This is an optimization exercise on Yosys and OpenROAD, whose aim is a short achievable clock period and few clock cycles, not a production implementation.
RTL that was checked went through simulation tests only; none was proved equivalent to the original.
Not every run is shown, and edits may drop behaviour that the tests do not exercise.
Only the layout flow was run in run 6; the RTL was not checked for function there.
The clock cells of runs 4 to 8 come from the design's own scripts or RTL, not from TritonCTS.
The clock port is modelled as an ideal driver, which makes a skipped or thinned clock tree look cheaper than it is; a real chip needs a root buffer or a tree.

==> design/flow/config.mk <==
export PLATFORM = sky130hd
export DESIGN_NAME = reduction
export DESIGN_NICKNAME = reduction
export VERILOG_FILES = /design/flow/design.v
export SDC_FILE = /design/flow/constraint.sdc
export NUM_CORES = 4
export LEC_CHECK = 0
export ABC_CLOCK_PERIOD_IN_PS = 10000
export CAP_MARGIN = 20
export CORE_MARGIN = 2
export CORE_UTILIZATION = 40
export PLACE_DENSITY = 0.6
export SLEW_MARGIN = 20
==> design/flow/constraint.sdc <==
create_clock -name core_clock -period 13.0 [get_ports {clk}]
set_input_delay 2.6000 -clock core_clock [delete_from_list [all_inputs] [get_ports {clk}]]
set_output_delay 2.6000 -clock core_clock [all_outputs]
set_load 0.01 [all_outputs]
==> design/flow/design.v <==
`timescale 1ns/1ns
module reduction
#( 
    parameter SOURCE_WIDTH = 640,
    parameter SOURCE_HEIGHT = 480,
    parameter SOURCE_DATA_WIDTH = 1,
    parameter SOURCE_ADDR_WIDTH = 19,
    parameter DEST_ADDR_WIDTH = 17,
    parameter DEST_DATA_WIDTH = 1
)
(
    input clk,
    input resetn,
    input go,
    input [SOURCE_DATA_WIDTH-1:0] source_data,
    output reg [SOURCE_ADDR_WIDTH-1:0] source_addr,
    output reg [DEST_ADDR_WIDTH-1:0] dest_addr,
    output reg [DEST_DATA_WIDTH-1:0] dest_data,
    output reg dest_write_enable,
    output reg done
);
    localparam RESET = 0,
               ISSUE_READ_TL = 1,
               ISSUE_READ_TR = 2,
               ISSUE_READ_BL_AND_TL_READY = 3,
               ISSUE_READ_BR_AND_TR_READY = 4,
               BL_READY = 5,
               BR_READY = 6,
               WRITE_RESULT = 7,
               DONE = 8;
     reg [4:0] curState, nextState;
     always@(posedge clk) begin
         if(resetn == 1'b0)
             curState <= RESET;
         else
             curState <= nextState;
     end
     always@(*) begin
         case (curState)
             RESET: begin
                if(go)
                    nextState <= ISSUE_READ_TL;
                else
                    nextState <= RESET;
             end
             ISSUE_READ_TL: begin
                 nextState <= ISSUE_READ_TR;
             end
             ISSUE_READ_TR: begin
                 nextState <= ISSUE_READ_BL_AND_TL_READY;
             end
             ISSUE_READ_BL_AND_TL_READY: begin
                 nextState <= ISSUE_READ_BR_AND_TR_READY;
             end
             ISSUE_READ_BR_AND_TR_READY: begin
                 nextState <= BL_READY;
             end
             BL_READY: begin
                 nextState <= BR_READY;
             end
             BR_READY: begin
                 nextState <= WRITE_RESULT;
             end
             WRITE_RESULT: begin
                 if(dest_addr == (SOURCE_WIDTH * SOURCE_HEIGHT)/4 - 1)
                     nextState <= DONE;
                 else
                     nextState <= ISSUE_READ_TL;
             end
             DONE: begin
                 nextState <= DONE;
             end
             default: begin
                 nextState <= RESET;
             end
         endcase
     end
     reg [SOURCE_ADDR_WIDTH-1:0] source_index;
     reg last;
     always@(posedge clk) begin
        case (curState)
            RESET: begin
                source_index <= 0;
                source_addr <= 0;
                dest_addr <= 0;
                dest_data <= 0;
                dest_write_enable <= 0;
                done <= 0;
                last <= 0;
            end
            ISSUE_READ_TL: begin
                source_addr <= source_index;
                dest_write_enable <= 0;
            end
            ISSUE_READ_TR: begin
                source_addr <= source_index + 1;
            end
            ISSUE_READ_BL_AND_TL_READY: begin
                source_addr <= (source_index + SOURCE_WIDTH);
                dest_data <= source_data[0];
            end
            ISSUE_READ_BR_AND_TR_READY: begin
                source_addr <= (source_index + SOURCE_WIDTH + 1);
                dest_data <= (dest_data & source_data[0]);
            end
            BL_READY: begin
                source_addr <= 0;
                dest_data <=  (dest_data & source_data[0]);
            end
            BR_READY: begin
                source_addr <= 0;
                dest_data <= (dest_data & source_data[0]);
                dest_write_enable <= 1;
            end
            WRITE_RESULT: begin
                if( (source_index + 2) % SOURCE_WIDTH == 0) begin
                    source_index <= source_index + 2 + SOURCE_WIDTH;
                    last <= 1;
                end
                else begin
                    source_index <= source_index + 2;
                    last <= 0;
                end
                dest_addr <= dest_addr + 1;
                dest_write_enable <= 0;
            end
            DONE: begin
                done <= 1'b1;
                dest_write_enable <= 0;
            end
            default: begin
                done <= 1'b0;
                dest_data <= 1'b0;
            end
        endcase
    end
endmodule
==> design/flow/run.sh <==
#!/bin/bash
# synth_recipe.tcl (not shown) runs the flow's synth.tcl, then flattens the netlist and writes it again
# the make line also repeats each setting of config.mk as NAME=value (left out here)
make -C /OpenROAD-flow-scripts/flow DESIGN_CONFIG=/design/flow/config.mk WORK_HOME=/design/flow/orfs CLKGATE_MAP_FILE= SYNTH_SCRIPT=/design/flow/synth_recipe.tcl finish
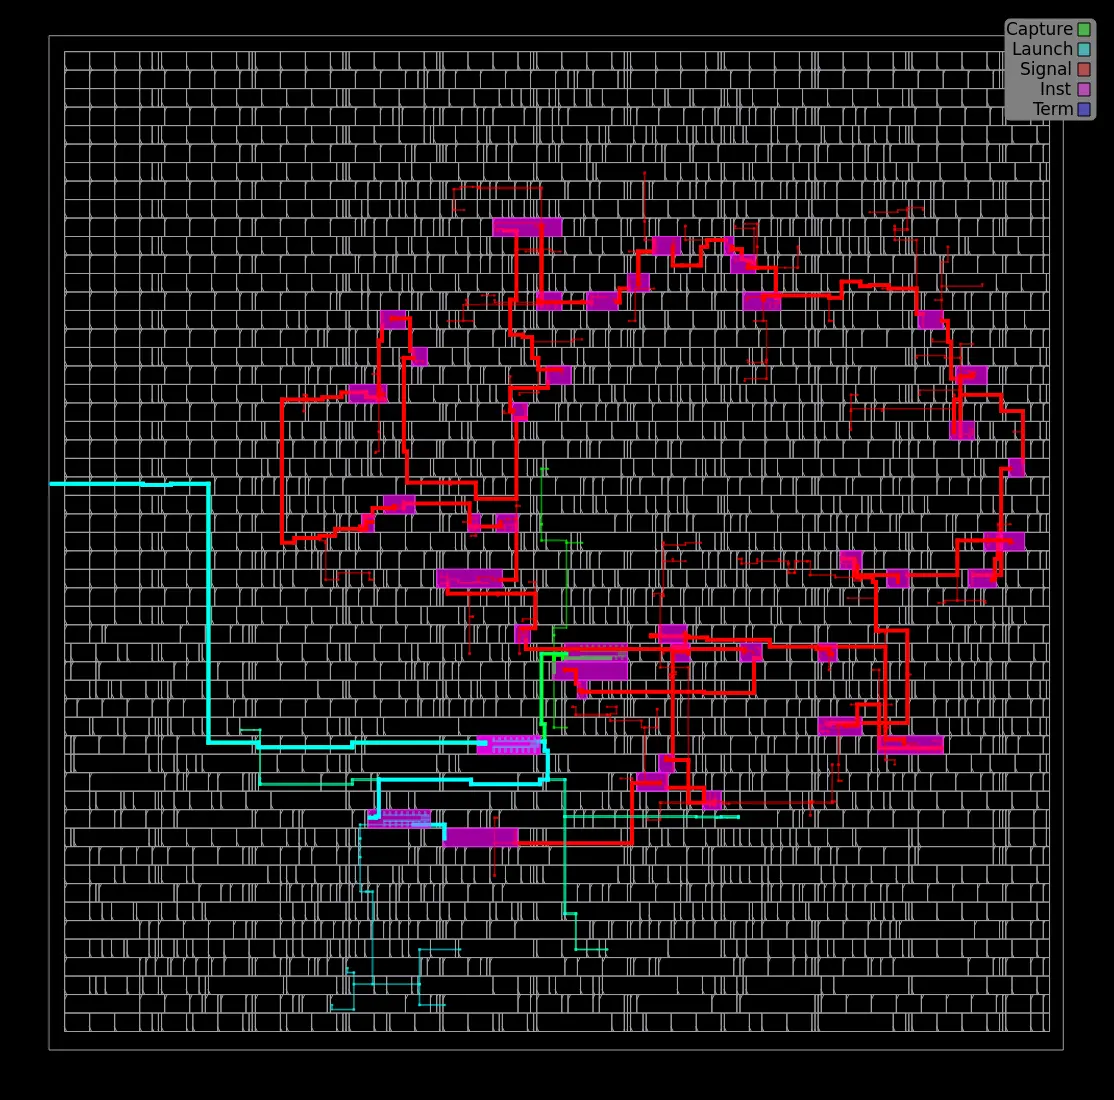
**Above:** run 1 (worst path highlighted).
post-layout util: 0.454
crit path time final: 12.24 ns
Layout Cells excl Fill: 1,372
final critical-path setup slack: 0.764 ns

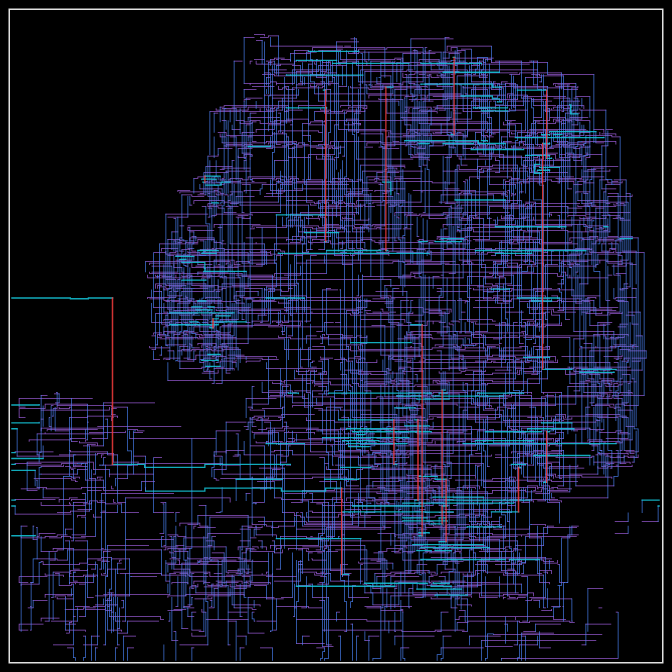
**Above:** run 1 (metal layers overlaid).
M1: marked purple, wire length 12,200 microns. M4: marked red, wire length 360 microns. M3: marked cyan, wire length 1,330 microns. M2: marked blue, wire length 11,700 microns.

==> reports/qor.txt, run 1 <==
Status: no timing/DRC/antenna violations
Post-Synth XOR/XNOR Area: 0.0972
Worst Setup SP: source_index[1]
Detailed placer's ending HPWL: 19.9 mm
Via/cell ratio: 6.23
Cell Area, Synth: 8440 sq um
Worst Max-Slew Pin Slew: 0.998 ns
Final setup fails: 0
Max FO, Critical Path: 16
Layout cells sized above 1: 0.134
I/O pin cnt: 43
R2r endpoint: source_index[15]
Clock tree root buffer cell: clkbuf_16
Most common cell after layout, fill and taps aside: nor2_1
CTS H-tree lvls: 3
Register bit count reported by yosys: 61
Post-route cell area: 9490 sq um
Met1 wire length: 12.2 mm
IO buf count: 42
Max clock buf depth: 2
Yosys top cell by area: edfxtp_1
Skew-Pair Late Insertion Delay: 0.32 ns
Initial antenna violation count: 0
Multiplexer share of the synthesized area: 0.0257
Die Area: 22,300 sq um
Clock Pin Slew Worst Setup and Hold Paths: 0.05 ns
Crit path to: source_index[15]
Final Hold Viols: 0
Main combinational cell family by area after synthesis: simple AND/OR/NAND/NOR gates
Largest net degree at the start of global routing: 36
Worst r2r path cells: 37
Die width: 149 microns
Worst rel slew slack: 0.333
Peak Freq: 0.0817 GHz
Routed Antenna Nets: 0
Hold Slack: 0.616 ns
Post-CTS sizing: 0
Vias in the first global route: 7,742
Clock Skews: 0.0109 ns
Top routing layer used: met4
Yosys top cell area share: 0.203
Hold_buf cts: 0
Async S/R FF share, synth: 0
Max Cap Viol: 0
Hold_sp: curState[2]
Slowest cell on the critical path: a2111oi_4
Avg Cell Area, Syn: 8.00 sq um
Synth Area in Simple Gates: 0.333
Initial Util: 0.404
Busiest layer in global routing: met2
Main synth FF type: edfxtp_1
Worst min path class: reg -> reg
First-pass GRT wire length: 40.6 mm
DRC violations left: 0
Worst path required time: 13.06 ns
Synth Warn #: 1
Critical Path Max Stage Delay: 0.59 ns
Crit path kind: reg -> reg
CP endpoint kind: register
Area growth from synthesis to layout: 12.5%
RSZ-0062 raised after global routing: no
Met3 Use GR: 0.0217
Max reg flops: 19
Post-synthesis sequential area ratio: 0.212
CTS tree: built
TNS Setup: 0 ns
Period utilization: 0.941
Routability cong.: 0.962
Sink Count: 61
Post-synthesis compound-gate area fraction: 0.273
Worst Setup Start Kind: register
Global route overflow: 0
DR iter-0 viols: 884
Testbench counts for the RTL of run 1, summed over its fixed seeds: cycles 3,225,612.
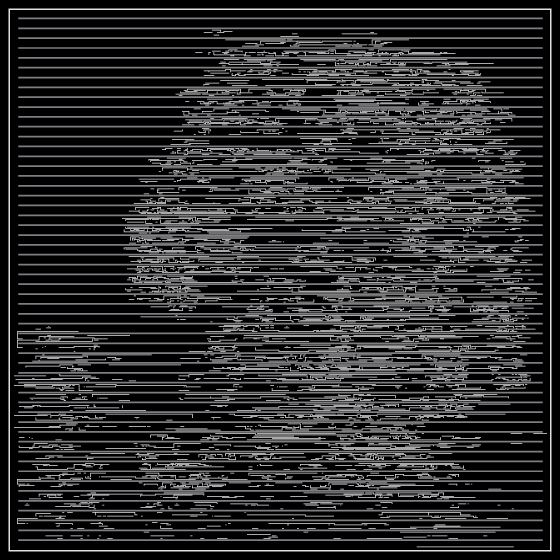
**Above:** run 1 (signal wires on met1).
Supply wires on this layer in gray.
The layer holds 48% of the routed length. 1,056 nets have wire on it. The layer carries 12,200 microns of wire. The wires run mostly horizontal. The longest straight run is 32.2 microns.
met1 Usage GRT: 0.327
total vias in the final route: 8,541

run 1: cell usage after synthesis (5+ instances only):
master and instances:
nor2_1 142, inv_1 14, or4_1 5, nand3_1 54, a31oi_1 18, o31a_1 6, a2111o_1 6, or3_1 12
and3_1 21, a21o_1 17, o211ai_1 8, nor2b_1 5, nand3b_1 10, and2_1 19, a211oi_1 16, buf_2 13
a21oi_1 53, nor3_1 39, o21ai_0 44, nor3_2 7, edfxtp_1 57, nand2_1 95, mux2i_1 13, o31ai_1 7
and4_1 6, nor4_1 15, ha_1 7, buf_4 17, xor2_1 26, o2111ai_1 5, nand4_1 23, clkbuf_1 12
o22ai_1 12, a31o_2 6, nand4b_1 6, o21a_1 10, buf_6 10, xnor2_1 62
run 1: worst max-delay path: cells and delay by family (launching register included):
family                     cells  cell delay (ns)
xor gates and xnor gates       1             0.29
AOI/OAI and AO/OA             19             6.90
and+or+nand+nor               13             2.97
DFF                            1             0.53
muxes                          2             0.78
adders and majority gates      1             0.28
buffers and inverters          1             0.18
run 1: cell families after synthesis:
family / after synthesis
DFF: 61
buffers and inverters: 67
muxes: 20
adders and majority gates: 7
and+or+nand+nor: 515
AOI/OAI and AO/OA: 293
xor gates and xnor gates: 91
run 1: through the flow:
stage | cells | setup WS (ns) | util
floorplan | 1054 | 2.09 | -
global placement | 1351 | 0.684 | 0.436
detailed placement | 1351 | 0.604 | 0.436
CTS | 1366 | 0.573 | 0.451
global route | 1372 | 0.0560 | 0.454
finish | 1372 | 0.764 | 0.454
run 1: final cells by class:
class,count,area [sq um]
Clock buffer,10,229
Clock inverter,5,76.3
Fill cell,2112,11400
Inverter,14,52.6
Multi-Input combinational cell,926,6280
Sequential cell,61,1790
Tap cell,275,344
Timing Repair Buffer,81,713
run 1: worst min path at each step:
stage	endpoint	slack (ns)	cells after the start
global route	curState[2]	0.66	2
finish	curState[2]	0.62	2
floorplan	curState[2]	0.53	2
detailed placement	curState[2]	0.61	2
global placement	curState[2]	0.60	2
CTS	curState[2]	0.62	2
==> run 2: changes to the inputs <==
==> design/flow/design.v (replaced) <==
`timescale 1ns/1ns
module reduction
#(
    parameter SOURCE_WIDTH = 640,
    parameter SOURCE_HEIGHT = 480,
    parameter SOURCE_DATA_WIDTH = 1,
    parameter SOURCE_ADDR_WIDTH = 19,
    parameter DEST_ADDR_WIDTH = 17,
    parameter DEST_DATA_WIDTH = 1
)
(
    input clk,
    input resetn,
    input go,
    input [SOURCE_DATA_WIDTH-1:0] source_data,
    output reg [SOURCE_ADDR_WIDTH-1:0] source_addr,
    output reg [DEST_ADDR_WIDTH-1:0] dest_addr,
    output reg [DEST_DATA_WIDTH-1:0] dest_data,
    output reg dest_write_enable,
    output reg done
);
    localparam AW = SOURCE_ADDR_WIDTH;
    localparam DW = DEST_ADDR_WIDTH;
    localparam BOXES_PER_ROW = SOURCE_WIDTH / 2;
    localparam NBOX = (SOURCE_WIDTH * SOURCE_HEIGHT) / 4;
    reg started;
    reg          v0, v1, v2;
    reg [1:0]    k0, k1, k2;
    reg [AW-1:0] s0, s1, s2;
    reg [AW-1:0] t0, t1, t2;
    reg [DW-1:0] d0, d1, d2;
    reg [AW-1:0] ca2;        
    reg          dq;         
    reg [AW-1:0] ns, nt;     
    reg [AW-1:0] rs, rt;     
    reg [DW-1:0] nd;
    reg [8:0]    col;
    reg          lastcol, lastbox, exhausted;
    wire fin   = ~v2 | ~dq | (k2 == 2'd3);
    wire alloc = fin & started & ~exhausted;
    always @(posedge clk) begin
        if (!resetn)
            started <= 1'b0;
        else if (go)
            started <= 1'b1;
    end
    always @(posedge clk) begin
        v1 <= v0; k1 <= k0; s1 <= s0; t1 <= t0; d1 <= d0;
        v2 <= v1; k2 <= k1; s2 <= s1; t2 <= t1; d2 <= d1;
        ca2 <= (k1[0] ? s1 : t1) | {{(AW-1){1'b0}}, ~k1[1]};
        dq <= source_data[0];
        if (fin) begin
            v0 <= alloc;
            k0 <= 2'd0;
            s0 <= ns;
            t0 <= nt;
            d0 <= nd;
            source_addr <= ns;
        end else begin
            v0 <= 1'b1;
            k0 <= k2 + 2'd1;
            s0 <= s2;
            t0 <= t2;
            d0 <= d2;
            source_addr <= ca2;
        end
        dest_addr <= d2;
        dest_data <= dq;
        dest_write_enable <= v2 & (~dq | (k2 == 2'd3));
        if (!resetn) begin
            v0 <= 1'b0;
            v1 <= 1'b0;
            v2 <= 1'b0;
            dest_write_enable <= 1'b0;
        end
    end
    always @(posedge clk) begin
        if (!started) begin
            ns <= 0;
            nt <= SOURCE_WIDTH;
            rs <= 2 * SOURCE_WIDTH;
            rt <= 3 * SOURCE_WIDTH;
            nd <= 0;
            col <= 0;
            lastcol <= 1'b0;
            lastbox <= 1'b0;
            exhausted <= 1'b0;
        end else if (alloc) begin
            nd <= nd + 1'b1;
            if (lastcol) begin
                ns <= rs;
                nt <= rt;
                rs <= rs + 2 * SOURCE_WIDTH;
                rt <= rt + 2 * SOURCE_WIDTH;
                col <= 0;
                lastcol <= 1'b0;
            end else begin
                ns <= ns + 2'd2;
                nt <= nt + 2'd2;
                col <= col + 1'b1;
                lastcol <= (col == BOXES_PER_ROW - 2);
            end
            lastbox <= (nd == NBOX - 2);
            exhausted <= lastbox;
        end
    end
    always @(posedge clk) begin
        if (!resetn)
            done <= 1'b0;
        else if (started & exhausted & ~v0 & ~v1 & ~v2)
            done <= 1'b1;
    end
endmodule
==> design/flow/flow/run.sh (new file) <==
#!/bin/bash
# Standard synthesis and layout; the layout's timing repair aims for a wide
# setup margin so that cells on the I/O and register paths get sized up
# (the design's clock and constraints are unchanged).
set -euo pipefail
bash standard.sh synth > synth.log 2>&1
bash standard.sh SETUP_SLACK_MARGIN=9.8 finish > layout.log 2>&1
==> design/flow/standard.sh (new file) <==
#!/bin/bash
# synth_recipe.tcl (not shown) runs the flow's synth.tcl, then flattens the netlist and writes it again
# the make line also repeats each setting of config.mk as NAME=value (left out here)
make -C /OpenROAD-flow-scripts/flow DESIGN_CONFIG=/design/flow/config.mk WORK_HOME=/design/flow/orfs CLKGATE_MAP_FILE= SYNTH_SCRIPT=/design/flow/synth_recipe.tcl "${@:-finish}"
removed: design/flow/run.sh
==> reports/qor.txt, run 2 <==
First-pass GRT wire length: 33.4 mm (-18%)
WL met2: 8.91 mm
Main synth FF type: dfxtp_1
Die Area: 26,800 sq um (+20%)
Vias in the first global route: 6,495 (-16%)
Status: no timing/DRC/antenna violations
DR iter-0 viols: 525 (-41%)
Main combinational cell family by area after synthesis: simple AND/OR/NAND/NOR gates
Post-Synth XOR/XNOR Area: 0.0275 (-0.0697)
Crit path time final: 3.53 ns (-8.71 ns)
Cell Area, Synth: 10,200 sq um (+21%)
Die width: 164 microns (+9.7%)
CTS tree: built
Family with the most delay on the worst path: flip-flops
Multiplexer share of the synthesized area: 0.0316 (+0.00597)
Peak Freq: 0.284 GHz (+250%)
Clock tree root buffer cell: clkbuf_16
Register bit count reported by yosys: 321 (+430%)
Final Hold Viols: 0 (unchanged)
Worst path required time: 10.40 ns (-2.66 ns)
CTS H-tree lvls: 2 (-1)
Worst rel slew slack: 0.337 (+0.00395)
Skew-Pair Late Insertion Delay: 0.50 ns (+0.18 ns)
Post-synthesis sequential area ratio: 0.630 (+0.417)
Most common cell after layout, fill and taps aside: dfxtp_1
Routability cong.: 0.798 (-17%)
Initial antenna violation count: 0 (unchanged)
Largest net degree at the start of global routing: 80 (+120%)
Met1 wire length: 10.1 mm (-17%)
DP Cell Count: 1,333 (-1.3%)
Layout cells sized above 1: 0.123 (-0.0109)
Clock Pin Slew Worst Setup and Hold Paths: 0.06 ns (about the same)
Top routing layer used: met4
Detailed placer's ending HPWL: 12.4 mm (-37%)
TNS Setup: 0 ns (unchanged)
Crit path buf inv count: 1 (unchanged)
I/O pin cnt: 43 (unchanged)
Yosys top cell by area: dfxtp_1
Synth Area in Simple Gates: 0.199 (-0.134)
RSZ-0062 raised after global routing: yes
Global route overflow: 0 (unchanged)
Clock Skews: 0.0154 ns (+0.00449 ns)
Synth Warn #: 1 (unchanged)
Slowest cell on the critical path: dfxtp_2
Initial Util: 0.406 (+0.00258)
Hold_buf cts: 0 (unchanged)
Worst Setup SP: done
Max FO, Critical Path: 2 (-14)
Max Slew Vio Count: 0
Max Cap Viol: 0 (unchanged)
Worst Max-Slew Pin Slew: 0.992 ns (-0.00560 ns)
Hold_sp: d1[8]
Via/cell ratio: 5.07 (-19%)
Post-synth top cells: 321 x dfxtp_1, 221 x nand2_1, 45 x clkbuf_1, 39 x nor2_1
DRC violations left: 0 (unchanged)
CP endpoint kind: primary output
Post-CTS setup repair buffer count: 0
Worst r2r path cells: 6 (-84%)
Routed Antenna Nets: 0 (unchanged)
Worst Setup Start Kind: register
Fillers: 2,372 (+12%)
Sink Count: 321 (+430%)
R2r endpoint: lastbox
IO buf count: 42 (unchanged)
Final setup fails: 0 (unchanged)
Critical Path Max Stage Delay: 0.32 ns (-0.27 ns)
Crit path kind: reg -> out
R2r setup slk: 10.10 ns
Async S/R FF share, synth: 0 (unchanged)
Post-synth EDFFs: 0
Period utilization: 0.271 (-0.670)
Max clock buf depth: 3 (+1)
Yosys top cell area share: 0.630 (+0.427)
Layout Cells excl Fill: 1,394 (+1.6%)
Area growth from synthesis to layout: 16.7%
Post-synthesis compound-gate area fraction: 0.0754 (-0.198)
Top-count cell post-synth: dfxtp_1
Avg Cell Area, Syn: 10.2 sq um (+27%)
WHS Endpoint: d2[8]
Testbench counts for the RTL of run 2, summed over its fixed seeds: cycles 561,903.
## run 2: cell types whose count changed in the layout (fill, tap and decap cells not counted), sizes merged, moves of 20 or more
cell           previous run  this run
clkdlybuf4s50            42         3
edfxtp                   57         0
nor2                    143        39
a21oi                    56        32
nor3                     48        28
dfxtp                     4       321
o21ai                    47        14
xnor2                    64        23
nand2                    98       221
clkbuf                   10        52
nand3                    58        32
## run 2: metal layers
metal,GRT usage,vias up
met5,0,-
met4,0.0530,0
met3,0.0295,36
met1,0.220,3334
li1,-,3554
met2,0.235,148
## run 2: what timing repair did
action | 4_1_cts | 5_1_grt
gates cloned | 0 | 1
setup endpoints to repair | 44 | 56
gates resized for setup | 158 | 9
## run 2: per-stage QoR
step	hold WS (ns)	setup WS, ns
floorplan	0.310	10.05
global placement	0.310	9.49
detailed placement	0.312	9.51
CTS	0.313	9.45
global route	0.327	9.43
finish	0.314	9.47
## run 2: cell type report
cell class              count  area, sq um  share of cell area
clock buffers              52         1060              0.0892
clock inverters             8          100             0.00840
inverters                  14         52.6             0.00441
multi-input cells         619         3530               0.297
flip-flops and latches    321         6430               0.540
well taps                 330          413              0.0347
repair buffers             50          317              0.0266
## run 2: cells by family (layout without fill, tap and decap cells)
kind of cell	Yosys count	count (layout)
AND/OR/NAND/NOR	429	430
adder cells (fa/ha/maj)	9	9
XOR/XNOR	32	32
flip-flops	321	321
AO/OA/AOI/OAI	118	118
multiplexers	30	30
buffers and inverters	65	124
## run 2: how the worst max path moves through the flow
stage                                    to  slack, ns  cells past startpoint
after floorplan                        done      10.05                      0
after global placement    dest_write_enable       9.49                      3
after detailed placement  dest_write_enable       9.51                      3
after CTS                   source_addr[12]       9.45                      1
after global routing          dest_addr[11]       9.43                      1
final                                  done       9.47                      1
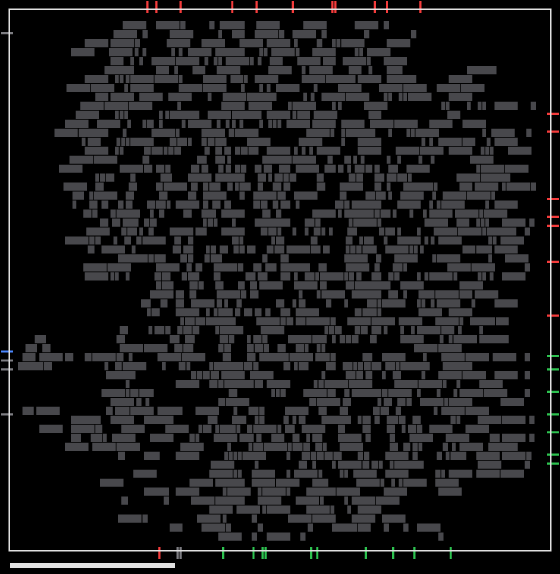
**Above:** run 2 (pin placement).
The bar under the picture is 50 microns long. Pins as bars across the die edge, other pins in gray.
`source_addr`: marked red, pins 19, direction output, edge 11 top, 7 right, 1 bottom. `dest_addr`: marked green, pins 17, direction output, edge 10 bottom, 7 right. `resetn`: marked blue, pins 1, direction input, edge left.

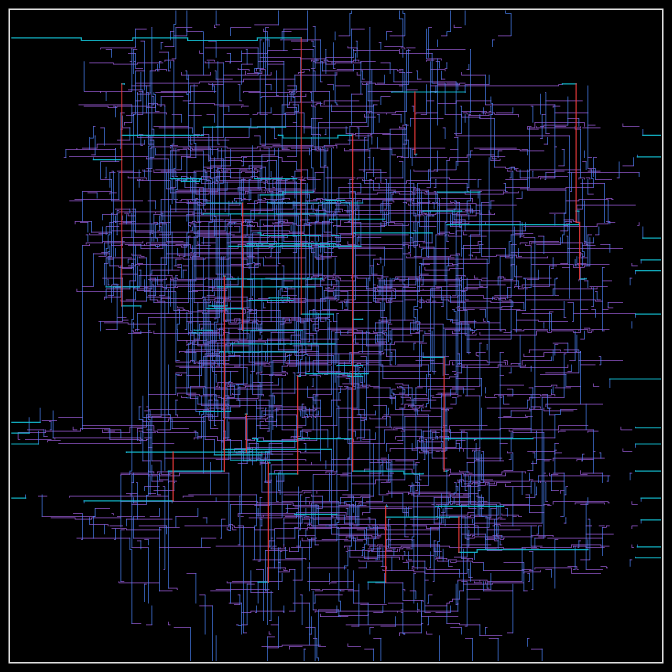
**Above:** run 2 (metal layers overlaid).
M2: marked blue, wire length 8,910 microns. M3: marked cyan, wire length 1,030 microns. M4: marked red, wire length 489 microns. M1: marked purple, wire length 10,100 microns.
GRT Util Overall: 0.154
routed wire length per instance: 14.8 microns
total vias in the final route: 7,072
WL final: 20.6 mm

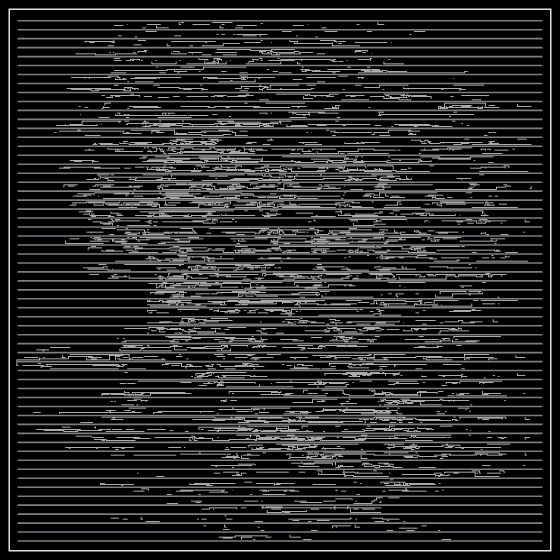
**Above:** run 2 (signal wires on met1).
Supply wires on this layer in gray.
987 nets have wire on it. The layer holds 49% of the routed length.
met1 Usage GRT: 0.220

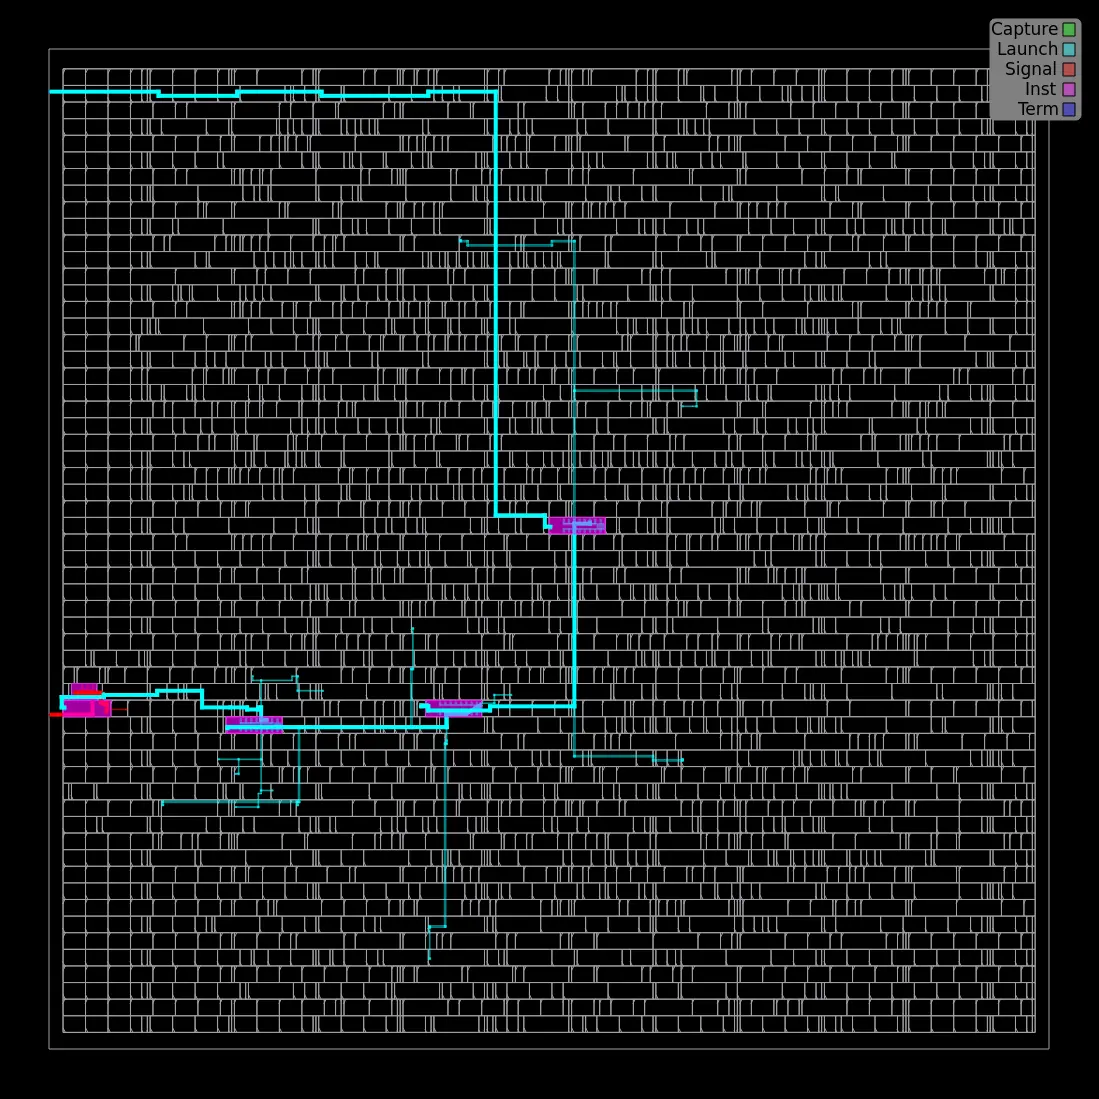
**Above:** run 2 (worst path highlighted).
final critical-path setup slack: 9.47 ns
post-layout util: 0.474

==> run 3: changes to the inputs <==
--- a/design/flow/design.v
+++ b/design/flow/design.v
@@ -49,3 +49,3 @@
         v2 <= v1; k2 <= k1; s2 <= s1; t2 <= t1; d2 <= d1;
-        ca2 <= (k1[0] ? s1 : t1) | {{(AW-1){1'b0}}, ~k1[1]};
+        ca2 <= ((k1 == 2'd0) ? s1 : t1) | {{(AW-1){1'b0}}, ~k1[0]};
         dq <= source_data[0];
==> design/flow/run.sh (new file) <==
#!/bin/bash
# synth_recipe.tcl (not shown) runs the flow's synth.tcl, then flattens the netlist and writes it again
# the make line also repeats each setting of config.mk as NAME=value (left out here)
make -C /OpenROAD-flow-scripts/flow DESIGN_CONFIG=/design/flow/config.mk WORK_HOME=/design/flow/orfs CLKGATE_MAP_FILE= SYNTH_SCRIPT=/design/flow/synth_recipe.tcl finish
removed: design/flow/flow/run.sh
removed: design/flow/standard.sh
==> reports/qor.txt, run 3 <==
Vias in the first global route: 6,569 (+1.1%)
Sink Count: 318 (-0.93%)
Ant diodes: 0
Max clock buf depth: 3 (unchanged)
Main synth FF type: dfxtp_1
Yosys top cell area share: 0.628 (-0.00134)
Fillers: 2,271 (-4.3%)
Final Hold Viols: 0 (unchanged)
Via/cell ratio: 5.07 (about the same)
Post-synthesis compound-gate area fraction: 0.0760 (+0.000549)
Critical Path Max Stage Delay: 0.53 ns (+0.21 ns)
Clock Pin Slew Worst Setup and Hold Paths: 0.06 ns (about the same)
Met1 wire length: 9.77 mm (-3.6%)
Post-CTS sizing: 0 (-100%)
Cell Area, Synth: 10,100 sq um (-0.72%)
Area growth from synthesis to layout: 19.0%
Yosys top cell by area: dfxtp_1
Post-synth EDFFs: 0 (unchanged)
GRT Util Overall: 0.155 (+0.000441)
Hold Slack: 0.310 ns (-0.00433 ns)
IO buf count: 42 (unchanged)
Layout cells sized above 1: 0.0833 (-0.0398)
Top routing layer used: met4
Worst Setup Start Kind: register
Post-CTS setup repair buffer count: 0 (unchanged)
Routed Antenna Nets: 0 (unchanged)
Post-Synth XOR/XNOR Area: 0.0277 (+0.000200)
Die Area: 26,600 sq um (-0.71%)
Largest net degree at the start of global routing: 69 (-14%)
Avg Cell Area, Syn: 10.1 sq um (-0.23%)
Initial antenna violation count: 0 (unchanged)
CTS H-tree lvls: 2 (unchanged)
DRC violations left: 0 (unchanged)
Skew-Pair Late Insertion Delay: 0.50 ns (about the same)
Worst path required time: 10.40 ns (about the same)
CP endpoint kind: primary output
I/O pin cnt: 43 (unchanged)
Clock Skews: 0.0225 ns (+0.00709 ns)
Routability cong.: 0.782 (-2.0%)
Post-synthesis sequential area ratio: 0.628 (-0.00134)
RSZ-0062 raised after global routing: no
Main combinational cell family by area after synthesis: simple AND/OR/NAND/NOR gates
Register bit count reported by yosys: 318 (-0.93%)
Crit path buf inv count: 1 (unchanged)
Final setup fails: 0 (unchanged)
Max Slew Vio Count: 0 (unchanged)
Max FO, Critical Path: 2 (unchanged)
Top-count cell post-synth: dfxtp_1
Period utilization: 0.304 (+0.0323)
Async S/R FF share, synth: 0 (unchanged)
Clock tree root buffer cell: clkbuf_16
R2r setup slk: 10.04 ns (-0.06 ns)
Post-synth top cells: 318 x dfxtp_1, 220 x nand2_1, 46 x clkbuf_1, 40 x nor2_1
Slowest cell on the critical path: clkdlybuf4s50_1
Status: no timing/DRC/antenna violations
Synth Area in Simple Gates: 0.201 (+0.00145)
DP Cell Count: 1,329 (-0.30%)
First-pass GRT wire length: 33.7 mm (+0.81%)
DR iter-0 viols: 570 (+8.6%)
Crit path kind: reg -> out
Initial Util: 0.405 (-0.00177)
Max Cap Viol: 0 (unchanged)
CTS tree: built
Routed wire length per instance: 14.6 microns (-1.0%)
Die width: 163 microns (-0.35%)
Hold_buf cts: 0 (unchanged)
Most common cell after layout, fill and taps aside: dfxtp_1
Worst Max-Slew Pin Slew: 0.843 ns (-0.150 ns)
Global route overflow: 0 (unchanged)
Worst rel slew slack: 0.433 (+0.0960)
Detailed placer's ending HPWL: 12.4 mm (-0.19%)
Peak Freq: 0.253 GHz (-11%)
Testbench counts for the RTL of run 3, summed over its fixed seeds: cycles 562,212.
-- run 3: layout make-up --
| type | instances | area [sq um] | area share |
|---|---|---|---|
| Clock buffer | 43 | 976 | 0.0809 |
| Timing Repair Buffer | 50 | 480 | 0.0398 |
| Inverter | 14 | 52.6 | 0.00436 |
| Tap cell | 330 | 413 | 0.0342 |
| Clock inverter | 14 | 260 | 0.0216 |
| Multi-Input combinational cell | 617 | 3510 | 0.291 |
| Sequential cell | 318 | 6370 | 0.528 |
-- run 3: worst paths after layout --
| path | from | to | depth (start not counted) |
|---|---|---|---|
| worst max-delay path | done | done | 1 |
| worst min-delay path | d1[2] | d2[2] | 0 |
| worst max register to register | started | lastbox | 5 |
| worst min register to register | d1[2] | d2[2] | 0 |
-- run 3: kinds of logic after synthesis --
logic type,after synthesis
multiplexers,29
AND/OR/NAND/NOR,429
AO/OA/AOI/OAI,118
buffers and inverters,64
adder cells (fa/ha/maj),9
flip-flops,318
XOR/XNOR,32
-- run 3: through the flow --
step	setup slack, ns
2_1_floorplan	10.05
3_3_place_gp	9.51
3_5_place_dp	9.50
4_1_cts	9.03
5_1_grt	9.01
6_report	9.05
-- run 3: metal layers --
metal	GRT usage	up-vias
li1	-	3536
met1	0.213	3314
met5	0	-
met3	0.0272	44
met2	0.244	134
met4	0.0567	0
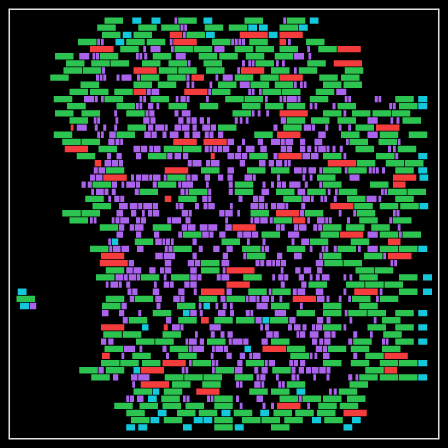
**Above:** run 3 (cell classes on the final placement).
remaining logic cells: marked purple, cells 631, share of their area 31%. sequential cells: marked green, cells 318, share of their area 55%. remaining buffers and delay cells: marked cyan, cells 50, share of their area 4.1%. clock drivers and dummy loads: marked red, cells 57, share of their area 11%.
Seq area share: 0.528
post-layout util: 0.482
Core Box Area: 25,000 sq um
post-route cell area: 12,100 sq um
row count: 58

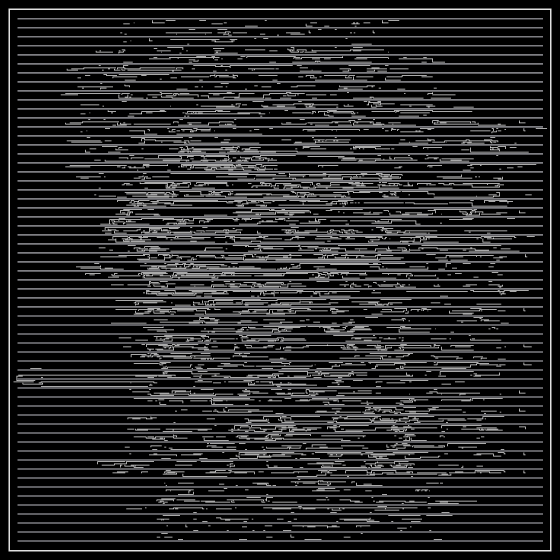
**Above:** run 3 (signal wires on met1).
Supply wires on this layer in gray.
The wires run mostly horizontal. 990 nets have wire on it.
total vias in the final route: 7,028
met1 Usage GRT: 0.213
WL final: 20.2 mm

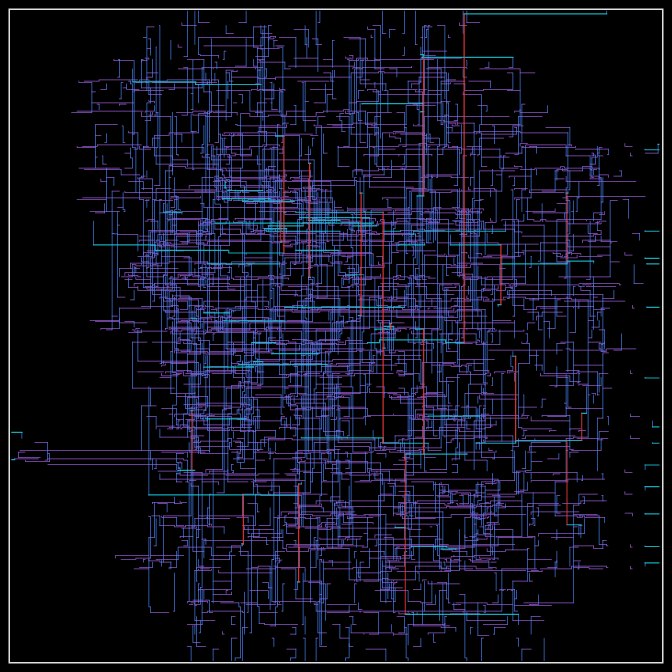
**Above:** run 3 (metal layers overlaid).
M3: marked cyan, wire length 809 microns. M1: marked purple, wire length 9,770 microns. M4: marked red, wire length 479 microns. M2: marked blue, wire length 9,190 microns.

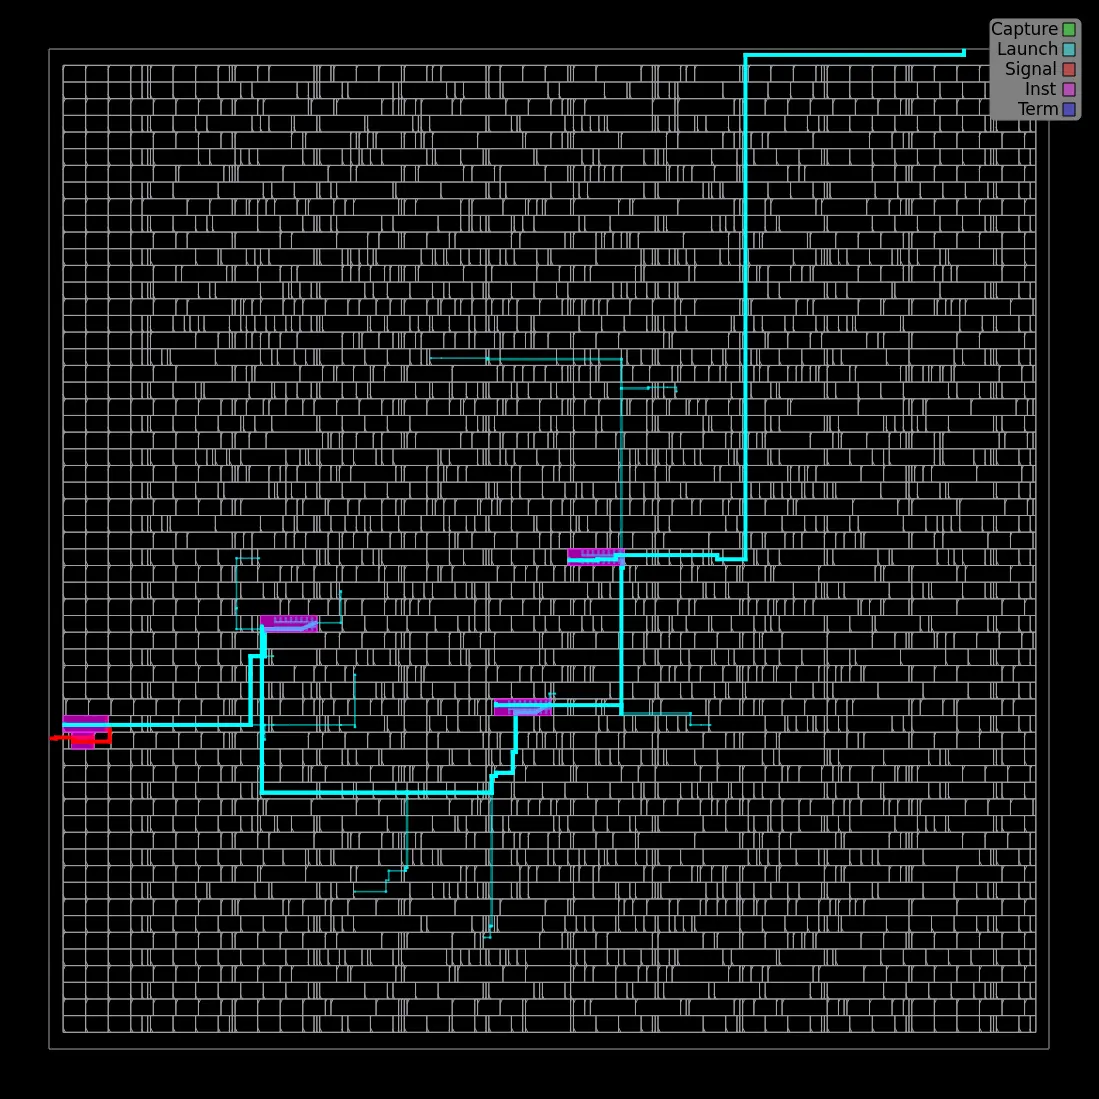
**Above:** run 3 (worst path highlighted).
TNS Setup: 0 ns
final critical-path setup slack: 9.05 ns
Layout Cells excl Fill: 1,386
crit path time final: 3.95 ns

==> run 4: a larger rewrite; changed files in full <==
removed: design/flow/run.sh
==> design/flow/design.v <==
`timescale 1ns/1ns
module reduction
#(
    parameter SOURCE_WIDTH = 640,
    parameter SOURCE_HEIGHT = 480,
    parameter SOURCE_DATA_WIDTH = 1,
    parameter SOURCE_ADDR_WIDTH = 19,
    parameter DEST_ADDR_WIDTH = 17,
    parameter DEST_DATA_WIDTH = 1
)
(
    input clk,
    input resetn,
    input go,
    input [SOURCE_DATA_WIDTH-1:0] source_data,
    output reg [SOURCE_ADDR_WIDTH-1:0] source_addr,
    output reg [DEST_ADDR_WIDTH-1:0] dest_addr,
    output reg [DEST_DATA_WIDTH-1:0] dest_data,
    output reg dest_write_enable,
    output reg done
);
    localparam AW = SOURCE_ADDR_WIDTH;
    localparam DW = DEST_ADDR_WIDTH;
    localparam BOXES_PER_ROW = SOURCE_WIDTH / 2;
    localparam NBOX = (SOURCE_WIDTH * SOURCE_HEIGHT) / 4;
    reg started;
    reg          v0, v1, v2;
    reg [1:0]    k0, k1, k2;
    reg [AW-1:0] s0, s1, s2;
    reg [AW-1:0] t0, t1, t2;
    reg [DW-1:0] d0, d1, d2;
    reg [AW-1:0] ca2;        
    reg          dq;         
    reg [AW-1:0] ns, nt;     
    reg [AW-1:0] rs, rt;     
    reg [DW-1:0] nd;
    reg [8:0]    col;
    reg          lastcol, lastbox, exhausted;
    wire fin   = ~v2 | ~dq | (k2 == 2'd3);
    wire alloc = fin & started & ~exhausted;
    always @(posedge clk) begin
        if (!resetn)
            started <= 1'b0;
        else if (go)
            started <= 1'b1;
    end
    always @(posedge clk) begin
        v1 <= v0; k1 <= k0; s1 <= s0; t1 <= t0; d1 <= d0;
        v2 <= v1; k2 <= k1; s2 <= s1; t2 <= t1; d2 <= d1;
        ca2 <= (k1[0] ? s1 : t1) | {{(AW-1){1'b0}}, ~k1[1]};
        dq <= source_data[0];
        if (fin) begin
            v0 <= alloc;
            k0 <= 2'd0;
            s0 <= ns;
            t0 <= nt;
            d0 <= nd;
            source_addr <= ns;
        end else begin
            v0 <= 1'b1;
            k0 <= k2 + 2'd1;
            s0 <= s2;
            t0 <= t2;
            d0 <= d2;
            source_addr <= ca2;
        end
        dest_addr <= d2;
        dest_data <= dq;
        dest_write_enable <= v2 & (~dq | (k2 == 2'd3));
        if (!resetn) begin
            v0 <= 1'b0;
            v1 <= 1'b0;
            v2 <= 1'b0;
            dest_write_enable <= 1'b0;
        end
    end
    always @(posedge clk) begin
        if (!started) begin
            ns <= 0;
            nt <= SOURCE_WIDTH;
            rs <= 2 * SOURCE_WIDTH;
            rt <= 3 * SOURCE_WIDTH;
            nd <= 0;
            col <= 0;
            lastcol <= 1'b0;
            lastbox <= 1'b0;
            exhausted <= 1'b0;
        end else if (alloc) begin
            nd <= nd + 1'b1;
            if (lastcol) begin
                ns <= rs;
                nt <= rt;
                rs <= rs + 2 * SOURCE_WIDTH;
                rt <= rt + 2 * SOURCE_WIDTH;
                col <= 0;
                lastcol <= 1'b0;
            end else begin
                ns <= ns + 2'd2;
                nt <= nt + 2'd2;
                col <= col + 1'b1;
                lastcol <= (col == BOXES_PER_ROW - 2);
            end
            lastbox <= (nd == NBOX - 2);
            exhausted <= lastbox;
        end
    end
    always @(posedge clk) begin
        if (!resetn)
            done <= 1'b0;
        else if (started & exhausted & ~v0 & ~v1 & ~v2)
            done <= 1'b1;
    end
endmodule
==> design/flow/flow/run.sh <==
#!/bin/bash
# Standard synthesis and placement; a hand-built two-level clock tree with
# timing repair aiming for a wide setup margin (flow/cts.tcl) in place of
# ORFS's CTS step; then ORFS's routing and finishing with the same margin.
# The design's clock and constraints are unchanged.
set -euo pipefail
MARGIN=9.8
bash standard.sh synth > synth.log 2>&1
bash standard.sh place > place.log 2>&1
export RESULTS=$PWD/orfs/results/sky130hd/reduction/base
export FLOWDIR=$PWD/flow
export MARGIN CTS_NTOP=4 CTS_NLEAF=16 CTS_LEAF_BUF=sky130_fd_sc_hd__clkbuf_16
export DONT_USE="sky130_fd_sc_hd__probe_p_8 sky130_fd_sc_hd__probec_p_8 sky130_fd_sc_hd__lpflow_*"
openroad -no_init -exit flow/cts.tcl > cts.log 2>&1
bash standard.sh SETUP_SLACK_MARGIN=$MARGIN finish > finish.log 2>&1
==> design/flow/flow/cts.tcl <==
# Clock tree and timing repair in place of ORFS's CTS step: reads the placed
# design, builds a two-level clock tree by hand (mcts.tcl), repairs setup
# with a wide margin and then hold, and writes ORFS's 4_1_cts.odb and 4_cts.sdc.
set P $::env(FLOW_HOME)/platforms/sky130hd
set R $::env(RESULTS)
read_lef $P/lef/sky130_fd_sc_hd.tlef
read_lef $P/lef/sky130_fd_sc_hd_merged.lef
read_liberty $P/lib/sky130_fd_sc_hd__tt_025C_1v80.lib
read_db $R/3_place.odb
read_sdc $R/3_place.sdc
source $P/setRC.tcl
set_dont_use $::env(DONT_USE)

source $::env(FLOWDIR)/mcts.tcl
manual_cts $::env(CTS_NTOP) $::env(CTS_NLEAF) sky130_fd_sc_hd__clkbuf_16 $::env(CTS_LEAF_BUF)
detailed_placement
set_propagated_clock [all_clocks]
estimate_parasitics -placement
report_clock_latency
report_checks -path_delay max -format full_clock_expanded

repair_timing -setup -setup_margin $::env(MARGIN) -repair_tns 100 -verbose
detailed_placement
estimate_parasitics -placement
repair_timing -hold -hold_margin 0.05 -verbose
detailed_placement
check_placement -verbose
estimate_parasitics -placement
report_clock_latency
report_checks -path_delay max -format full_clock_expanded
report_checks -path_delay max -group_path_count 5
report_checks -path_delay min

write_db $R/4_1_cts.odb
write_sdc $R/4_cts.sdc
==> design/flow/flow/mcts.tcl <==
# Manual two-level clock tree: the clock port drives NTOP clock buffers,
# each drives some of NLEAF leaf clock buffers, and each leaf buffer feeds
# one cluster of registers (balanced k-means on positions). Every register
# sees the same two buffer stages.
proc mcts_cluster {pts nk} {
  # pts: list of {x y}; returns {assignment centres}
  set n [llength $pts]
  set cap [expr {int(ceil(double($n)/$nk))}]
  set sorted [lsort -real -index 0 $pts]
  set cx {}; set cy {}
  for {set k 0} {$k < $nk} {incr k} {
    set s [lindex $sorted [expr {int(($k+0.5)*$n/$nk)}]]
    lappend cx [lindex $s 0]; lappend cy [lindex $s 1]
  }
  for {set iter 0} {$iter < 40} {incr iter} {
    set pairs {}
    set i 0
    foreach s $pts {
      for {set k 0} {$k < $nk} {incr k} {
        set dx [expr {[lindex $s 0]-[lindex $cx $k]}]
        set dy [expr {[lindex $s 1]-[lindex $cy $k]}]
        lappend pairs [list $i $k [expr {$dx*$dx+$dy*$dy}]]
      }
      incr i
    }
    set pairs [lsort -real -index 2 $pairs]
    array unset asg; array unset cnt
    for {set k 0} {$k < $nk} {incr k} {set cnt($k) 0; set sx($k) 0.0; set sy($k) 0.0}
    foreach p $pairs {
      lassign $p i k d
      if {[info exists asg($i)]} continue
      if {$cnt($k) >= $cap} continue
      set asg($i) $k; incr cnt($k)
    }
    for {set i 0} {$i < $n} {incr i} {
      set k $asg($i)
      set sx($k) [expr {$sx($k)+[lindex $pts $i 0]}]
      set sy($k) [expr {$sy($k)+[lindex $pts $i 1]}]
    }
    set cx {}; set cy {}
    for {set k 0} {$k < $nk} {incr k} {
      lappend cx [expr {$sx($k)/max(1,$cnt($k))}]
      lappend cy [expr {$sy($k)/max(1,$cnt($k))}]
    }
  }
  set a {}
  for {set i 0} {$i < $n} {incr i} {lappend a $asg($i)}
  return [list $a $cx $cy]
}

proc mcts_buffer {block master name innet x y} {
  set inst [odb::dbInst_create $block $master $name]
  set net [odb::dbNet_create $block "${name}_net"]
  $net setSigType CLOCK
  [$inst findITerm A] connect $innet
  [$inst findITerm X] connect $net
  set w [[$inst getMaster] getWidth]
  set h [[$inst getMaster] getHeight]
  $inst setLocation [expr {int($x - $w/2)}] [expr {int($y - $h/2)}]
  $inst setPlacementStatus PLACED
  return $net
}

proc manual_cts {ntop nleaf top_master_name leaf_master_name} {
  set block [ord::get_db_block]
  set db [ord::get_db]
  set tmaster [$db findMaster $top_master_name]
  set lmaster [$db findMaster $leaf_master_name]
  set clknet [$block findNet clk]
  set sinks {}
  set pts {}
  foreach it [$clknet getITerms] {
    set bb [[$it getInst] getBBox]
    lappend sinks $it
    lappend pts [list [expr {([$bb xMin]+[$bb xMax])/2.0}] [expr {([$bb yMin]+[$bb yMax])/2.0}]]
  }
  lassign [mcts_cluster $pts $nleaf] lasg lcx lcy
  set lpts {}
  for {set k 0} {$k < $nleaf} {incr k} {lappend lpts [list [lindex $lcx $k] [lindex $lcy $k]]}
  lassign [mcts_cluster $lpts $ntop] tasg tcx tcy
  for {set t 0} {$t < $ntop} {incr t} {
    set tnet($t) [mcts_buffer $block $tmaster "clkbuf_top_$t" $clknet [lindex $tcx $t] [lindex $tcy $t]]
  }
  for {set k 0} {$k < $nleaf} {incr k} {
    set lnet($k) [mcts_buffer $block $lmaster "clkbuf_leaf_$k" $tnet([lindex $tasg $k]) [lindex $lcx $k] [lindex $lcy $k]]
  }
  set i 0
  foreach it $sinks {
    $it disconnect
    $it connect $lnet([lindex $lasg $i])
    incr i
  }
  puts "manual_cts: [llength $sinks] sinks, $nleaf leaf and $ntop top buffers"
}
==> design/flow/standard.sh <==
#!/bin/bash
# synth_recipe.tcl (not shown) runs the flow's synth.tcl, then flattens the netlist and writes it again
# the make line also repeats each setting of config.mk as NAME=value (left out here)
make -C /OpenROAD-flow-scripts/flow DESIGN_CONFIG=/design/flow/config.mk WORK_HOME=/design/flow/orfs CLKGATE_MAP_FILE= SYNTH_SCRIPT=/design/flow/synth_recipe.tcl "${@:-finish}"
==> reports/qor.txt, run 4 <==
Max Slew Vio Count: 0 (unchanged)
Total Nets Final: 1,039
Die height: 164 microns
Layout cells sized above 1: 0.0957 (+0.0124)
Crit path kind: reg -> out
Register bit count reported by yosys: 321 (+0.94%)
Period utilization: 0.258 (-0.0460)
Arr. time, crit path: 0.75 ns
Worst Setup Start Kind: register
Critical Path Stages: 1 (unchanged)
DR iter-0 viols: 513 (-10%)
Ranking of synthesized cells by area: dfxtp_1 63%, nand2_1 8.1%, mux2_2 2.0%, xnor2_1 2.0%, or4_1 1.9%
TNS Setup: 0 ns (unchanged)
Synth unique cells: 54
Worst hold stages: 0 (unchanged)
Cell Area, Synth: 10,200 sq um (+0.73%)
Slowest cell on the critical path: dfxtp_2
Synth Warn #: 1
Initial antenna violation count: 0 (unchanged)
Worst r2r path cells: 6 (+1)
Routability cong.: 0.798 (+2.1%)
Most common cell after layout, fill and taps aside: dfxtp_1
Top-count cell post-synth: dfxtp_1
Global route overflow: 0 (unchanged)
Post-synthesis sequential area ratio: 0.630 (+0.00134)
Worst path required time: 10.40 ns (about the same)
Post-synth top cells: 321 x dfxtp_1, 221 x nand2_1, 45 x clkbuf_1, 39 x nor2_1
Yosys top cell area share: 0.630 (+0.00134)
Drt first pass iters: 7
Critical path cell sequence: buf_2
Synth Instances: 1,004
CP endpoint kind: primary output
Detailed placer's ending HPWL: 12.4 mm (+0.19%)
Largest net degree at the start of global routing: 80 (+16%)
RSZ-0062 raised after global routing: yes
Ant diodes: 0 (unchanged)
Crit path buf inv count: 1 (unchanged)
Post-synth EDFFs: 0 (unchanged)
Die Area: 26,800 sq um (+0.71%)
Peak Freq: 0.299 GHz (+18%)
Main synth FF type: dfxtp_1
Max FO, Critical Path: 1 (-1)
Max Cap Viol: 0 (unchanged)
Initial Util: 0.406 (+0.00177)
Status: no timing/DRC/antenna violations
Critical Path Max Stage Delay: 0.31 ns (-0.22 ns)
Die width: 164 microns (+0.36%)
Family with the most delay on the worst path: flip-flops
Async S/R FF share, synth: 0 (unchanged)
Crit path time final: 3.35 ns (-0.599 ns)
Final Hold Viols: 0 (unchanged)
Worst Max-Slew Pin Slew: 1.01 ns (+0.168 ns)
Clock Skews: 0.0203 ns (-0.00221 ns)
Clock Pin Slew Worst Setup and Hold Paths: 0.08 ns (+0.02 ns)
First-pass GRT wire length: 32.7 mm (-2.8%)
Via/cell ratio: 5.11 (+0.85%)
Vias in the first global route: 6,289 (-4.3%)
Worst min path class: reg -> reg
Row count: 58 (unchanged)
Avg Cell Area, Syn: 10.2 sq um (+0.23%)
Routed Antenna Nets: 0 (unchanged)
IO buf count: 42 (unchanged)
Yosys top cell by area: dfxtp_1
Final setup fails: 0 (unchanged)
Core Box Area: 25,100 sq um (+0.29%)
Skew-Pair Late Insertion Delay: 0.31 ns (-0.19 ns)
Synthesized net count: 1,017
I/O pin cnt: 43 (unchanged)
Area growth from synthesis to layout: 10.2%
Commonest cells after routing, fill and taps aside: 315 x dfxtp_1, 220 x nand2_1, 39 x nor2_1
Worst rel slew slack: 0.320 (-0.113)
DRC violations left: 0 (unchanged)
Testbench counts for the RTL of run 4, summed over its fixed seeds: cycles 561,903.
run 4: area by class of cell:
class / instances / area [sq um]
sequential: 321 / 6430
multi-input combinational: 619 / 3530
tap: 330 / 413
buffer: 20 / 500
fill: 2447 / 13900
timing repair buffer: 50 / 313
inverter: 14 / 52.6
run 4: worst paths after layout:
check / to / startpoint / slack [ns]
worst max-delay path: dest_data[0] / dest_data / 9.65
worst min-delay path: d2[13] / d1[13] / 0.32
worst max register to register: lastbox / k2[0] / 10.05
worst min register to register: d2[13] / d1[13] / 0.32
run 4: stage by stage:
stage / hold WS (ns) / std cells / cell area, sq um / setup WS [ns]
floorplan: 0.310 / 1004 / 10200 / 10.05
global placement: 0.310 / 1333 / 10900 / 9.49
detailed placement: 0.312 / 1333 / 10900 / 9.51
global route: 0.328 / 1354 / 11200 / 9.62
finish: 0.316 / 1354 / 11200 / 9.65
run 4: kinds of logic (layout without fill, tap and decap cells):
| kind of cell | count (synthesis) | in the layout | share of synthesized area |
|---|---|---|---|
| simple gates | 429 | 430 | 0.199 |
| flops | 321 | 321 | 0.630 |
| compound gates | 118 | 118 | 0.0754 |
| buf+inv | 65 | 84 | 0.0255 |
| xor+xnor | 32 | 32 | 0.0275 |
| mux | 30 | 30 | 0.0316 |
| fa+ha+maj | 9 | 9 | 0.0110 |
run 4: per-layer routing:
metal | share of wire | GRT usage | wire [microns]
met1 | 0.50 | 0.220 | 10100
met2 | 0.43 | 0.230 | 8740
met3 | 0.045 | 0.0162 | 915
met4 | 0.019 | 0.0259 | 386
met5 | 0 | 0 | 0
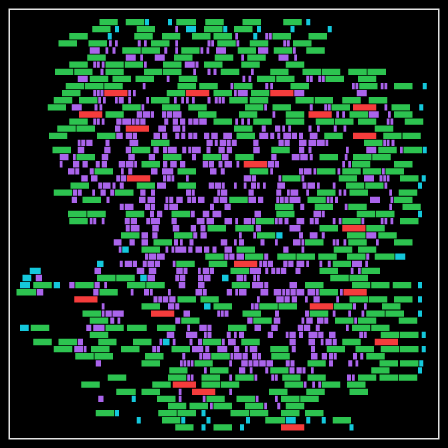
**Above:** run 4 (cell classes on the final placement).
remaining logic cells: marked purple, cells 633, share of their area 33%. sequential cells: marked green, cells 321, share of their area 59%. remaining buffers and delay cells: marked cyan, cells 50, share of their area 2.9%. clock-net drivers: marked red, cells 20, share of their area 4.6%.

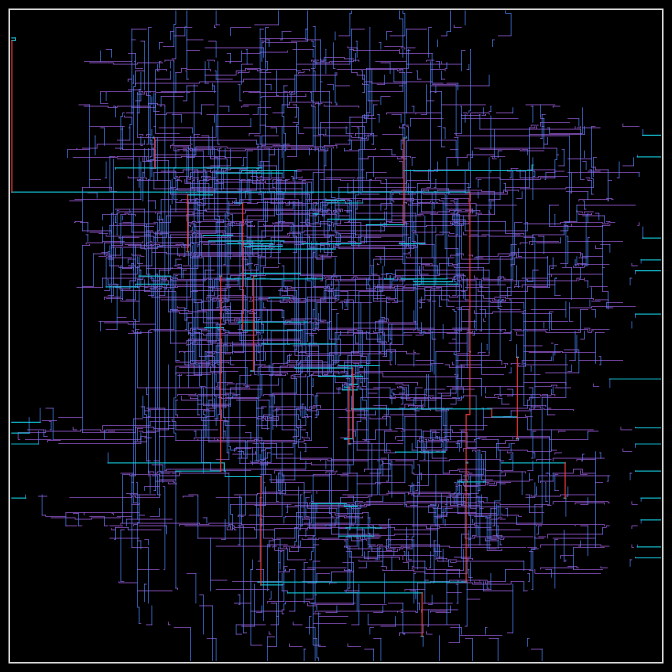
**Above:** run 4 (metal layers overlaid).
M3: marked cyan, wire length 915 microns. M2: marked blue, wire length 8,740 microns. M4: marked red, wire length 387 microns. M1: marked purple, wire length 10,100 microns.
WL final: 20.2 mm
total vias in the final route: 6,924
GRT Util Overall: 0.147
routed wire length per instance: 14.9 microns

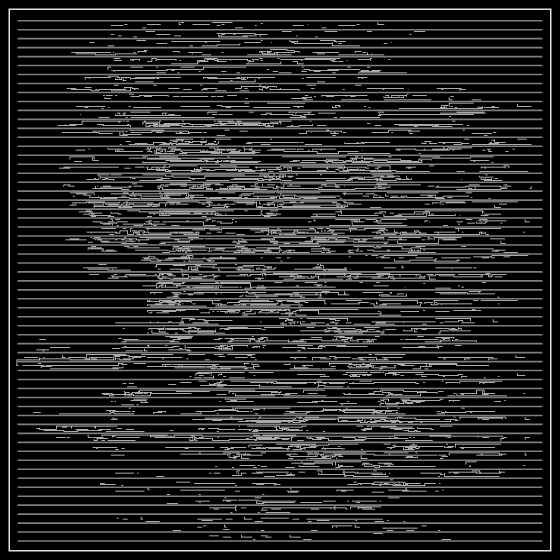
**Above:** run 4 (signal wires on met1).
Supply wires on this layer in gray.
971 nets have wire on it. The layer carries 10,100 microns of wire.
met1 Usage GRT: 0.220

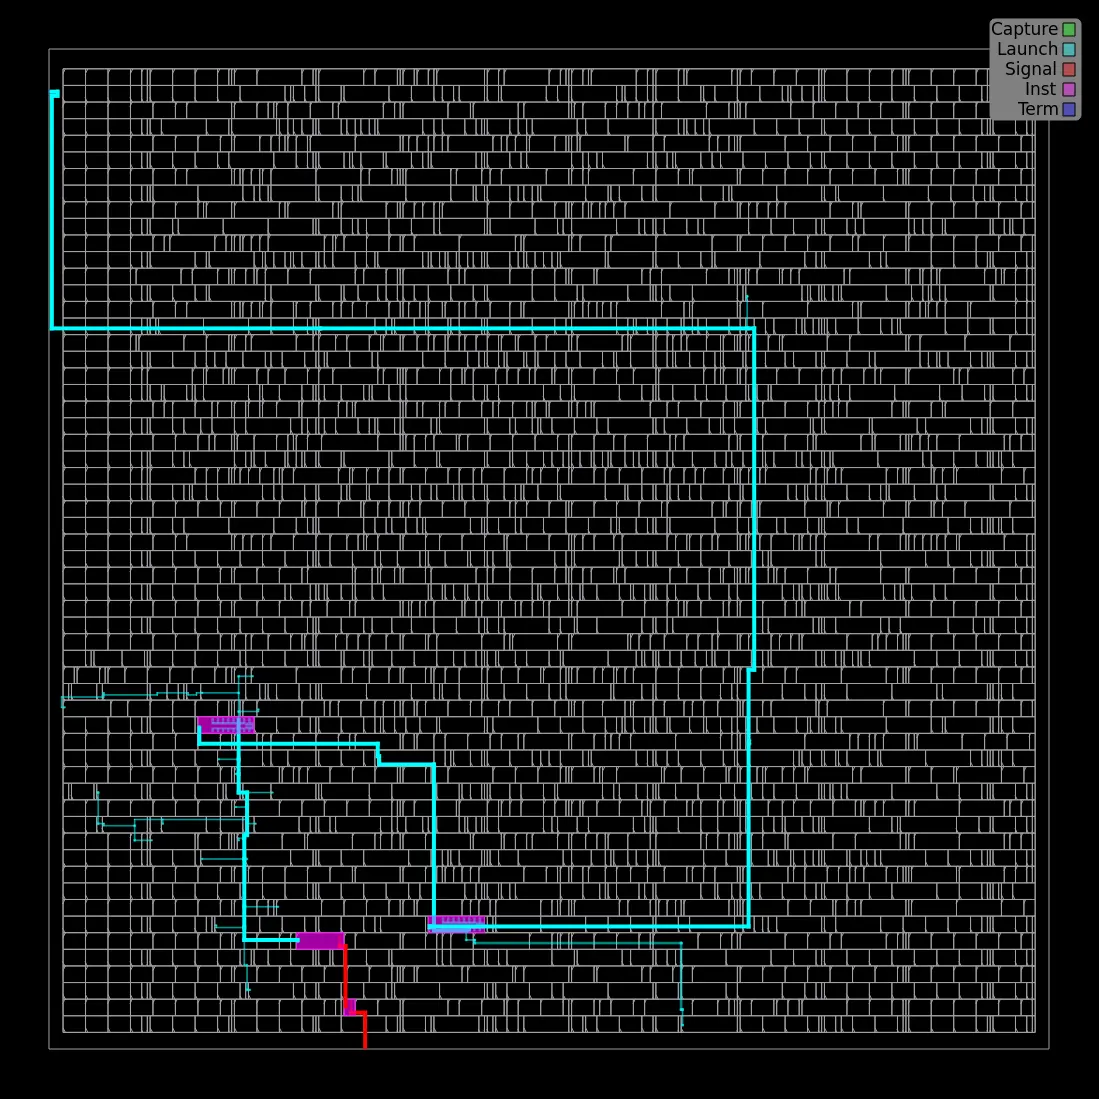
**Above:** run 4 (worst path highlighted).
post-layout util: 0.448
Layout Cells excl Fill: 1,354
final critical-path setup slack: 9.65 ns

==> run 5: changes to the inputs <==
--- a/design/flow/flow/run.sh
+++ b/design/flow/flow/run.sh
@@ -6,3 +6,3 @@
 set -euo pipefail
-MARGIN=9.8
+MARGIN=9.9
 bash standard.sh synth > synth.log 2>&1
@@ -11,3 +11,3 @@
 export FLOWDIR=$PWD/flow
-export MARGIN CTS_NTOP=4 CTS_NLEAF=16 CTS_LEAF_BUF=sky130_fd_sc_hd__clkbuf_16
+export MARGIN CTS_NTOP=4 CTS_NLEAF=24 CTS_TOP_BUF=sky130_fd_sc_hd__clkinv_16 CTS_LEAF_BUF=sky130_fd_sc_hd__clkinv_8
 export DONT_USE="sky130_fd_sc_hd__probe_p_8 sky130_fd_sc_hd__probec_p_8 sky130_fd_sc_hd__lpflow_*"
--- a/design/flow/flow/cts.tcl
+++ b/design/flow/flow/cts.tcl
@@ -14,3 +14,3 @@
 source $::env(FLOWDIR)/mcts.tcl
-manual_cts $::env(CTS_NTOP) $::env(CTS_NLEAF) sky130_fd_sc_hd__clkbuf_16 $::env(CTS_LEAF_BUF)
+manual_cts $::env(CTS_NTOP) $::env(CTS_NLEAF) $::env(CTS_TOP_BUF) $::env(CTS_LEAF_BUF)
 detailed_placement
--- a/design/flow/flow/mcts.tcl
+++ b/design/flow/flow/mcts.tcl
@@ -1,2 +1,2 @@
-# Manual two-level clock tree: the clock port drives NTOP clock buffers,
+# Manual two-level clock tree: the clock port drives NTOP clock buffers (or inverters),
 # each drives some of NLEAF leaf clock buffers, and each leaf buffer feeds
@@ -55,3 +55,5 @@
   [$inst findITerm A] connect $innet
-  [$inst findITerm X] connect $net
+  foreach it [$inst getITerms] {
+    if {[$it isOutputSignal]} { $it connect $net }
+  }
   set w [[$inst getMaster] getWidth]
==> reports/qor.txt, run 5 <==
TNS Setup: 0 ns (unchanged)
Crit path kind: reg -> out
Worst Max-Slew Pin Slew: 1.01 ns (-0.00529 ns)
Final setup fails: 0 (unchanged)
Setup WS pre-CTS: 9.51 ns (unchanged)
Status: no timing/DRC/antenna violations
Core Box Area: 25,100 sq um (unchanged)
Routability cong.: 0.798 (unchanged)
Worst path required time: 10.40 ns (about the same)
Final Hold Viols: 0 (unchanged)
Area growth from synthesis to layout: 10.4%
Arr. time, crit path: 0.61 ns (-0.14 ns)
Worst rel slew slack: 0.328 (+0.00836)
Top routing layer used: met4
Global route overflow: 0 (unchanged)
DR iter-0 viols: 547 (+6.6%)
RSZ-0062 raised after global routing: yes
Worst Setup Start Kind: register
Critical path cell sequence: buf_2
Avg Cell Area, Syn: 10.2 sq um (unchanged)
Initial Util: 0.406 (unchanged)
Register bit count reported by yosys: 321 (unchanged)
First-pass GRT wire length: 33.2 mm (+1.6%)
Post-synthesis sequential area ratio: 0.630 (unchanged)
Routed Antenna Nets: 0 (unchanged)
Max Slew Vio Count: 0 (unchanged)
Clock Pin Slew Worst Setup and Hold Paths: 0.06 ns (-0.02 ns)
Yosys top cell by area: dfxtp_1
Synth unique cells: 54 (unchanged)
Vias in the first global route: 6,388 (+1.6%)
Most common cell after layout, fill and taps aside: dfxtp_1
Top-count cell post-synth: dfxtp_1
Met1 wire length: 9.97 mm (-1.6%)
Commonest cells after routing, fill and taps aside: 315 x dfxtp_1, 220 x nand2_1, 39 x nor2_1
Largest net degree at the start of global routing: 80 (unchanged)
Async S/R FF share, synth: 0 (unchanged)
Die Area: 26,800 sq um (unchanged)
Row count: 58 (unchanged)
Ranking of synthesized cells by area: dfxtp_1 63%, nand2_1 8.1%, mux2_2 2.0%, xnor2_1 2.0%, or4_1 1.9%
Initial antenna violation count: 0 (unchanged)
Post-synth top cells: 321 x dfxtp_1, 221 x nand2_1, 45 x clkbuf_1, 39 x nor2_1
Family with the most delay on the worst path: flip-flops
Period utilization: 0.247 (-0.0109)
Max Cap Viol: 0 (unchanged)
Drt first pass iters: 7 (unchanged)
GRT Util Overall: 0.149 (+0.00287)
Synth Instances: 1,004 (unchanged)
Layout cells sized above 1: 0.103 (+0.00701)
Post-synth EDFFs: 0 (unchanged)
CP endpoint kind: primary output
Crit path buf inv count: 1 (unchanged)
Yosys top cell area share: 0.630 (unchanged)
Peak Freq: 0.312 GHz (+4.4%)
Synthesized net count: 1,017 (unchanged)
DRC violations left: 0 (unchanged)
Synth Warn #: 1 (unchanged)
Skew-Pair Late Insertion Delay: 0.19 ns (-0.12 ns)
Main synth FF type: dfxtp_1
Met3 wire len: 982 microns (+7.3%)
Max FO, Critical Path: 1 (unchanged)
Worst min path class: reg -> reg
Critical Path Max Stage Delay: 0.30 ns (about the same)
Ant diodes: 0 (unchanged)
Slowest cell on the critical path: dfxtp_1
Post-DP Area: 10,900 sq um (unchanged)
Fillers: 2,449 (+0.082%)
I/O pin cnt: 43 (unchanged)
Detailed placer's ending HPWL: 12.4 mm (unchanged)
WL met2: 8.92 mm (+2.0%)
Total Nets Final: 1,047 (+0.77%)
Cell Area, Synth: 10,200 sq um (unchanged)
Post-route cell area: 11,300 sq um (+0.21%)
Via/cell ratio: 5.12 (about the same)
Clock Skews: 0.0208 ns (+0.000537 ns)
## run 5: final timing paths
check        cells after the start                end         startpoint  slack (ns)
max                              1  dest_write_enable  dest_write_enable        9.79
min                              0              s1[1]              s0[1]        0.32
max reg2reg                      5            lastbox            started       10.16
min reg2reg                      0              s1[1]              s0[1]        0.32
## run 5: worst reg2reg max path, cell delays in order (launching register included)
cell     delay, ns
dfxtp_1       0.30
buf_4         0.30
nor2b_1       0.86
nand2_2       0.52
or4_1         0.65
a21oi_1       0.15
## run 5: layer usage
layer,vias up,global-route usage
met3,31,0.0164
met2,146,0.237
met5,-,0
met4,0,0.0327
li1,3515,-
met1,3277,0.220
## run 5: cell families (layout without fill, tap and decap cells)
logic type | count (synthesis) | after routing | share of synthesized area
compound gates | 118 | 118 | 0.0754
mux | 30 | 30 | 0.0316
buf+inv | 65 | 92 | 0.0255
flops | 321 | 321 | 0.630
xor+xnor | 32 | 32 | 0.0275
fa+ha+maj | 9 | 9 | 0.0110
simple gates | 429 | 430 | 0.199
## run 5: final cells by class
cell class / instances / area, sq um / share of cell area
multi-input cells: 619 / 3530 / 0.313
flip-flops and latches: 321 / 6430 / 0.571
repair buffers: 50 / 327 / 0.0290
inverters: 42 / 563 / 0.0500
well taps: 330 / 413 / 0.0366
## run 5: through the flow
stage          hold slack [ns]  utilization  std cells
2_1_floorplan            0.310            -       1004
3_3_place_gp             0.310        0.434       1333
3_5_place_dp             0.312        0.434       1333
5_1_grt                  0.329        0.449       1362
6_report                 0.317        0.449       1362
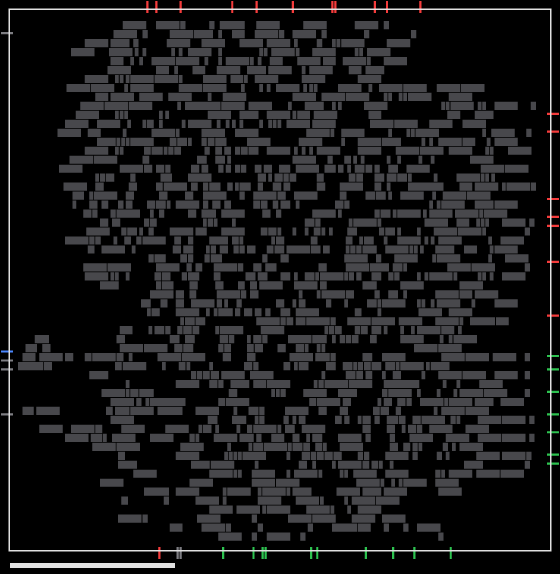
**Above:** run 5 (pin placement).
The bar under the picture is 50 microns long. Pins as bars across the die edge, other pins in gray.
`resetn`: marked blue, pins 1, direction input, edge left. `source_addr`: marked red, pins 19, direction output, edge 11 top, 7 right, 1 bottom. `dest_addr`: marked green, pins 17, direction output, edge 10 bottom, 7 right.
IO buf count: 42
die height: 164 microns
die width: 164 microns

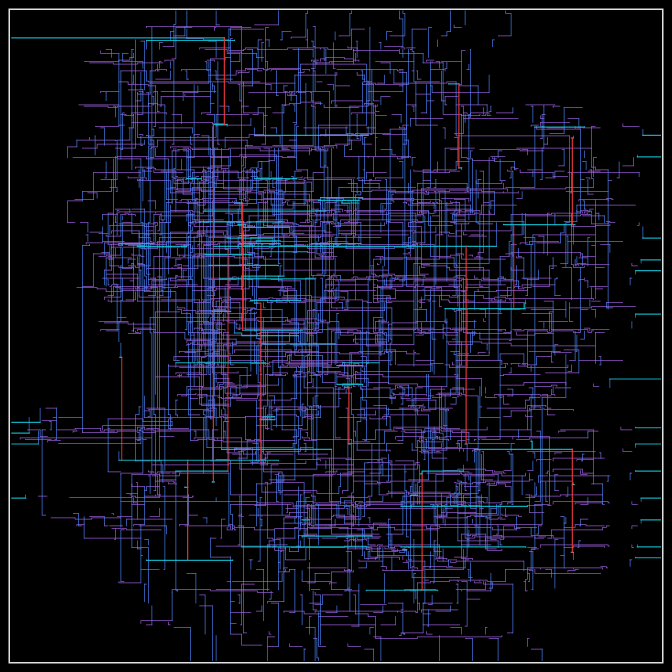
**Above:** run 5 (metal layers overlaid).
M1: marked purple, wire length 9,970 microns. M3: marked cyan, wire length 983 microns. M4: marked red, wire length 474 microns. M2: marked blue, wire length 8,920 microns.
WL final: 20.3 mm
total vias in the final route: 6,969
routed wire length per instance: 14.9 microns

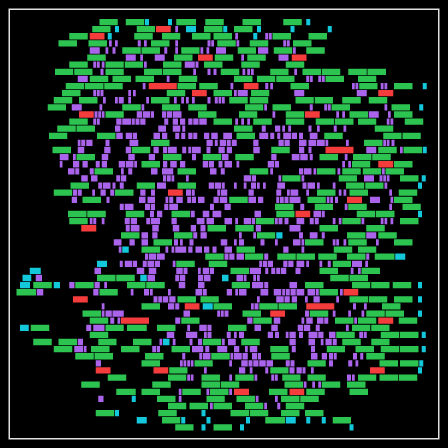
**Above:** run 5 (cell classes on the final placement).
clock-net drivers: marked red, cells 28, share of their area 4.7%. remaining logic cells: marked purple, cells 633, share of their area 33%. remaining buffers and delay cells: marked cyan, cells 50, share of their area 3.0%. sequential cells: marked green, cells 321, share of their area 59%.

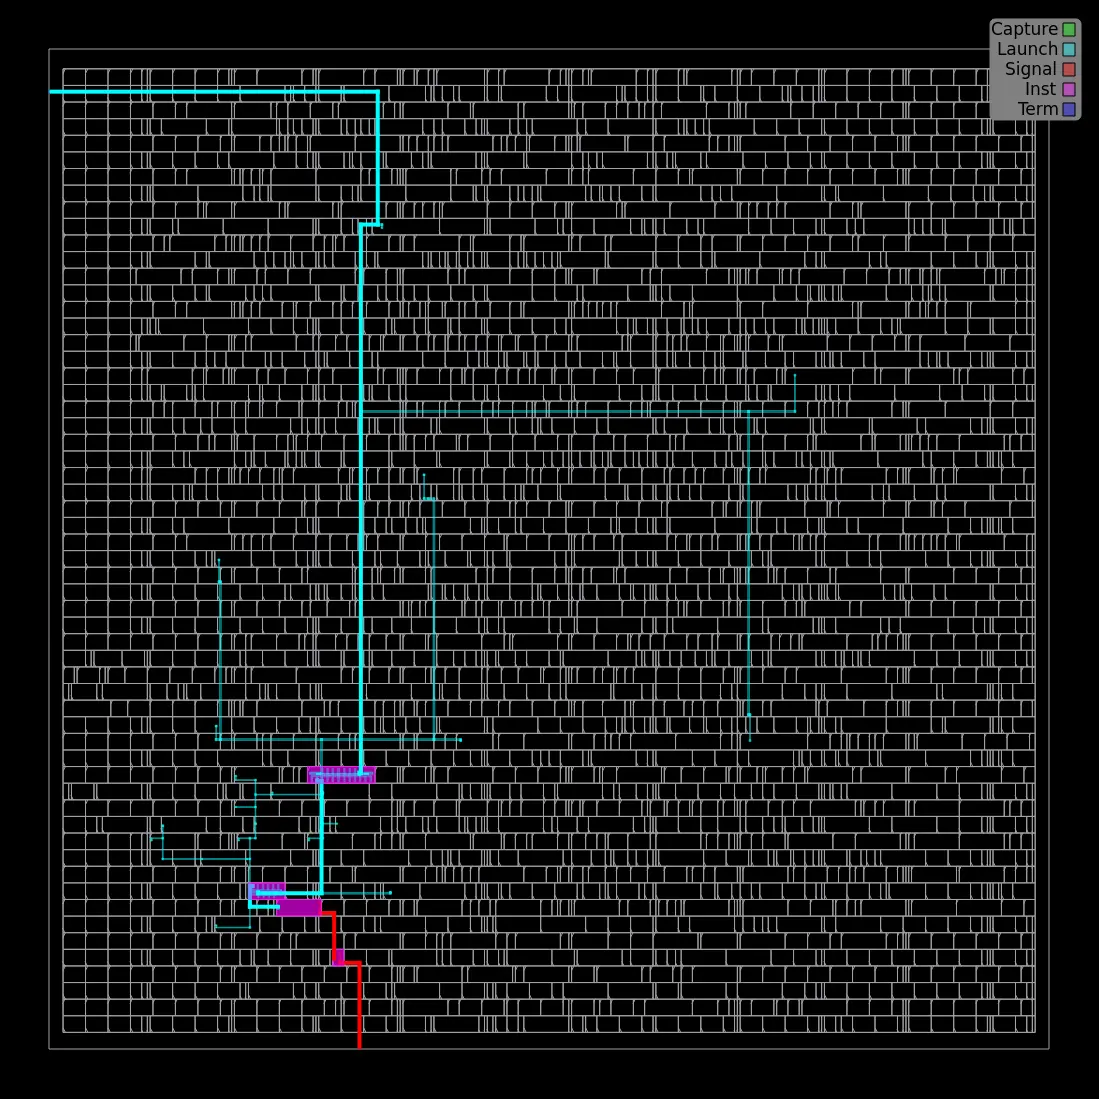
**Above:** run 5 (worst path highlighted).
Layout Cells excl Fill: 1,362
final critical-path setup slack: 9.79 ns
crit path time final: 3.21 ns
post-layout util: 0.449

==> run 6: changes to the inputs <==
--- a/design/flow/design.v
+++ b/design/flow/design.v
@@ -28,4 +28,3 @@
     reg [1:0]    k0, k1, k2;
-    reg [AW-1:0] s0, s1, s2;
-    reg [AW-1:0] t0, t1, t2;
+    reg [AW-2:0] s0, s1, s2;
     reg [DW-1:0] d0, d1, d2;
@@ -33,4 +32,4 @@
     reg          dq;         
-    reg [AW-1:0] ns, nt;     
-    reg [AW-1:0] rs, rt;     
+    reg [AW-2:0] ns;         
+    reg [AW-2:0] rs;         
     reg [DW-1:0] nd;
@@ -40,2 +39,4 @@
     wire alloc = fin & started & ~exhausted;
+    wire [AW-1:0] tl1 = {s1, 1'b0};
+    wire [AW-1:0] bl1 = tl1 + SOURCE_WIDTH;
     always @(posedge clk) begin
@@ -47,5 +48,9 @@
     always @(posedge clk) begin
-        v1 <= v0; k1 <= k0; s1 <= s0; t1 <= t0; d1 <= d0;
-        v2 <= v1; k2 <= k1; s2 <= s1; t2 <= t1; d2 <= d1;
-        ca2 <= (k1[0] ? s1 : t1) | {{(AW-1){1'b0}}, ~k1[1]};
+        v1 <= v0; k1 <= k0; s1 <= s0; d1 <= d0;
+        v2 <= v1; k2 <= k1; s2 <= s1; d2 <= d1;
+        case (k1)
+            2'd0:    ca2 <= bl1 | 1'b1;      
+            2'd1:    ca2 <= tl1 | 1'b1;      
+            default: ca2 <= bl1;             
+        endcase
         dq <= source_data[0];
@@ -55,5 +60,4 @@
             s0 <= ns;
-            t0 <= nt;
             d0 <= nd;
-            source_addr <= ns;
+            source_addr <= {ns, 1'b0};
         end else begin
@@ -62,3 +66,2 @@
             s0 <= s2;
-            t0 <= t2;
             d0 <= d2;
@@ -79,5 +82,3 @@
             ns <= 0;
-            nt <= SOURCE_WIDTH;
-            rs <= 2 * SOURCE_WIDTH;
-            rt <= 3 * SOURCE_WIDTH;
+            rs <= SOURCE_WIDTH;
             nd <= 0;
@@ -91,5 +92,3 @@
                 ns <= rs;
-                nt <= rt;
-                rs <= rs + 2 * SOURCE_WIDTH;
-                rt <= rt + 2 * SOURCE_WIDTH;
+                rs <= rs + SOURCE_WIDTH;
                 col <= 0;
@@ -97,4 +96,3 @@
             end else begin
-                ns <= ns + 2'd2;
-                nt <= nt + 2'd2;
+                ns <= ns + 1'b1;
                 col <= col + 1'b1;
==> reports/qor.txt, run 6 <==
CP endpoint kind: primary output
Skew-Pair Late Insertion Delay: 0.17 ns (-0.02 ns)
Yosys top cell by area: dfxtp_1
Post-synth top cells: 220 x dfxtp_1, 161 x nand2_1, 35 x nor2_1, 29 x a21oi_1
Period utilization: 0.246 (-0.000532)
Drt first pass iters: 5 (-2)
Die width: 137 microns (-16%)
Vias in the first global route: 4,650 (-27%)
Hold_sp: s0[17]
Die Area: 18,800 sq um (-30%)
Synth Warn #: 1 (unchanged)
Fillers: 1,640 (-33%)
Global route overflow: 0 (unchanged)
Family with the most delay on the worst path: flip-flops
Layout cells sized above 1: 0.129 (+0.0263)
Initial Util: 0.409 (+0.00236)
Ant diodes: 0 (unchanged)
Via/cell ratio: 4.99 (-2.5%)
Reg2reg start: k2[0]
Post-synthesis sequential area ratio: 0.623 (-0.00682)
Worst rel slew slack: 0.400 (+0.0721)
Routed Antenna Nets: 0 (unchanged)
Max Slew Vio Count: 0 (unchanged)
Total Nets Final: 766 (-27%)
Setup WS pre-CTS: 9.53 ns (+0.0289 ns)
DR iter-0 viols: 316 (-42%)
Clock Pin Slew Worst Setup and Hold Paths: 0.05 ns (about the same)
Routability cong.: 0.788 (-1.3%)
Top reg by flops: ca2
Avg Cell Area, Syn: 9.93 sq um (-2.3%)
Commonest cells after routing, fill and taps aside: 203 x dfxtp_1, 161 x nand2_1, 35 x nor2_1
Die height: 137 microns (-16%)
Synth Instances: 712 (-29%)
DP Cell Count: 949 (-29%)
Critical Path Max Stage Delay: 0.32 ns (+0.02 ns)
Slowest cell on the critical path: dfxtp_2
Worst Setup SP: done
First-pass GRT wire length: 22.9 mm (-31%)
I/O pin cnt: 43 (unchanged)
Top-count cell post-synth: dfxtp_1
Detailed placer's ending HPWL: 8.93 mm (-28%)
Async S/R FF share, synth: 0 (unchanged)
Final critical-path setup slack: 9.80 ns (+0.00691 ns)
Area of the multi-input gates: 2450 sq um (-31%)
Post-synth EDFFs: 0 (unchanged)
Max Cap Viol: 0 (unchanged)
Critical path cell sequence: buf_6
RSZ-0062 raised after global routing: yes
Post-DP Area: 7630 sq um (-30%)
FF+latch area: 4430 sq um (-31%)
Cell Area, Synth: 7070 sq um (-31%)
Yosys top cell area share: 0.623 (-0.00682)
Register bit count reported by yosys: 220 (-31%)
Crit path buf inv count: 1 (unchanged)
Main synth FF type: dfxtp_1
Synthesized net count: 724 (-29%)
Worst min path class: reg -> reg
Max reg flops: 19
Most common cell after layout, fill and taps aside: dfxtp_1
Worst Setup Start Kind: register
Synth unique cells: 54 (unchanged)
Crit path kind: reg -> out
Initial antenna violation count: 0 (unchanged)
DRC violations left: 0 (unchanged)
Final Hold Viols: 0 (unchanged)
Clock Skews: 0.0155 ns (-0.00531 ns)
Final setup fails: 0 (unchanged)
Arr. time, crit path: 0.60 ns (about the same)
Largest net degree at the start of global routing: 77 (-3.8%)
Worst path required time: 10.40 ns (about the same)
Ranking of synthesized cells by area: dfxtp_1 62%, nand2_1 8.5%, xnor2_1 2.7%, a21oi_1 2.1%, nor2_1 1.9%
Peak Freq: 0.313 GHz (+0.22%)
Status: no timing/DRC/antenna violations
IO buf count: 42 (unchanged)
Area growth from synthesis to layout: 14.4%
TNS Setup: 0 ns (unchanged)
Max FO, Critical Path: 2 (+1)
Worst Max-Slew Pin Slew: 0.896 ns (-0.109 ns)
run 6: cell count changes in the layout (fill, tap and decap cells not counted), sizes merged, moves of 10 or more:
cell,before,now
nand2,221,161
o31ai,16,6
nor3,28,12
a22oi,14,1
nand4,29,14
or4,27,9
mux2,18,1
mux2i,12,2
dfxtp,321,220
run 6: path summary, 6_finish.rpt:
path	end	slack [ns]	cells after the start
max reg2reg	nd[15]	10.41	6
max	done	9.80	1
min reg2reg	s1[17]	0.31	0
min	s1[17]	0.31	0
run 6: logic make-up after synthesis:
family	Yosys count	synth area share
xor gates and xnor gates	35	0.0434
and+or+nand+nor	315	0.213
buffers and inverters	49	0.0327
AOI/OAI and AO/OA	82	0.0699
DFF	220	0.623
adders and majority gates	8	0.0142
muxes	3	0.00442
run 6: routing by layer:
layer / global-route usage / share of wire
met4: 0.0441 / 0.032
met1: 0.198 / 0.44
met3: 0.0226 / 0.050
met5: 0 / 0
met2: 0.247 / 0.47
run 6: layout make-up:
cell class	instances	area share
multi-input cells	443	0.303
flip-flops and latches	220	0.547
inverters	43	0.0701
well taps	225	0.0348
repair buffers	46	0.0453
run 6: through the flow:
| step | utilization | hold slack [ns] |
|---|---|---|
| 6_report | 0.468 | 0.313 |
| 5_1_grt | 0.468 | 0.328 |
| 3_5_place_dp | 0.441 | 0.312 |
| 3_3_place_gp | 0.441 | 0.310 |
| 2_1_floorplan | - | 0.310 |
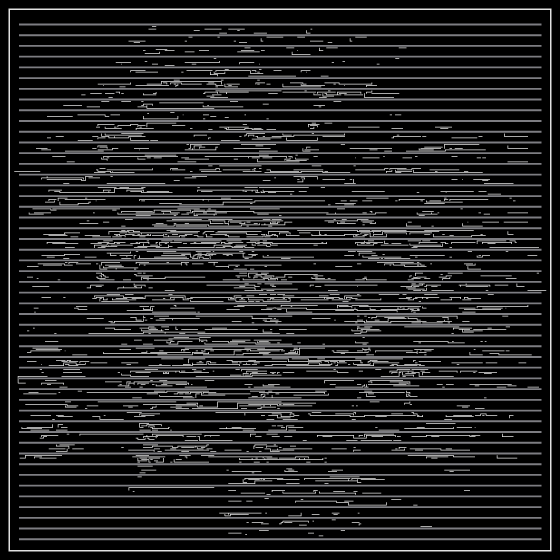
**Above:** run 6 (signal wires on met1).
Supply wires on this layer in gray.
The longest straight run is 28.5 microns. 715 nets have wire on it. The wires run mostly horizontal. The layer carries 6,090 microns of wire. The layer holds 45% of the routed length.
WL final: 13.7 mm
total vias in the final route: 4,872
met1 Usage GRT: 0.198

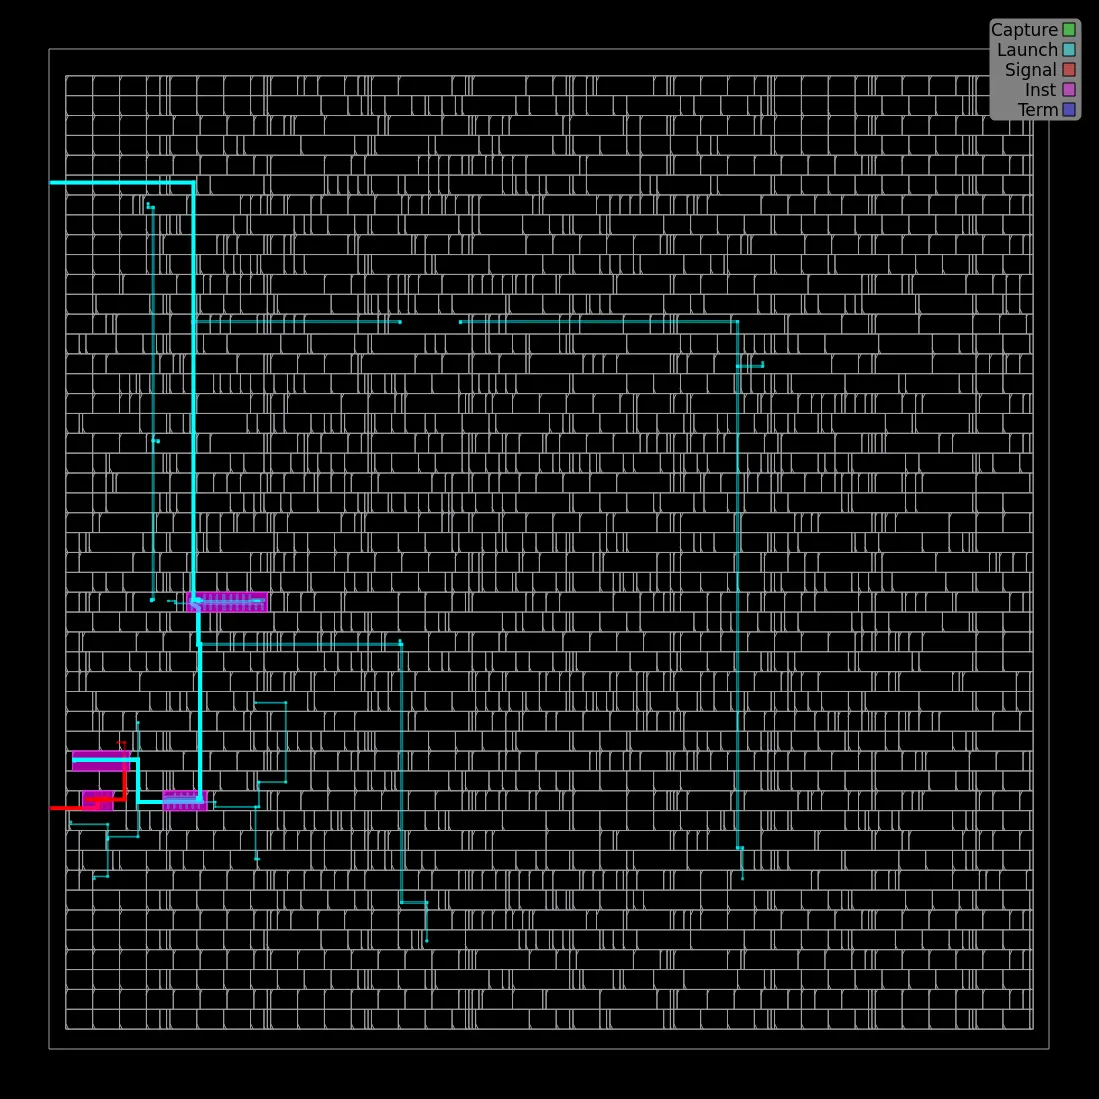
**Above:** run 6 (worst path highlighted).
Layout Cells excl Fill: 977
crit path time final: 3.20 ns

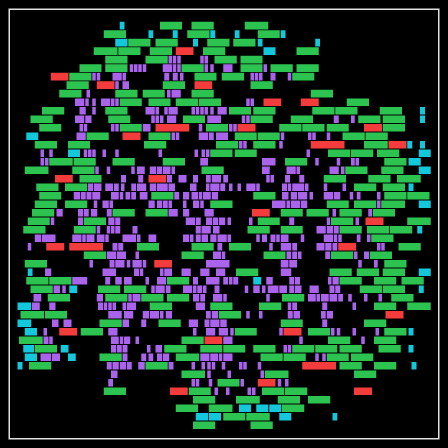
**Above:** run 6 (cell classes on the final placement).
remaining logic cells: marked purple, cells 458, share of their area 32%. remaining buffers and delay cells: marked cyan, cells 46, share of their area 4.7%. sequential cells: marked green, cells 220, share of their area 57%. clock-net drivers: marked red, cells 28, share of their area 6.5%.
row count: 48
Core Box Area: 17,300 sq um
Seq area share: 0.547
post-route cell area: 8090 sq um
post-layout util: 0.468

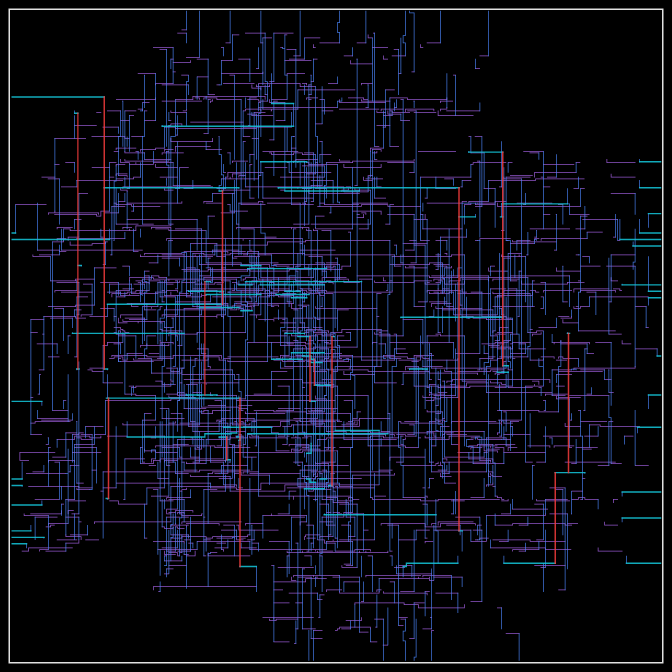
**Above:** run 6 (metal layers overlaid).
M4: marked red, wire length 435 microns. M2: marked blue, wire length 6,470 microns. M1: marked purple, wire length 6,090 microns. M3: marked cyan, wire length 688 microns.
routed wire length per instance: 14.0 microns
GRT Util Overall: 0.148

==> run 7: changes to the inputs <==
--- a/design/flow/design.v
+++ b/design/flow/design.v
@@ -107,4 +107,4 @@
             done <= 1'b0;
-        else if (started & exhausted & ~v0 & ~v1 & ~v2)
-            done <= 1'b1;
+        else
+            done <= started & exhausted & ~v0 & ~v1 & ~v2;
     end
--- a/design/flow/flow/run.sh
+++ b/design/flow/flow/run.sh
@@ -11,3 +11,3 @@
 export FLOWDIR=$PWD/flow
-export MARGIN CTS_NTOP=4 CTS_NLEAF=24 CTS_TOP_BUF=sky130_fd_sc_hd__clkinv_16 CTS_LEAF_BUF=sky130_fd_sc_hd__clkinv_8
+export MARGIN CTS_NTOP=4 CTS_NLEAF=16 CTS_TOP_BUF=sky130_fd_sc_hd__clkinv_16 CTS_LEAF_BUF=sky130_fd_sc_hd__clkinv_8
 export DONT_USE="sky130_fd_sc_hd__probe_p_8 sky130_fd_sc_hd__probec_p_8 sky130_fd_sc_hd__lpflow_*"
==> reports/qor.txt, run 7 <==
Initial antenna violation count: 0 (unchanged)
Synth unique cells: 54 (unchanged)
Layout cells sized above 1: 0.127 (-0.00213)
IO buf count: 42 (unchanged)
Worst Max-Slew Pin Slew: 0.931 ns (+0.0352 ns)
Async S/R FF share, synth: 0 (unchanged)
Period utilization: 0.244 (-0.00172)
Main synth FF type: dfxtp_1
Die Area: 18,800 sq um (+0.19%)
Clock Pin Slew Worst Setup and Hold Paths: 0.06 ns (about the same)
Crit path kind: reg -> out
Worst rel slew slack: 0.373 (-0.0270)
TNS Setup: 0 ns (unchanged)
DR iter-0 viols: 291 (-7.9%)
R2r setup slk: 10.30 ns (-0.11 ns)
Via/cell ratio: 5.00 (+0.35%)
Die height: 137 microns (about the same)
Worst path required time: 10.40 ns (about the same)
Arr. time, crit path: 0.58 ns (-0.02 ns)
Area growth from synthesis to layout: 12.7%
Drt first pass iters: 4 (-1)
Skew-Pair Late Insertion Delay: 0.15 ns (-0.02 ns)
Max Slew Vio Count: 0 (unchanged)
Critical path cell sequence: buf_6
CP endpoint kind: primary output
Most common cell after layout, fill and taps aside: dfxtp_1
Synth Warn #: 1 (unchanged)
Slowest cell on the critical path: dfxtp_2
Post-synthesis sequential area ratio: 0.622 (-0.00121)
Clock Skews: 0.0157 ns (+0.000205 ns)
Initial Util: 0.410 (+0.000796)
Cell Area, Synth: 7080 sq um (+0.19%)
Commonest cells after routing, fill and taps aside: 202 x dfxtp_1, 161 x nand2_1, 35 x nor2_1
Top reg by flops: ca2
Status: no timing/DRC/antenna violations
Area of the multi-input gates: 2480 sq um (+1.4%)
FF+latch area: 4430 sq um (about the same)
Worst Setup Start Kind: register
I/O pin cnt: 43 (unchanged)
Final setup fails: 0 (unchanged)
Routed Antenna Nets: 0 (unchanged)
Detailed placer's ending HPWL: 8.45 mm (-5.3%)
Vias in the first global route: 4,844 (+4.2%)
GRT Util Overall: 0.145 (-0.00341)
Fillers: 1,634 (-0.37%)
Peak Freq: 0.315 GHz (+0.71%)
Critical Path Max Stage Delay: 0.32 ns (about the same)
Global route overflow: 0 (unchanged)
Die width: 137 microns (about the same)
Routed wire length per instance: 13.9 microns (-0.61%)
Routability cong.: 0.783 (-0.66%)
Ranking of synthesized cells by area: dfxtp_1 62%, nand2_1 8.5%, xnor2_1 2.8%, a21oi_1 2.0%, nor2_1 1.9%
Total Nets Final: 755 (-1.4%)
Yosys top cell area share: 0.622 (-0.00121)
Max FO, Critical Path: 2 (unchanged)
Register bit count reported by yosys: 220 (unchanged)
Top-count cell post-synth: dfxtp_1
RSZ-0062 raised after global routing: yes
Final Hold Viols: 0 (unchanged)
WL final: 13.4 mm (-1.7%)
Core Box Area: 17,300 sq um (unchanged)
Crit path buf inv count: 1 (unchanged)
Avg Cell Area, Syn: 9.95 sq um (+0.19%)
Yosys top cell by area: dfxtp_1
Synthesized net count: 724 (unchanged)
Total vias in the final route: 4,834 (-0.78%)
Max Cap Viol: 0 (unchanged)
Family with the most delay on the worst path: flip-flops
Worst min path class: reg -> reg
Post-synth top cells: 220 x dfxtp_1, 161 x nand2_1, 35 x nor2_1, 29 x a21oi_1, 26 x clkbuf_1
Largest net degree at the start of global routing: 86 (+12%)
First-pass GRT wire length: 22.9 mm (-0.21%)
Max reg flops: 19 (unchanged)
Row count: 48 (unchanged)
Ant diodes: 0 (unchanged)
DRC violations left: 0 (unchanged)
Testbench counts for the RTL of run 7, summed over its fixed seeds: cycles 561,903.
[run 7: cells by family (layout without fill, tap and decap cells)]
| family | Yosys count | in the layout | share of synthesized area |
|---|---|---|---|
| flops | 220 | 220 | 0.622 |
| fa+ha+maj | 8 | 8 | 0.0141 |
| buf+inv | 49 | 78 | 0.0304 |
| compound gates | 84 | 84 | 0.0712 |
| simple gates | 311 | 311 | 0.212 |
| mux | 4 | 4 | 0.00583 |
| xor+xnor | 36 | 36 | 0.0445 |
[run 7: final cells by class]
cell class | count | share of cell area
well taps | 225 | 0.0352
flip-flops and latches | 220 | 0.554
multi-input cells | 443 | 0.311
repair buffers | 47 | 0.0467
inverters | 31 | 0.0528
[run 7: metal layers]
metal	GRT usage	wire length [microns]	up-vias
met5	0	0	-
met4	0.0367	350	0
met3	0.0178	626	32
met2	0.247	6250	97
met1	0.194	6220	2258
li1	-	-	2447
[run 7: worst paths after layout]
kind          start              to  cells past startpoint
max           s0[2]  source_addr[3]                      1
min          d1[16]          d2[16]                      0
max reg2reg   k2[0]          nd[13]                      6
min reg2reg  d1[16]          d2[16]                      0
[run 7: through the flow]
| step | cell area [sq um] | setup WS (ns) | hold WS (ns) | util | instances |
|---|---|---|---|---|---|
| after floorplan | 7080 | 9.99 | 0.310 | - | 712 |
| after global routing | 7990 | 9.79 | 0.324 | 0.462 | 966 |
| after global placement | 7650 | 9.39 | 0.310 | 0.442 | 946 |
| final | 7990 | 9.82 | 0.308 | 0.462 | 966 |
| after detailed placement | 7650 | 9.37 | 0.312 | 0.442 | 946 |
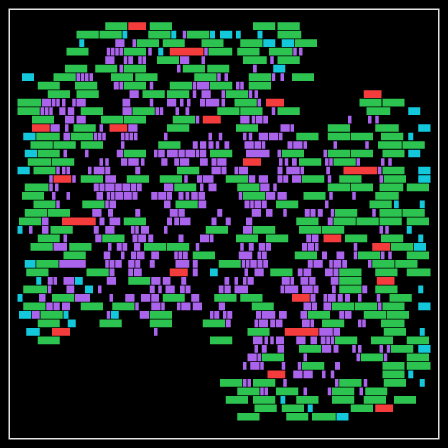
**Above:** run 7 (cell classes on the final placement).
remaining logic cells: marked purple, cells 454, share of their area 33%. sequential cells: marked green, cells 220, share of their area 57%. clock-net drivers: marked red, cells 20, share of their area 4.9%. remaining buffers and delay cells: marked cyan, cells 47, share of their area 4.8%.

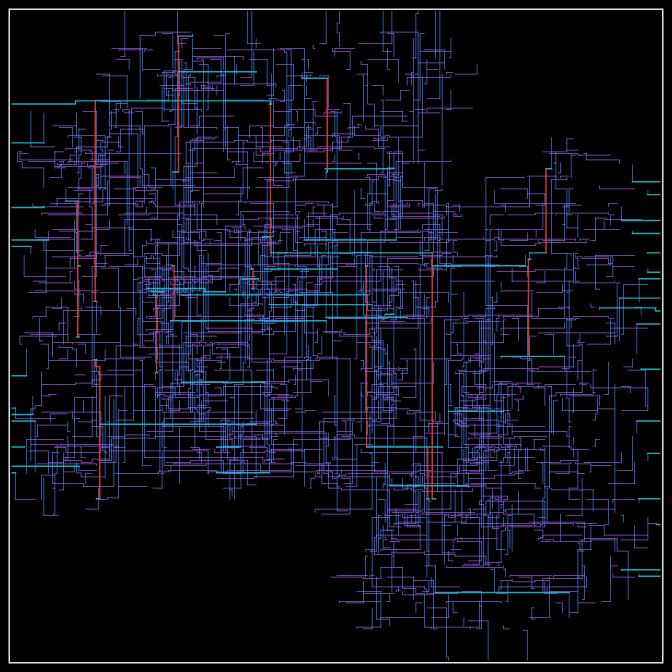
**Above:** run 7 (metal layers overlaid).
M1: marked purple, wire length 6,220 microns. M4: marked red, wire length 350 microns. M3: marked cyan, wire length 627 microns. M2: marked blue, wire length 6,250 microns.

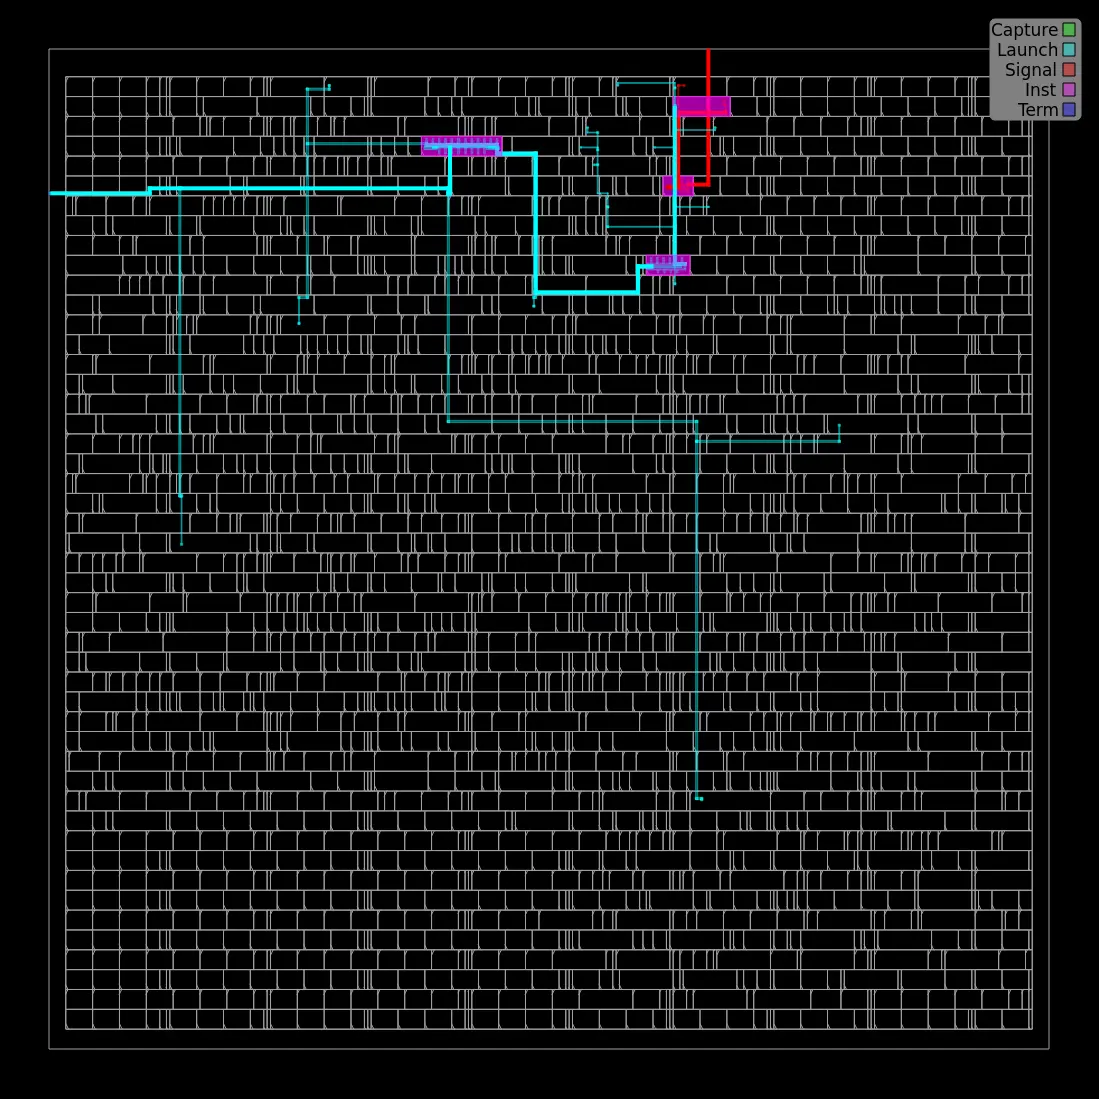
**Above:** run 7 (worst path highlighted).
crit path time final: 3.18 ns
Layout Cells excl Fill: 966

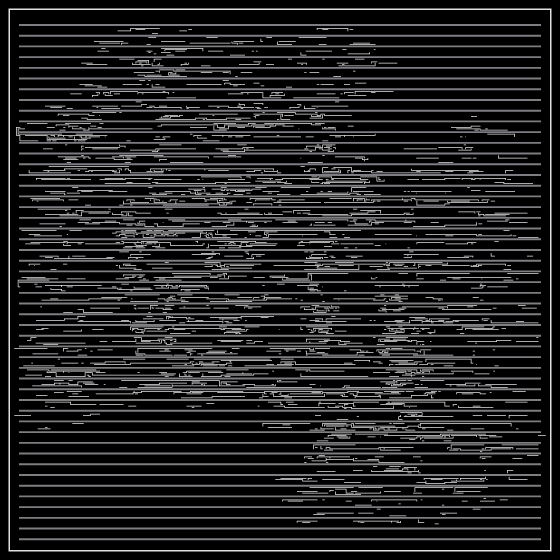
**Above:** run 7 (signal wires on met1).
Supply wires on this layer in gray.
The longest straight run is 33.1 microns. The wires run mostly horizontal. The layer carries 6,220 microns of wire. 694 nets have wire on it.

==> run 8: changes to the inputs <==
--- a/design/flow/flow/run.sh
+++ b/design/flow/flow/run.sh
@@ -11,3 +11,3 @@
 export FLOWDIR=$PWD/flow
-export MARGIN CTS_NTOP=4 CTS_NLEAF=16 CTS_TOP_BUF=sky130_fd_sc_hd__clkinv_16 CTS_LEAF_BUF=sky130_fd_sc_hd__clkinv_8
+export MARGIN CTS_NTOP=4 CTS_NLEAF=32 CTS_TOP_BUF=sky130_fd_sc_hd__clkinv_16 CTS_LEAF_BUF=sky130_fd_sc_hd__clkinv_4
 export DONT_USE="sky130_fd_sc_hd__probe_p_8 sky130_fd_sc_hd__probec_p_8 sky130_fd_sc_hd__lpflow_*"
==> reports/qor.txt, run 8 <==
Status: no timing/DRC/antenna violations
Clock Skews: 0.0287 ns (+0.0130 ns)
Final setup fails: 0 (unchanged)
DRC violations left: 0 (unchanged)
Die width: 137 microns (unchanged)
Die Area: 18,800 sq um (unchanged)
Skew-Pair Late Insertion Delay: 0.16 ns (about the same)
First-pass GRT wire length: 23.1 mm (+0.90%)
Hold_sp: k0[0]
Yosys top cell by area: dfxtp_1
Register bit count reported by yosys: 220 (unchanged)
Initial antenna violation count: 0 (unchanged)
Worst hold stages: 0 (unchanged)
Max Slew Vio Count: 0 (unchanged)
Crit path kind: reg -> out
Peak Freq: 0.312 GHz (-0.80%)
Layout cells sized above 1: 0.147 (+0.0198)
Routed Antenna Nets: 0 (unchanged)
Ant diodes: 0 (unchanged)
WHS Endpoint: k1[0]
Worst path required time: 10.40 ns (about the same)
Area growth from synthesis to layout: 13.1%
RSZ-0062 raised after global routing: yes
Total Nets Final: 771 (+2.1%)
CP endpoint kind: primary output
Ranking of synthesized cells by area: dfxtp_1 62%, nand2_1 8.5%, xnor2_1 2.8%, a21oi_1 2.0%, nor2_1 1.9%
Core Box Area: 17,300 sq um (unchanged)
Async S/R FF share, synth: 0 (unchanged)
Crit path time final: 3.20 ns (+0.0256 ns)
TNS Setup: 0 ns (unchanged)
Main synth FF type: dfxtp_1
Largest net degree at the start of global routing: 86 (unchanged)
Drt first pass iters: 4 (unchanged)
Synth Warn #: 1 (unchanged)
IO buf count: 42 (unchanged)
Yosys top cell area share: 0.622 (unchanged)
Post-synth top cells: 220 x dfxtp_1, 161 x nand2_1, 35 x nor2_1, 29 x a21oi_1, 26 x clkbuf_1
Final Hold Viols: 0 (unchanged)
Crit path buf inv count: 1 (unchanged)
Reg2reg start: k2[0]
Synthesized net count: 724 (unchanged)
Routed wire length per instance: 13.6 microns (-2.0%)
Routability cong.: 0.783 (unchanged)
Family with the most delay on the worst path: flip-flops
Post-synthesis sequential area ratio: 0.622 (unchanged)
GRT Util Overall: 0.146 (+0.00128)
R2r endpoint: nd[15]
Avg Cell Area, Syn: 9.95 sq um (unchanged)
Critical Path Max Stage Delay: 0.32 ns (about the same)
Top-count cell post-synth: dfxtp_1
Worst r2r path cells: 6 (unchanged)
Global route overflow: 0 (unchanged)
Worst Setup SP: s0[2]
Vias in the first global route: 5,022 (+3.7%)
Most common cell after layout, fill and taps aside: dfxtp_1
Commonest cells after routing, fill and taps aside: 201 x dfxtp_1, 161 x nand2_1, 35 x nor2_1
Worst min path class: reg -> reg
Cell Area, Synth: 7080 sq um (unchanged)
Max reg flops: 19 (unchanged)
Worst rel slew slack: 0.368 (-0.00547)
Die height: 137 microns (unchanged)
Critical path cell sequence: buf_6
I/O pin cnt: 43 (unchanged)
-- run 8: cell counts after synthesis --
No cell type changed its count.
-- run 8: logic make-up after synthesis --
logic type	share of synthesized area
xor gates and xnor gates	0.0445
AOI/OAI and AO/OA	0.0712
muxes	0.00583
and+or+nand+nor	0.212
adders and majority gates	0.0141
DFF	0.622
buffers and inverters	0.0304
-- run 8: layout make-up --
class	count	area, sq um	share of cell area
inverters	47	442	0.0551
multi-input cells	443	2480	0.310
repair buffers	47	379	0.0473
flip-flops and latches	220	4430	0.553
well taps	225	282	0.0351
-- run 8: through the flow --
stage                      util  std cells  hold WS [ns]  worst slack (ns)  instance area, sq um
final                     0.463        982         0.315              9.80                  8010
after global placement    0.442        946         0.310              9.39                  7650
after detailed placement  0.442        946         0.312              9.37                  7650
after floorplan               -        712         0.310              9.99                  7080
after global routing      0.463        982         0.323              9.78                  8010
-- run 8: worst max path at each step --
stage	to	slack [ns]	cells past startpoint
detailed placement	done	9.37	3
finish	source_addr[3]	9.80	1
floorplan	source_addr[1]	9.99	1
global placement	done	9.39	3
global route	source_addr[3]	9.78	1
-- run 8: metal layers --
metal / global-route usage / up-vias / part of all wire / routed length (microns)
met5: 0 / - / 0 / 0
met4: 0.0498 / 0 / 0.027 / 363
met3: 0.0244 / 37 / 0.057 / 765
met2: 0.247 / 115 / 0.46 / 6170
met1: 0.188 / 2299 / 0.45 / 6090
li1: - / 2496 / - / -
-- run 8: worst register-to-register path: stages (launching register included) --
cell     delay, ns
dfxtp_1       0.33
ha_1          0.18
and3b_2       0.20
buf_4         0.31
or4_1         0.88
or4_1         0.52
a21oi_1       0.14
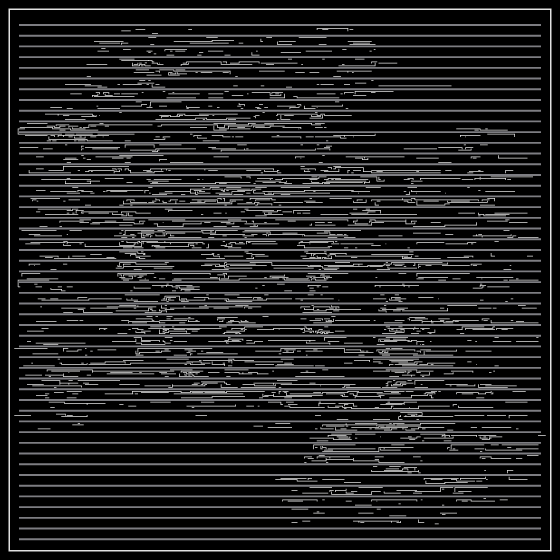
**Above:** run 8 (signal wires on met1).
Supply wires on this layer in gray.
The longest straight run is 31.3 microns. The wires run mostly horizontal. 710 nets have wire on it.
met1 Usage GRT: 0.188
total vias in the final route: 4,947
WL final: 13.4 mm

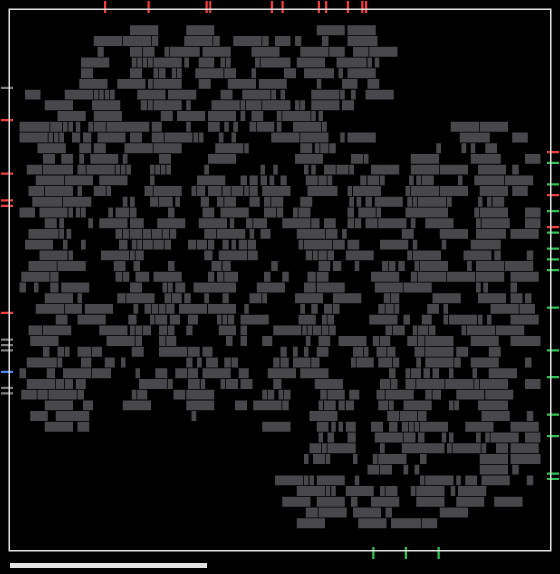
**Above:** run 8 (pin placement).
The bar under the picture is 50 microns long. Pins as bars across the die edge, other pins in gray.
`dest_addr`: marked green, pins 17, direction output, edge 14 right, 3 bottom. `source_addr`: marked red, pins 19, direction output, edge 11 top, 5 left, 3 right. `resetn`: marked blue, pins 1, direction input, edge left.

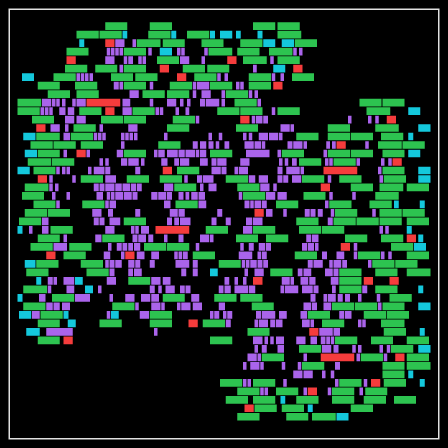
**Above:** run 8 (cell classes on the final placement).
sequential cells: marked green, cells 220, share of their area 57%. clock-net drivers: marked red, cells 36, share of their area 5.2%. remaining buffers and delay cells: marked cyan, cells 47, share of their area 4.9%. remaining logic cells: marked purple, cells 454, share of their area 33%.
post-route cell area: 8010 sq um
post-layout util: 0.463
Seq area share: 0.553

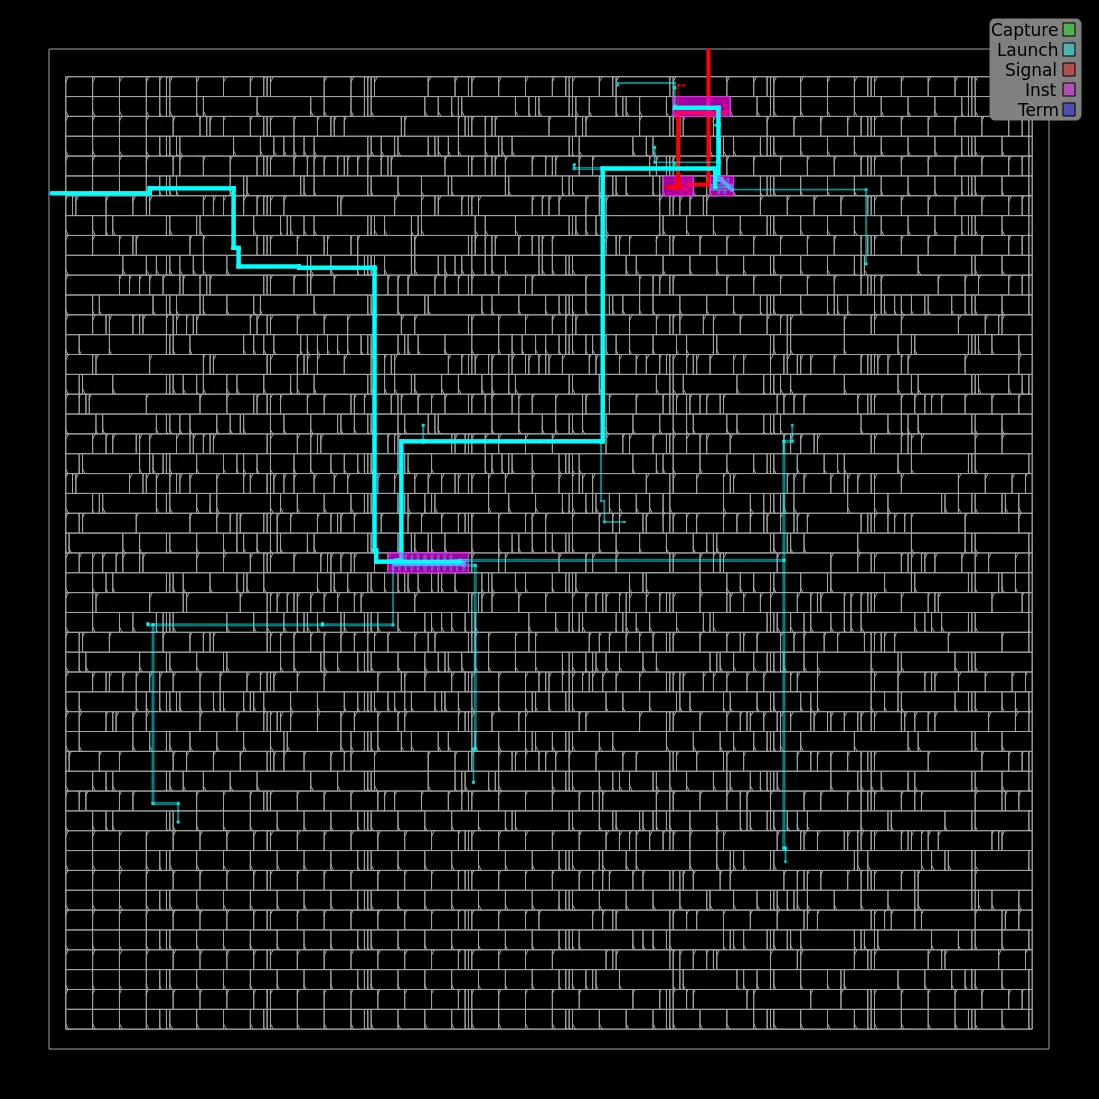
**Above:** run 8 (worst path highlighted).
final critical-path setup slack: 9.80 ns
Layout Cells excl Fill: 982


==> layout pictures side by side <==
Pin placement.
The bar under the picture is 50 microns long. Pins as bars across the die edge, other pins in gray.
Plate I
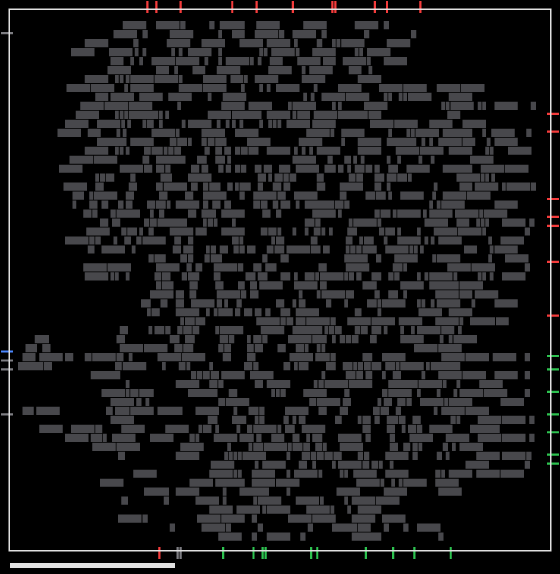
Plate II
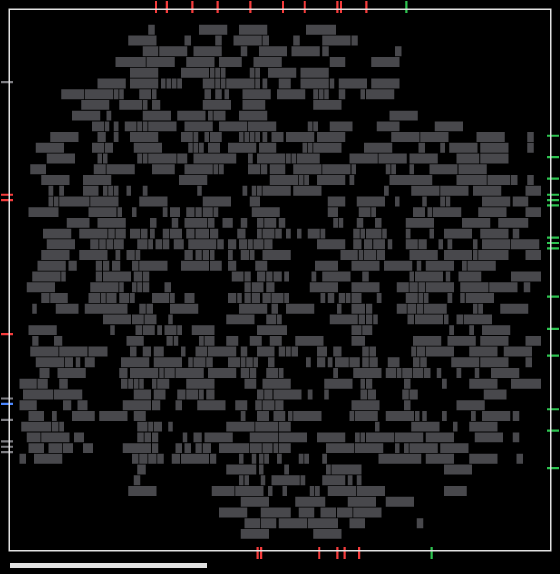
Plate III
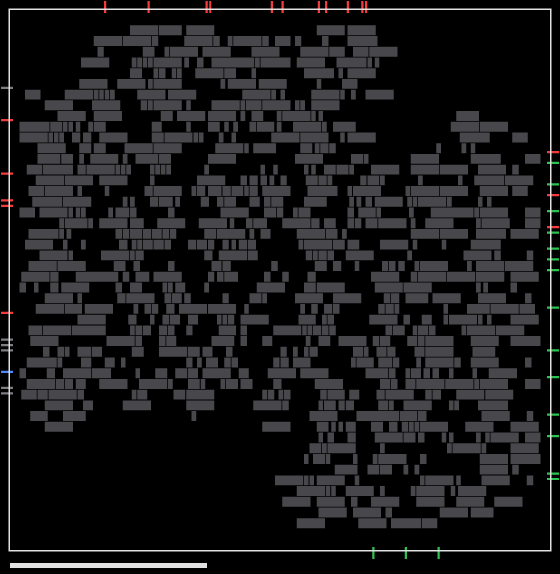
| from | picture |
|---|---|
| run 4 | Plate I |
| run 6 | Plate II |
| run 7 | Plate III |
Of these, largest die: Plate I

Key to Plate III:
`dest_addr`: marked green, pins 17, direction output, edge 14 right, 3 bottom. `source_addr`: marked red, pins 19, direction output, edge 11 top, 5 left, 3 right. `resetn`: marked blue, pins 1, direction input, edge left.

-- port drivers added, routing unchanged --
In the flow no input, the clock included, has a driving cell. The finished layouts below were timed again as built, in two steps.
Step 1 sets driving cells, clkbuf_16 on the clock port and buf_2 on the other inputs (assumed; they add their load-dependent delay and slew).
Step 2 times the ports against the registers' clock, not the clock port: input delays grow and output delays shrink by t, the midpoint of the rising clock arrivals with the driver on.
Three values: ideal, step 1, step 2; two values: the first two.
| run | t, ns | setup slack, ns | pins driven straight from the clock port |
|---|---|---|---|
| run 1 | 0.354 | 0.764 / 0.764 / 0.764 | 1 |
| run 2 | 0.544 | 9.473 / 9.425 / 9.507 | 1 |
| run 3 | 0.536 | 9.054 / 9.007 / 9.517 | 1 |
| run 4 | 0.398 | 9.652 / 9.554 / 9.730 | 4 |
| run 5 | 0.419 | 9.794 / 9.555 / 9.713 | 4 |
| run 6 | 0.382 | 9.801 / 9.577 / 9.889 | 4 |
| run 7 | 0.364 | 9.823 / 9.604 / 9.793 | 4 |
| run 8 | 0.360 | 9.798 / 9.583 / 9.827 | 4 |
After both steps every run listed still meets setup and hold. The setup slack of run 5, which loses most, moves by -0.239 ns with the drivers and by -0.081 ns with both steps.
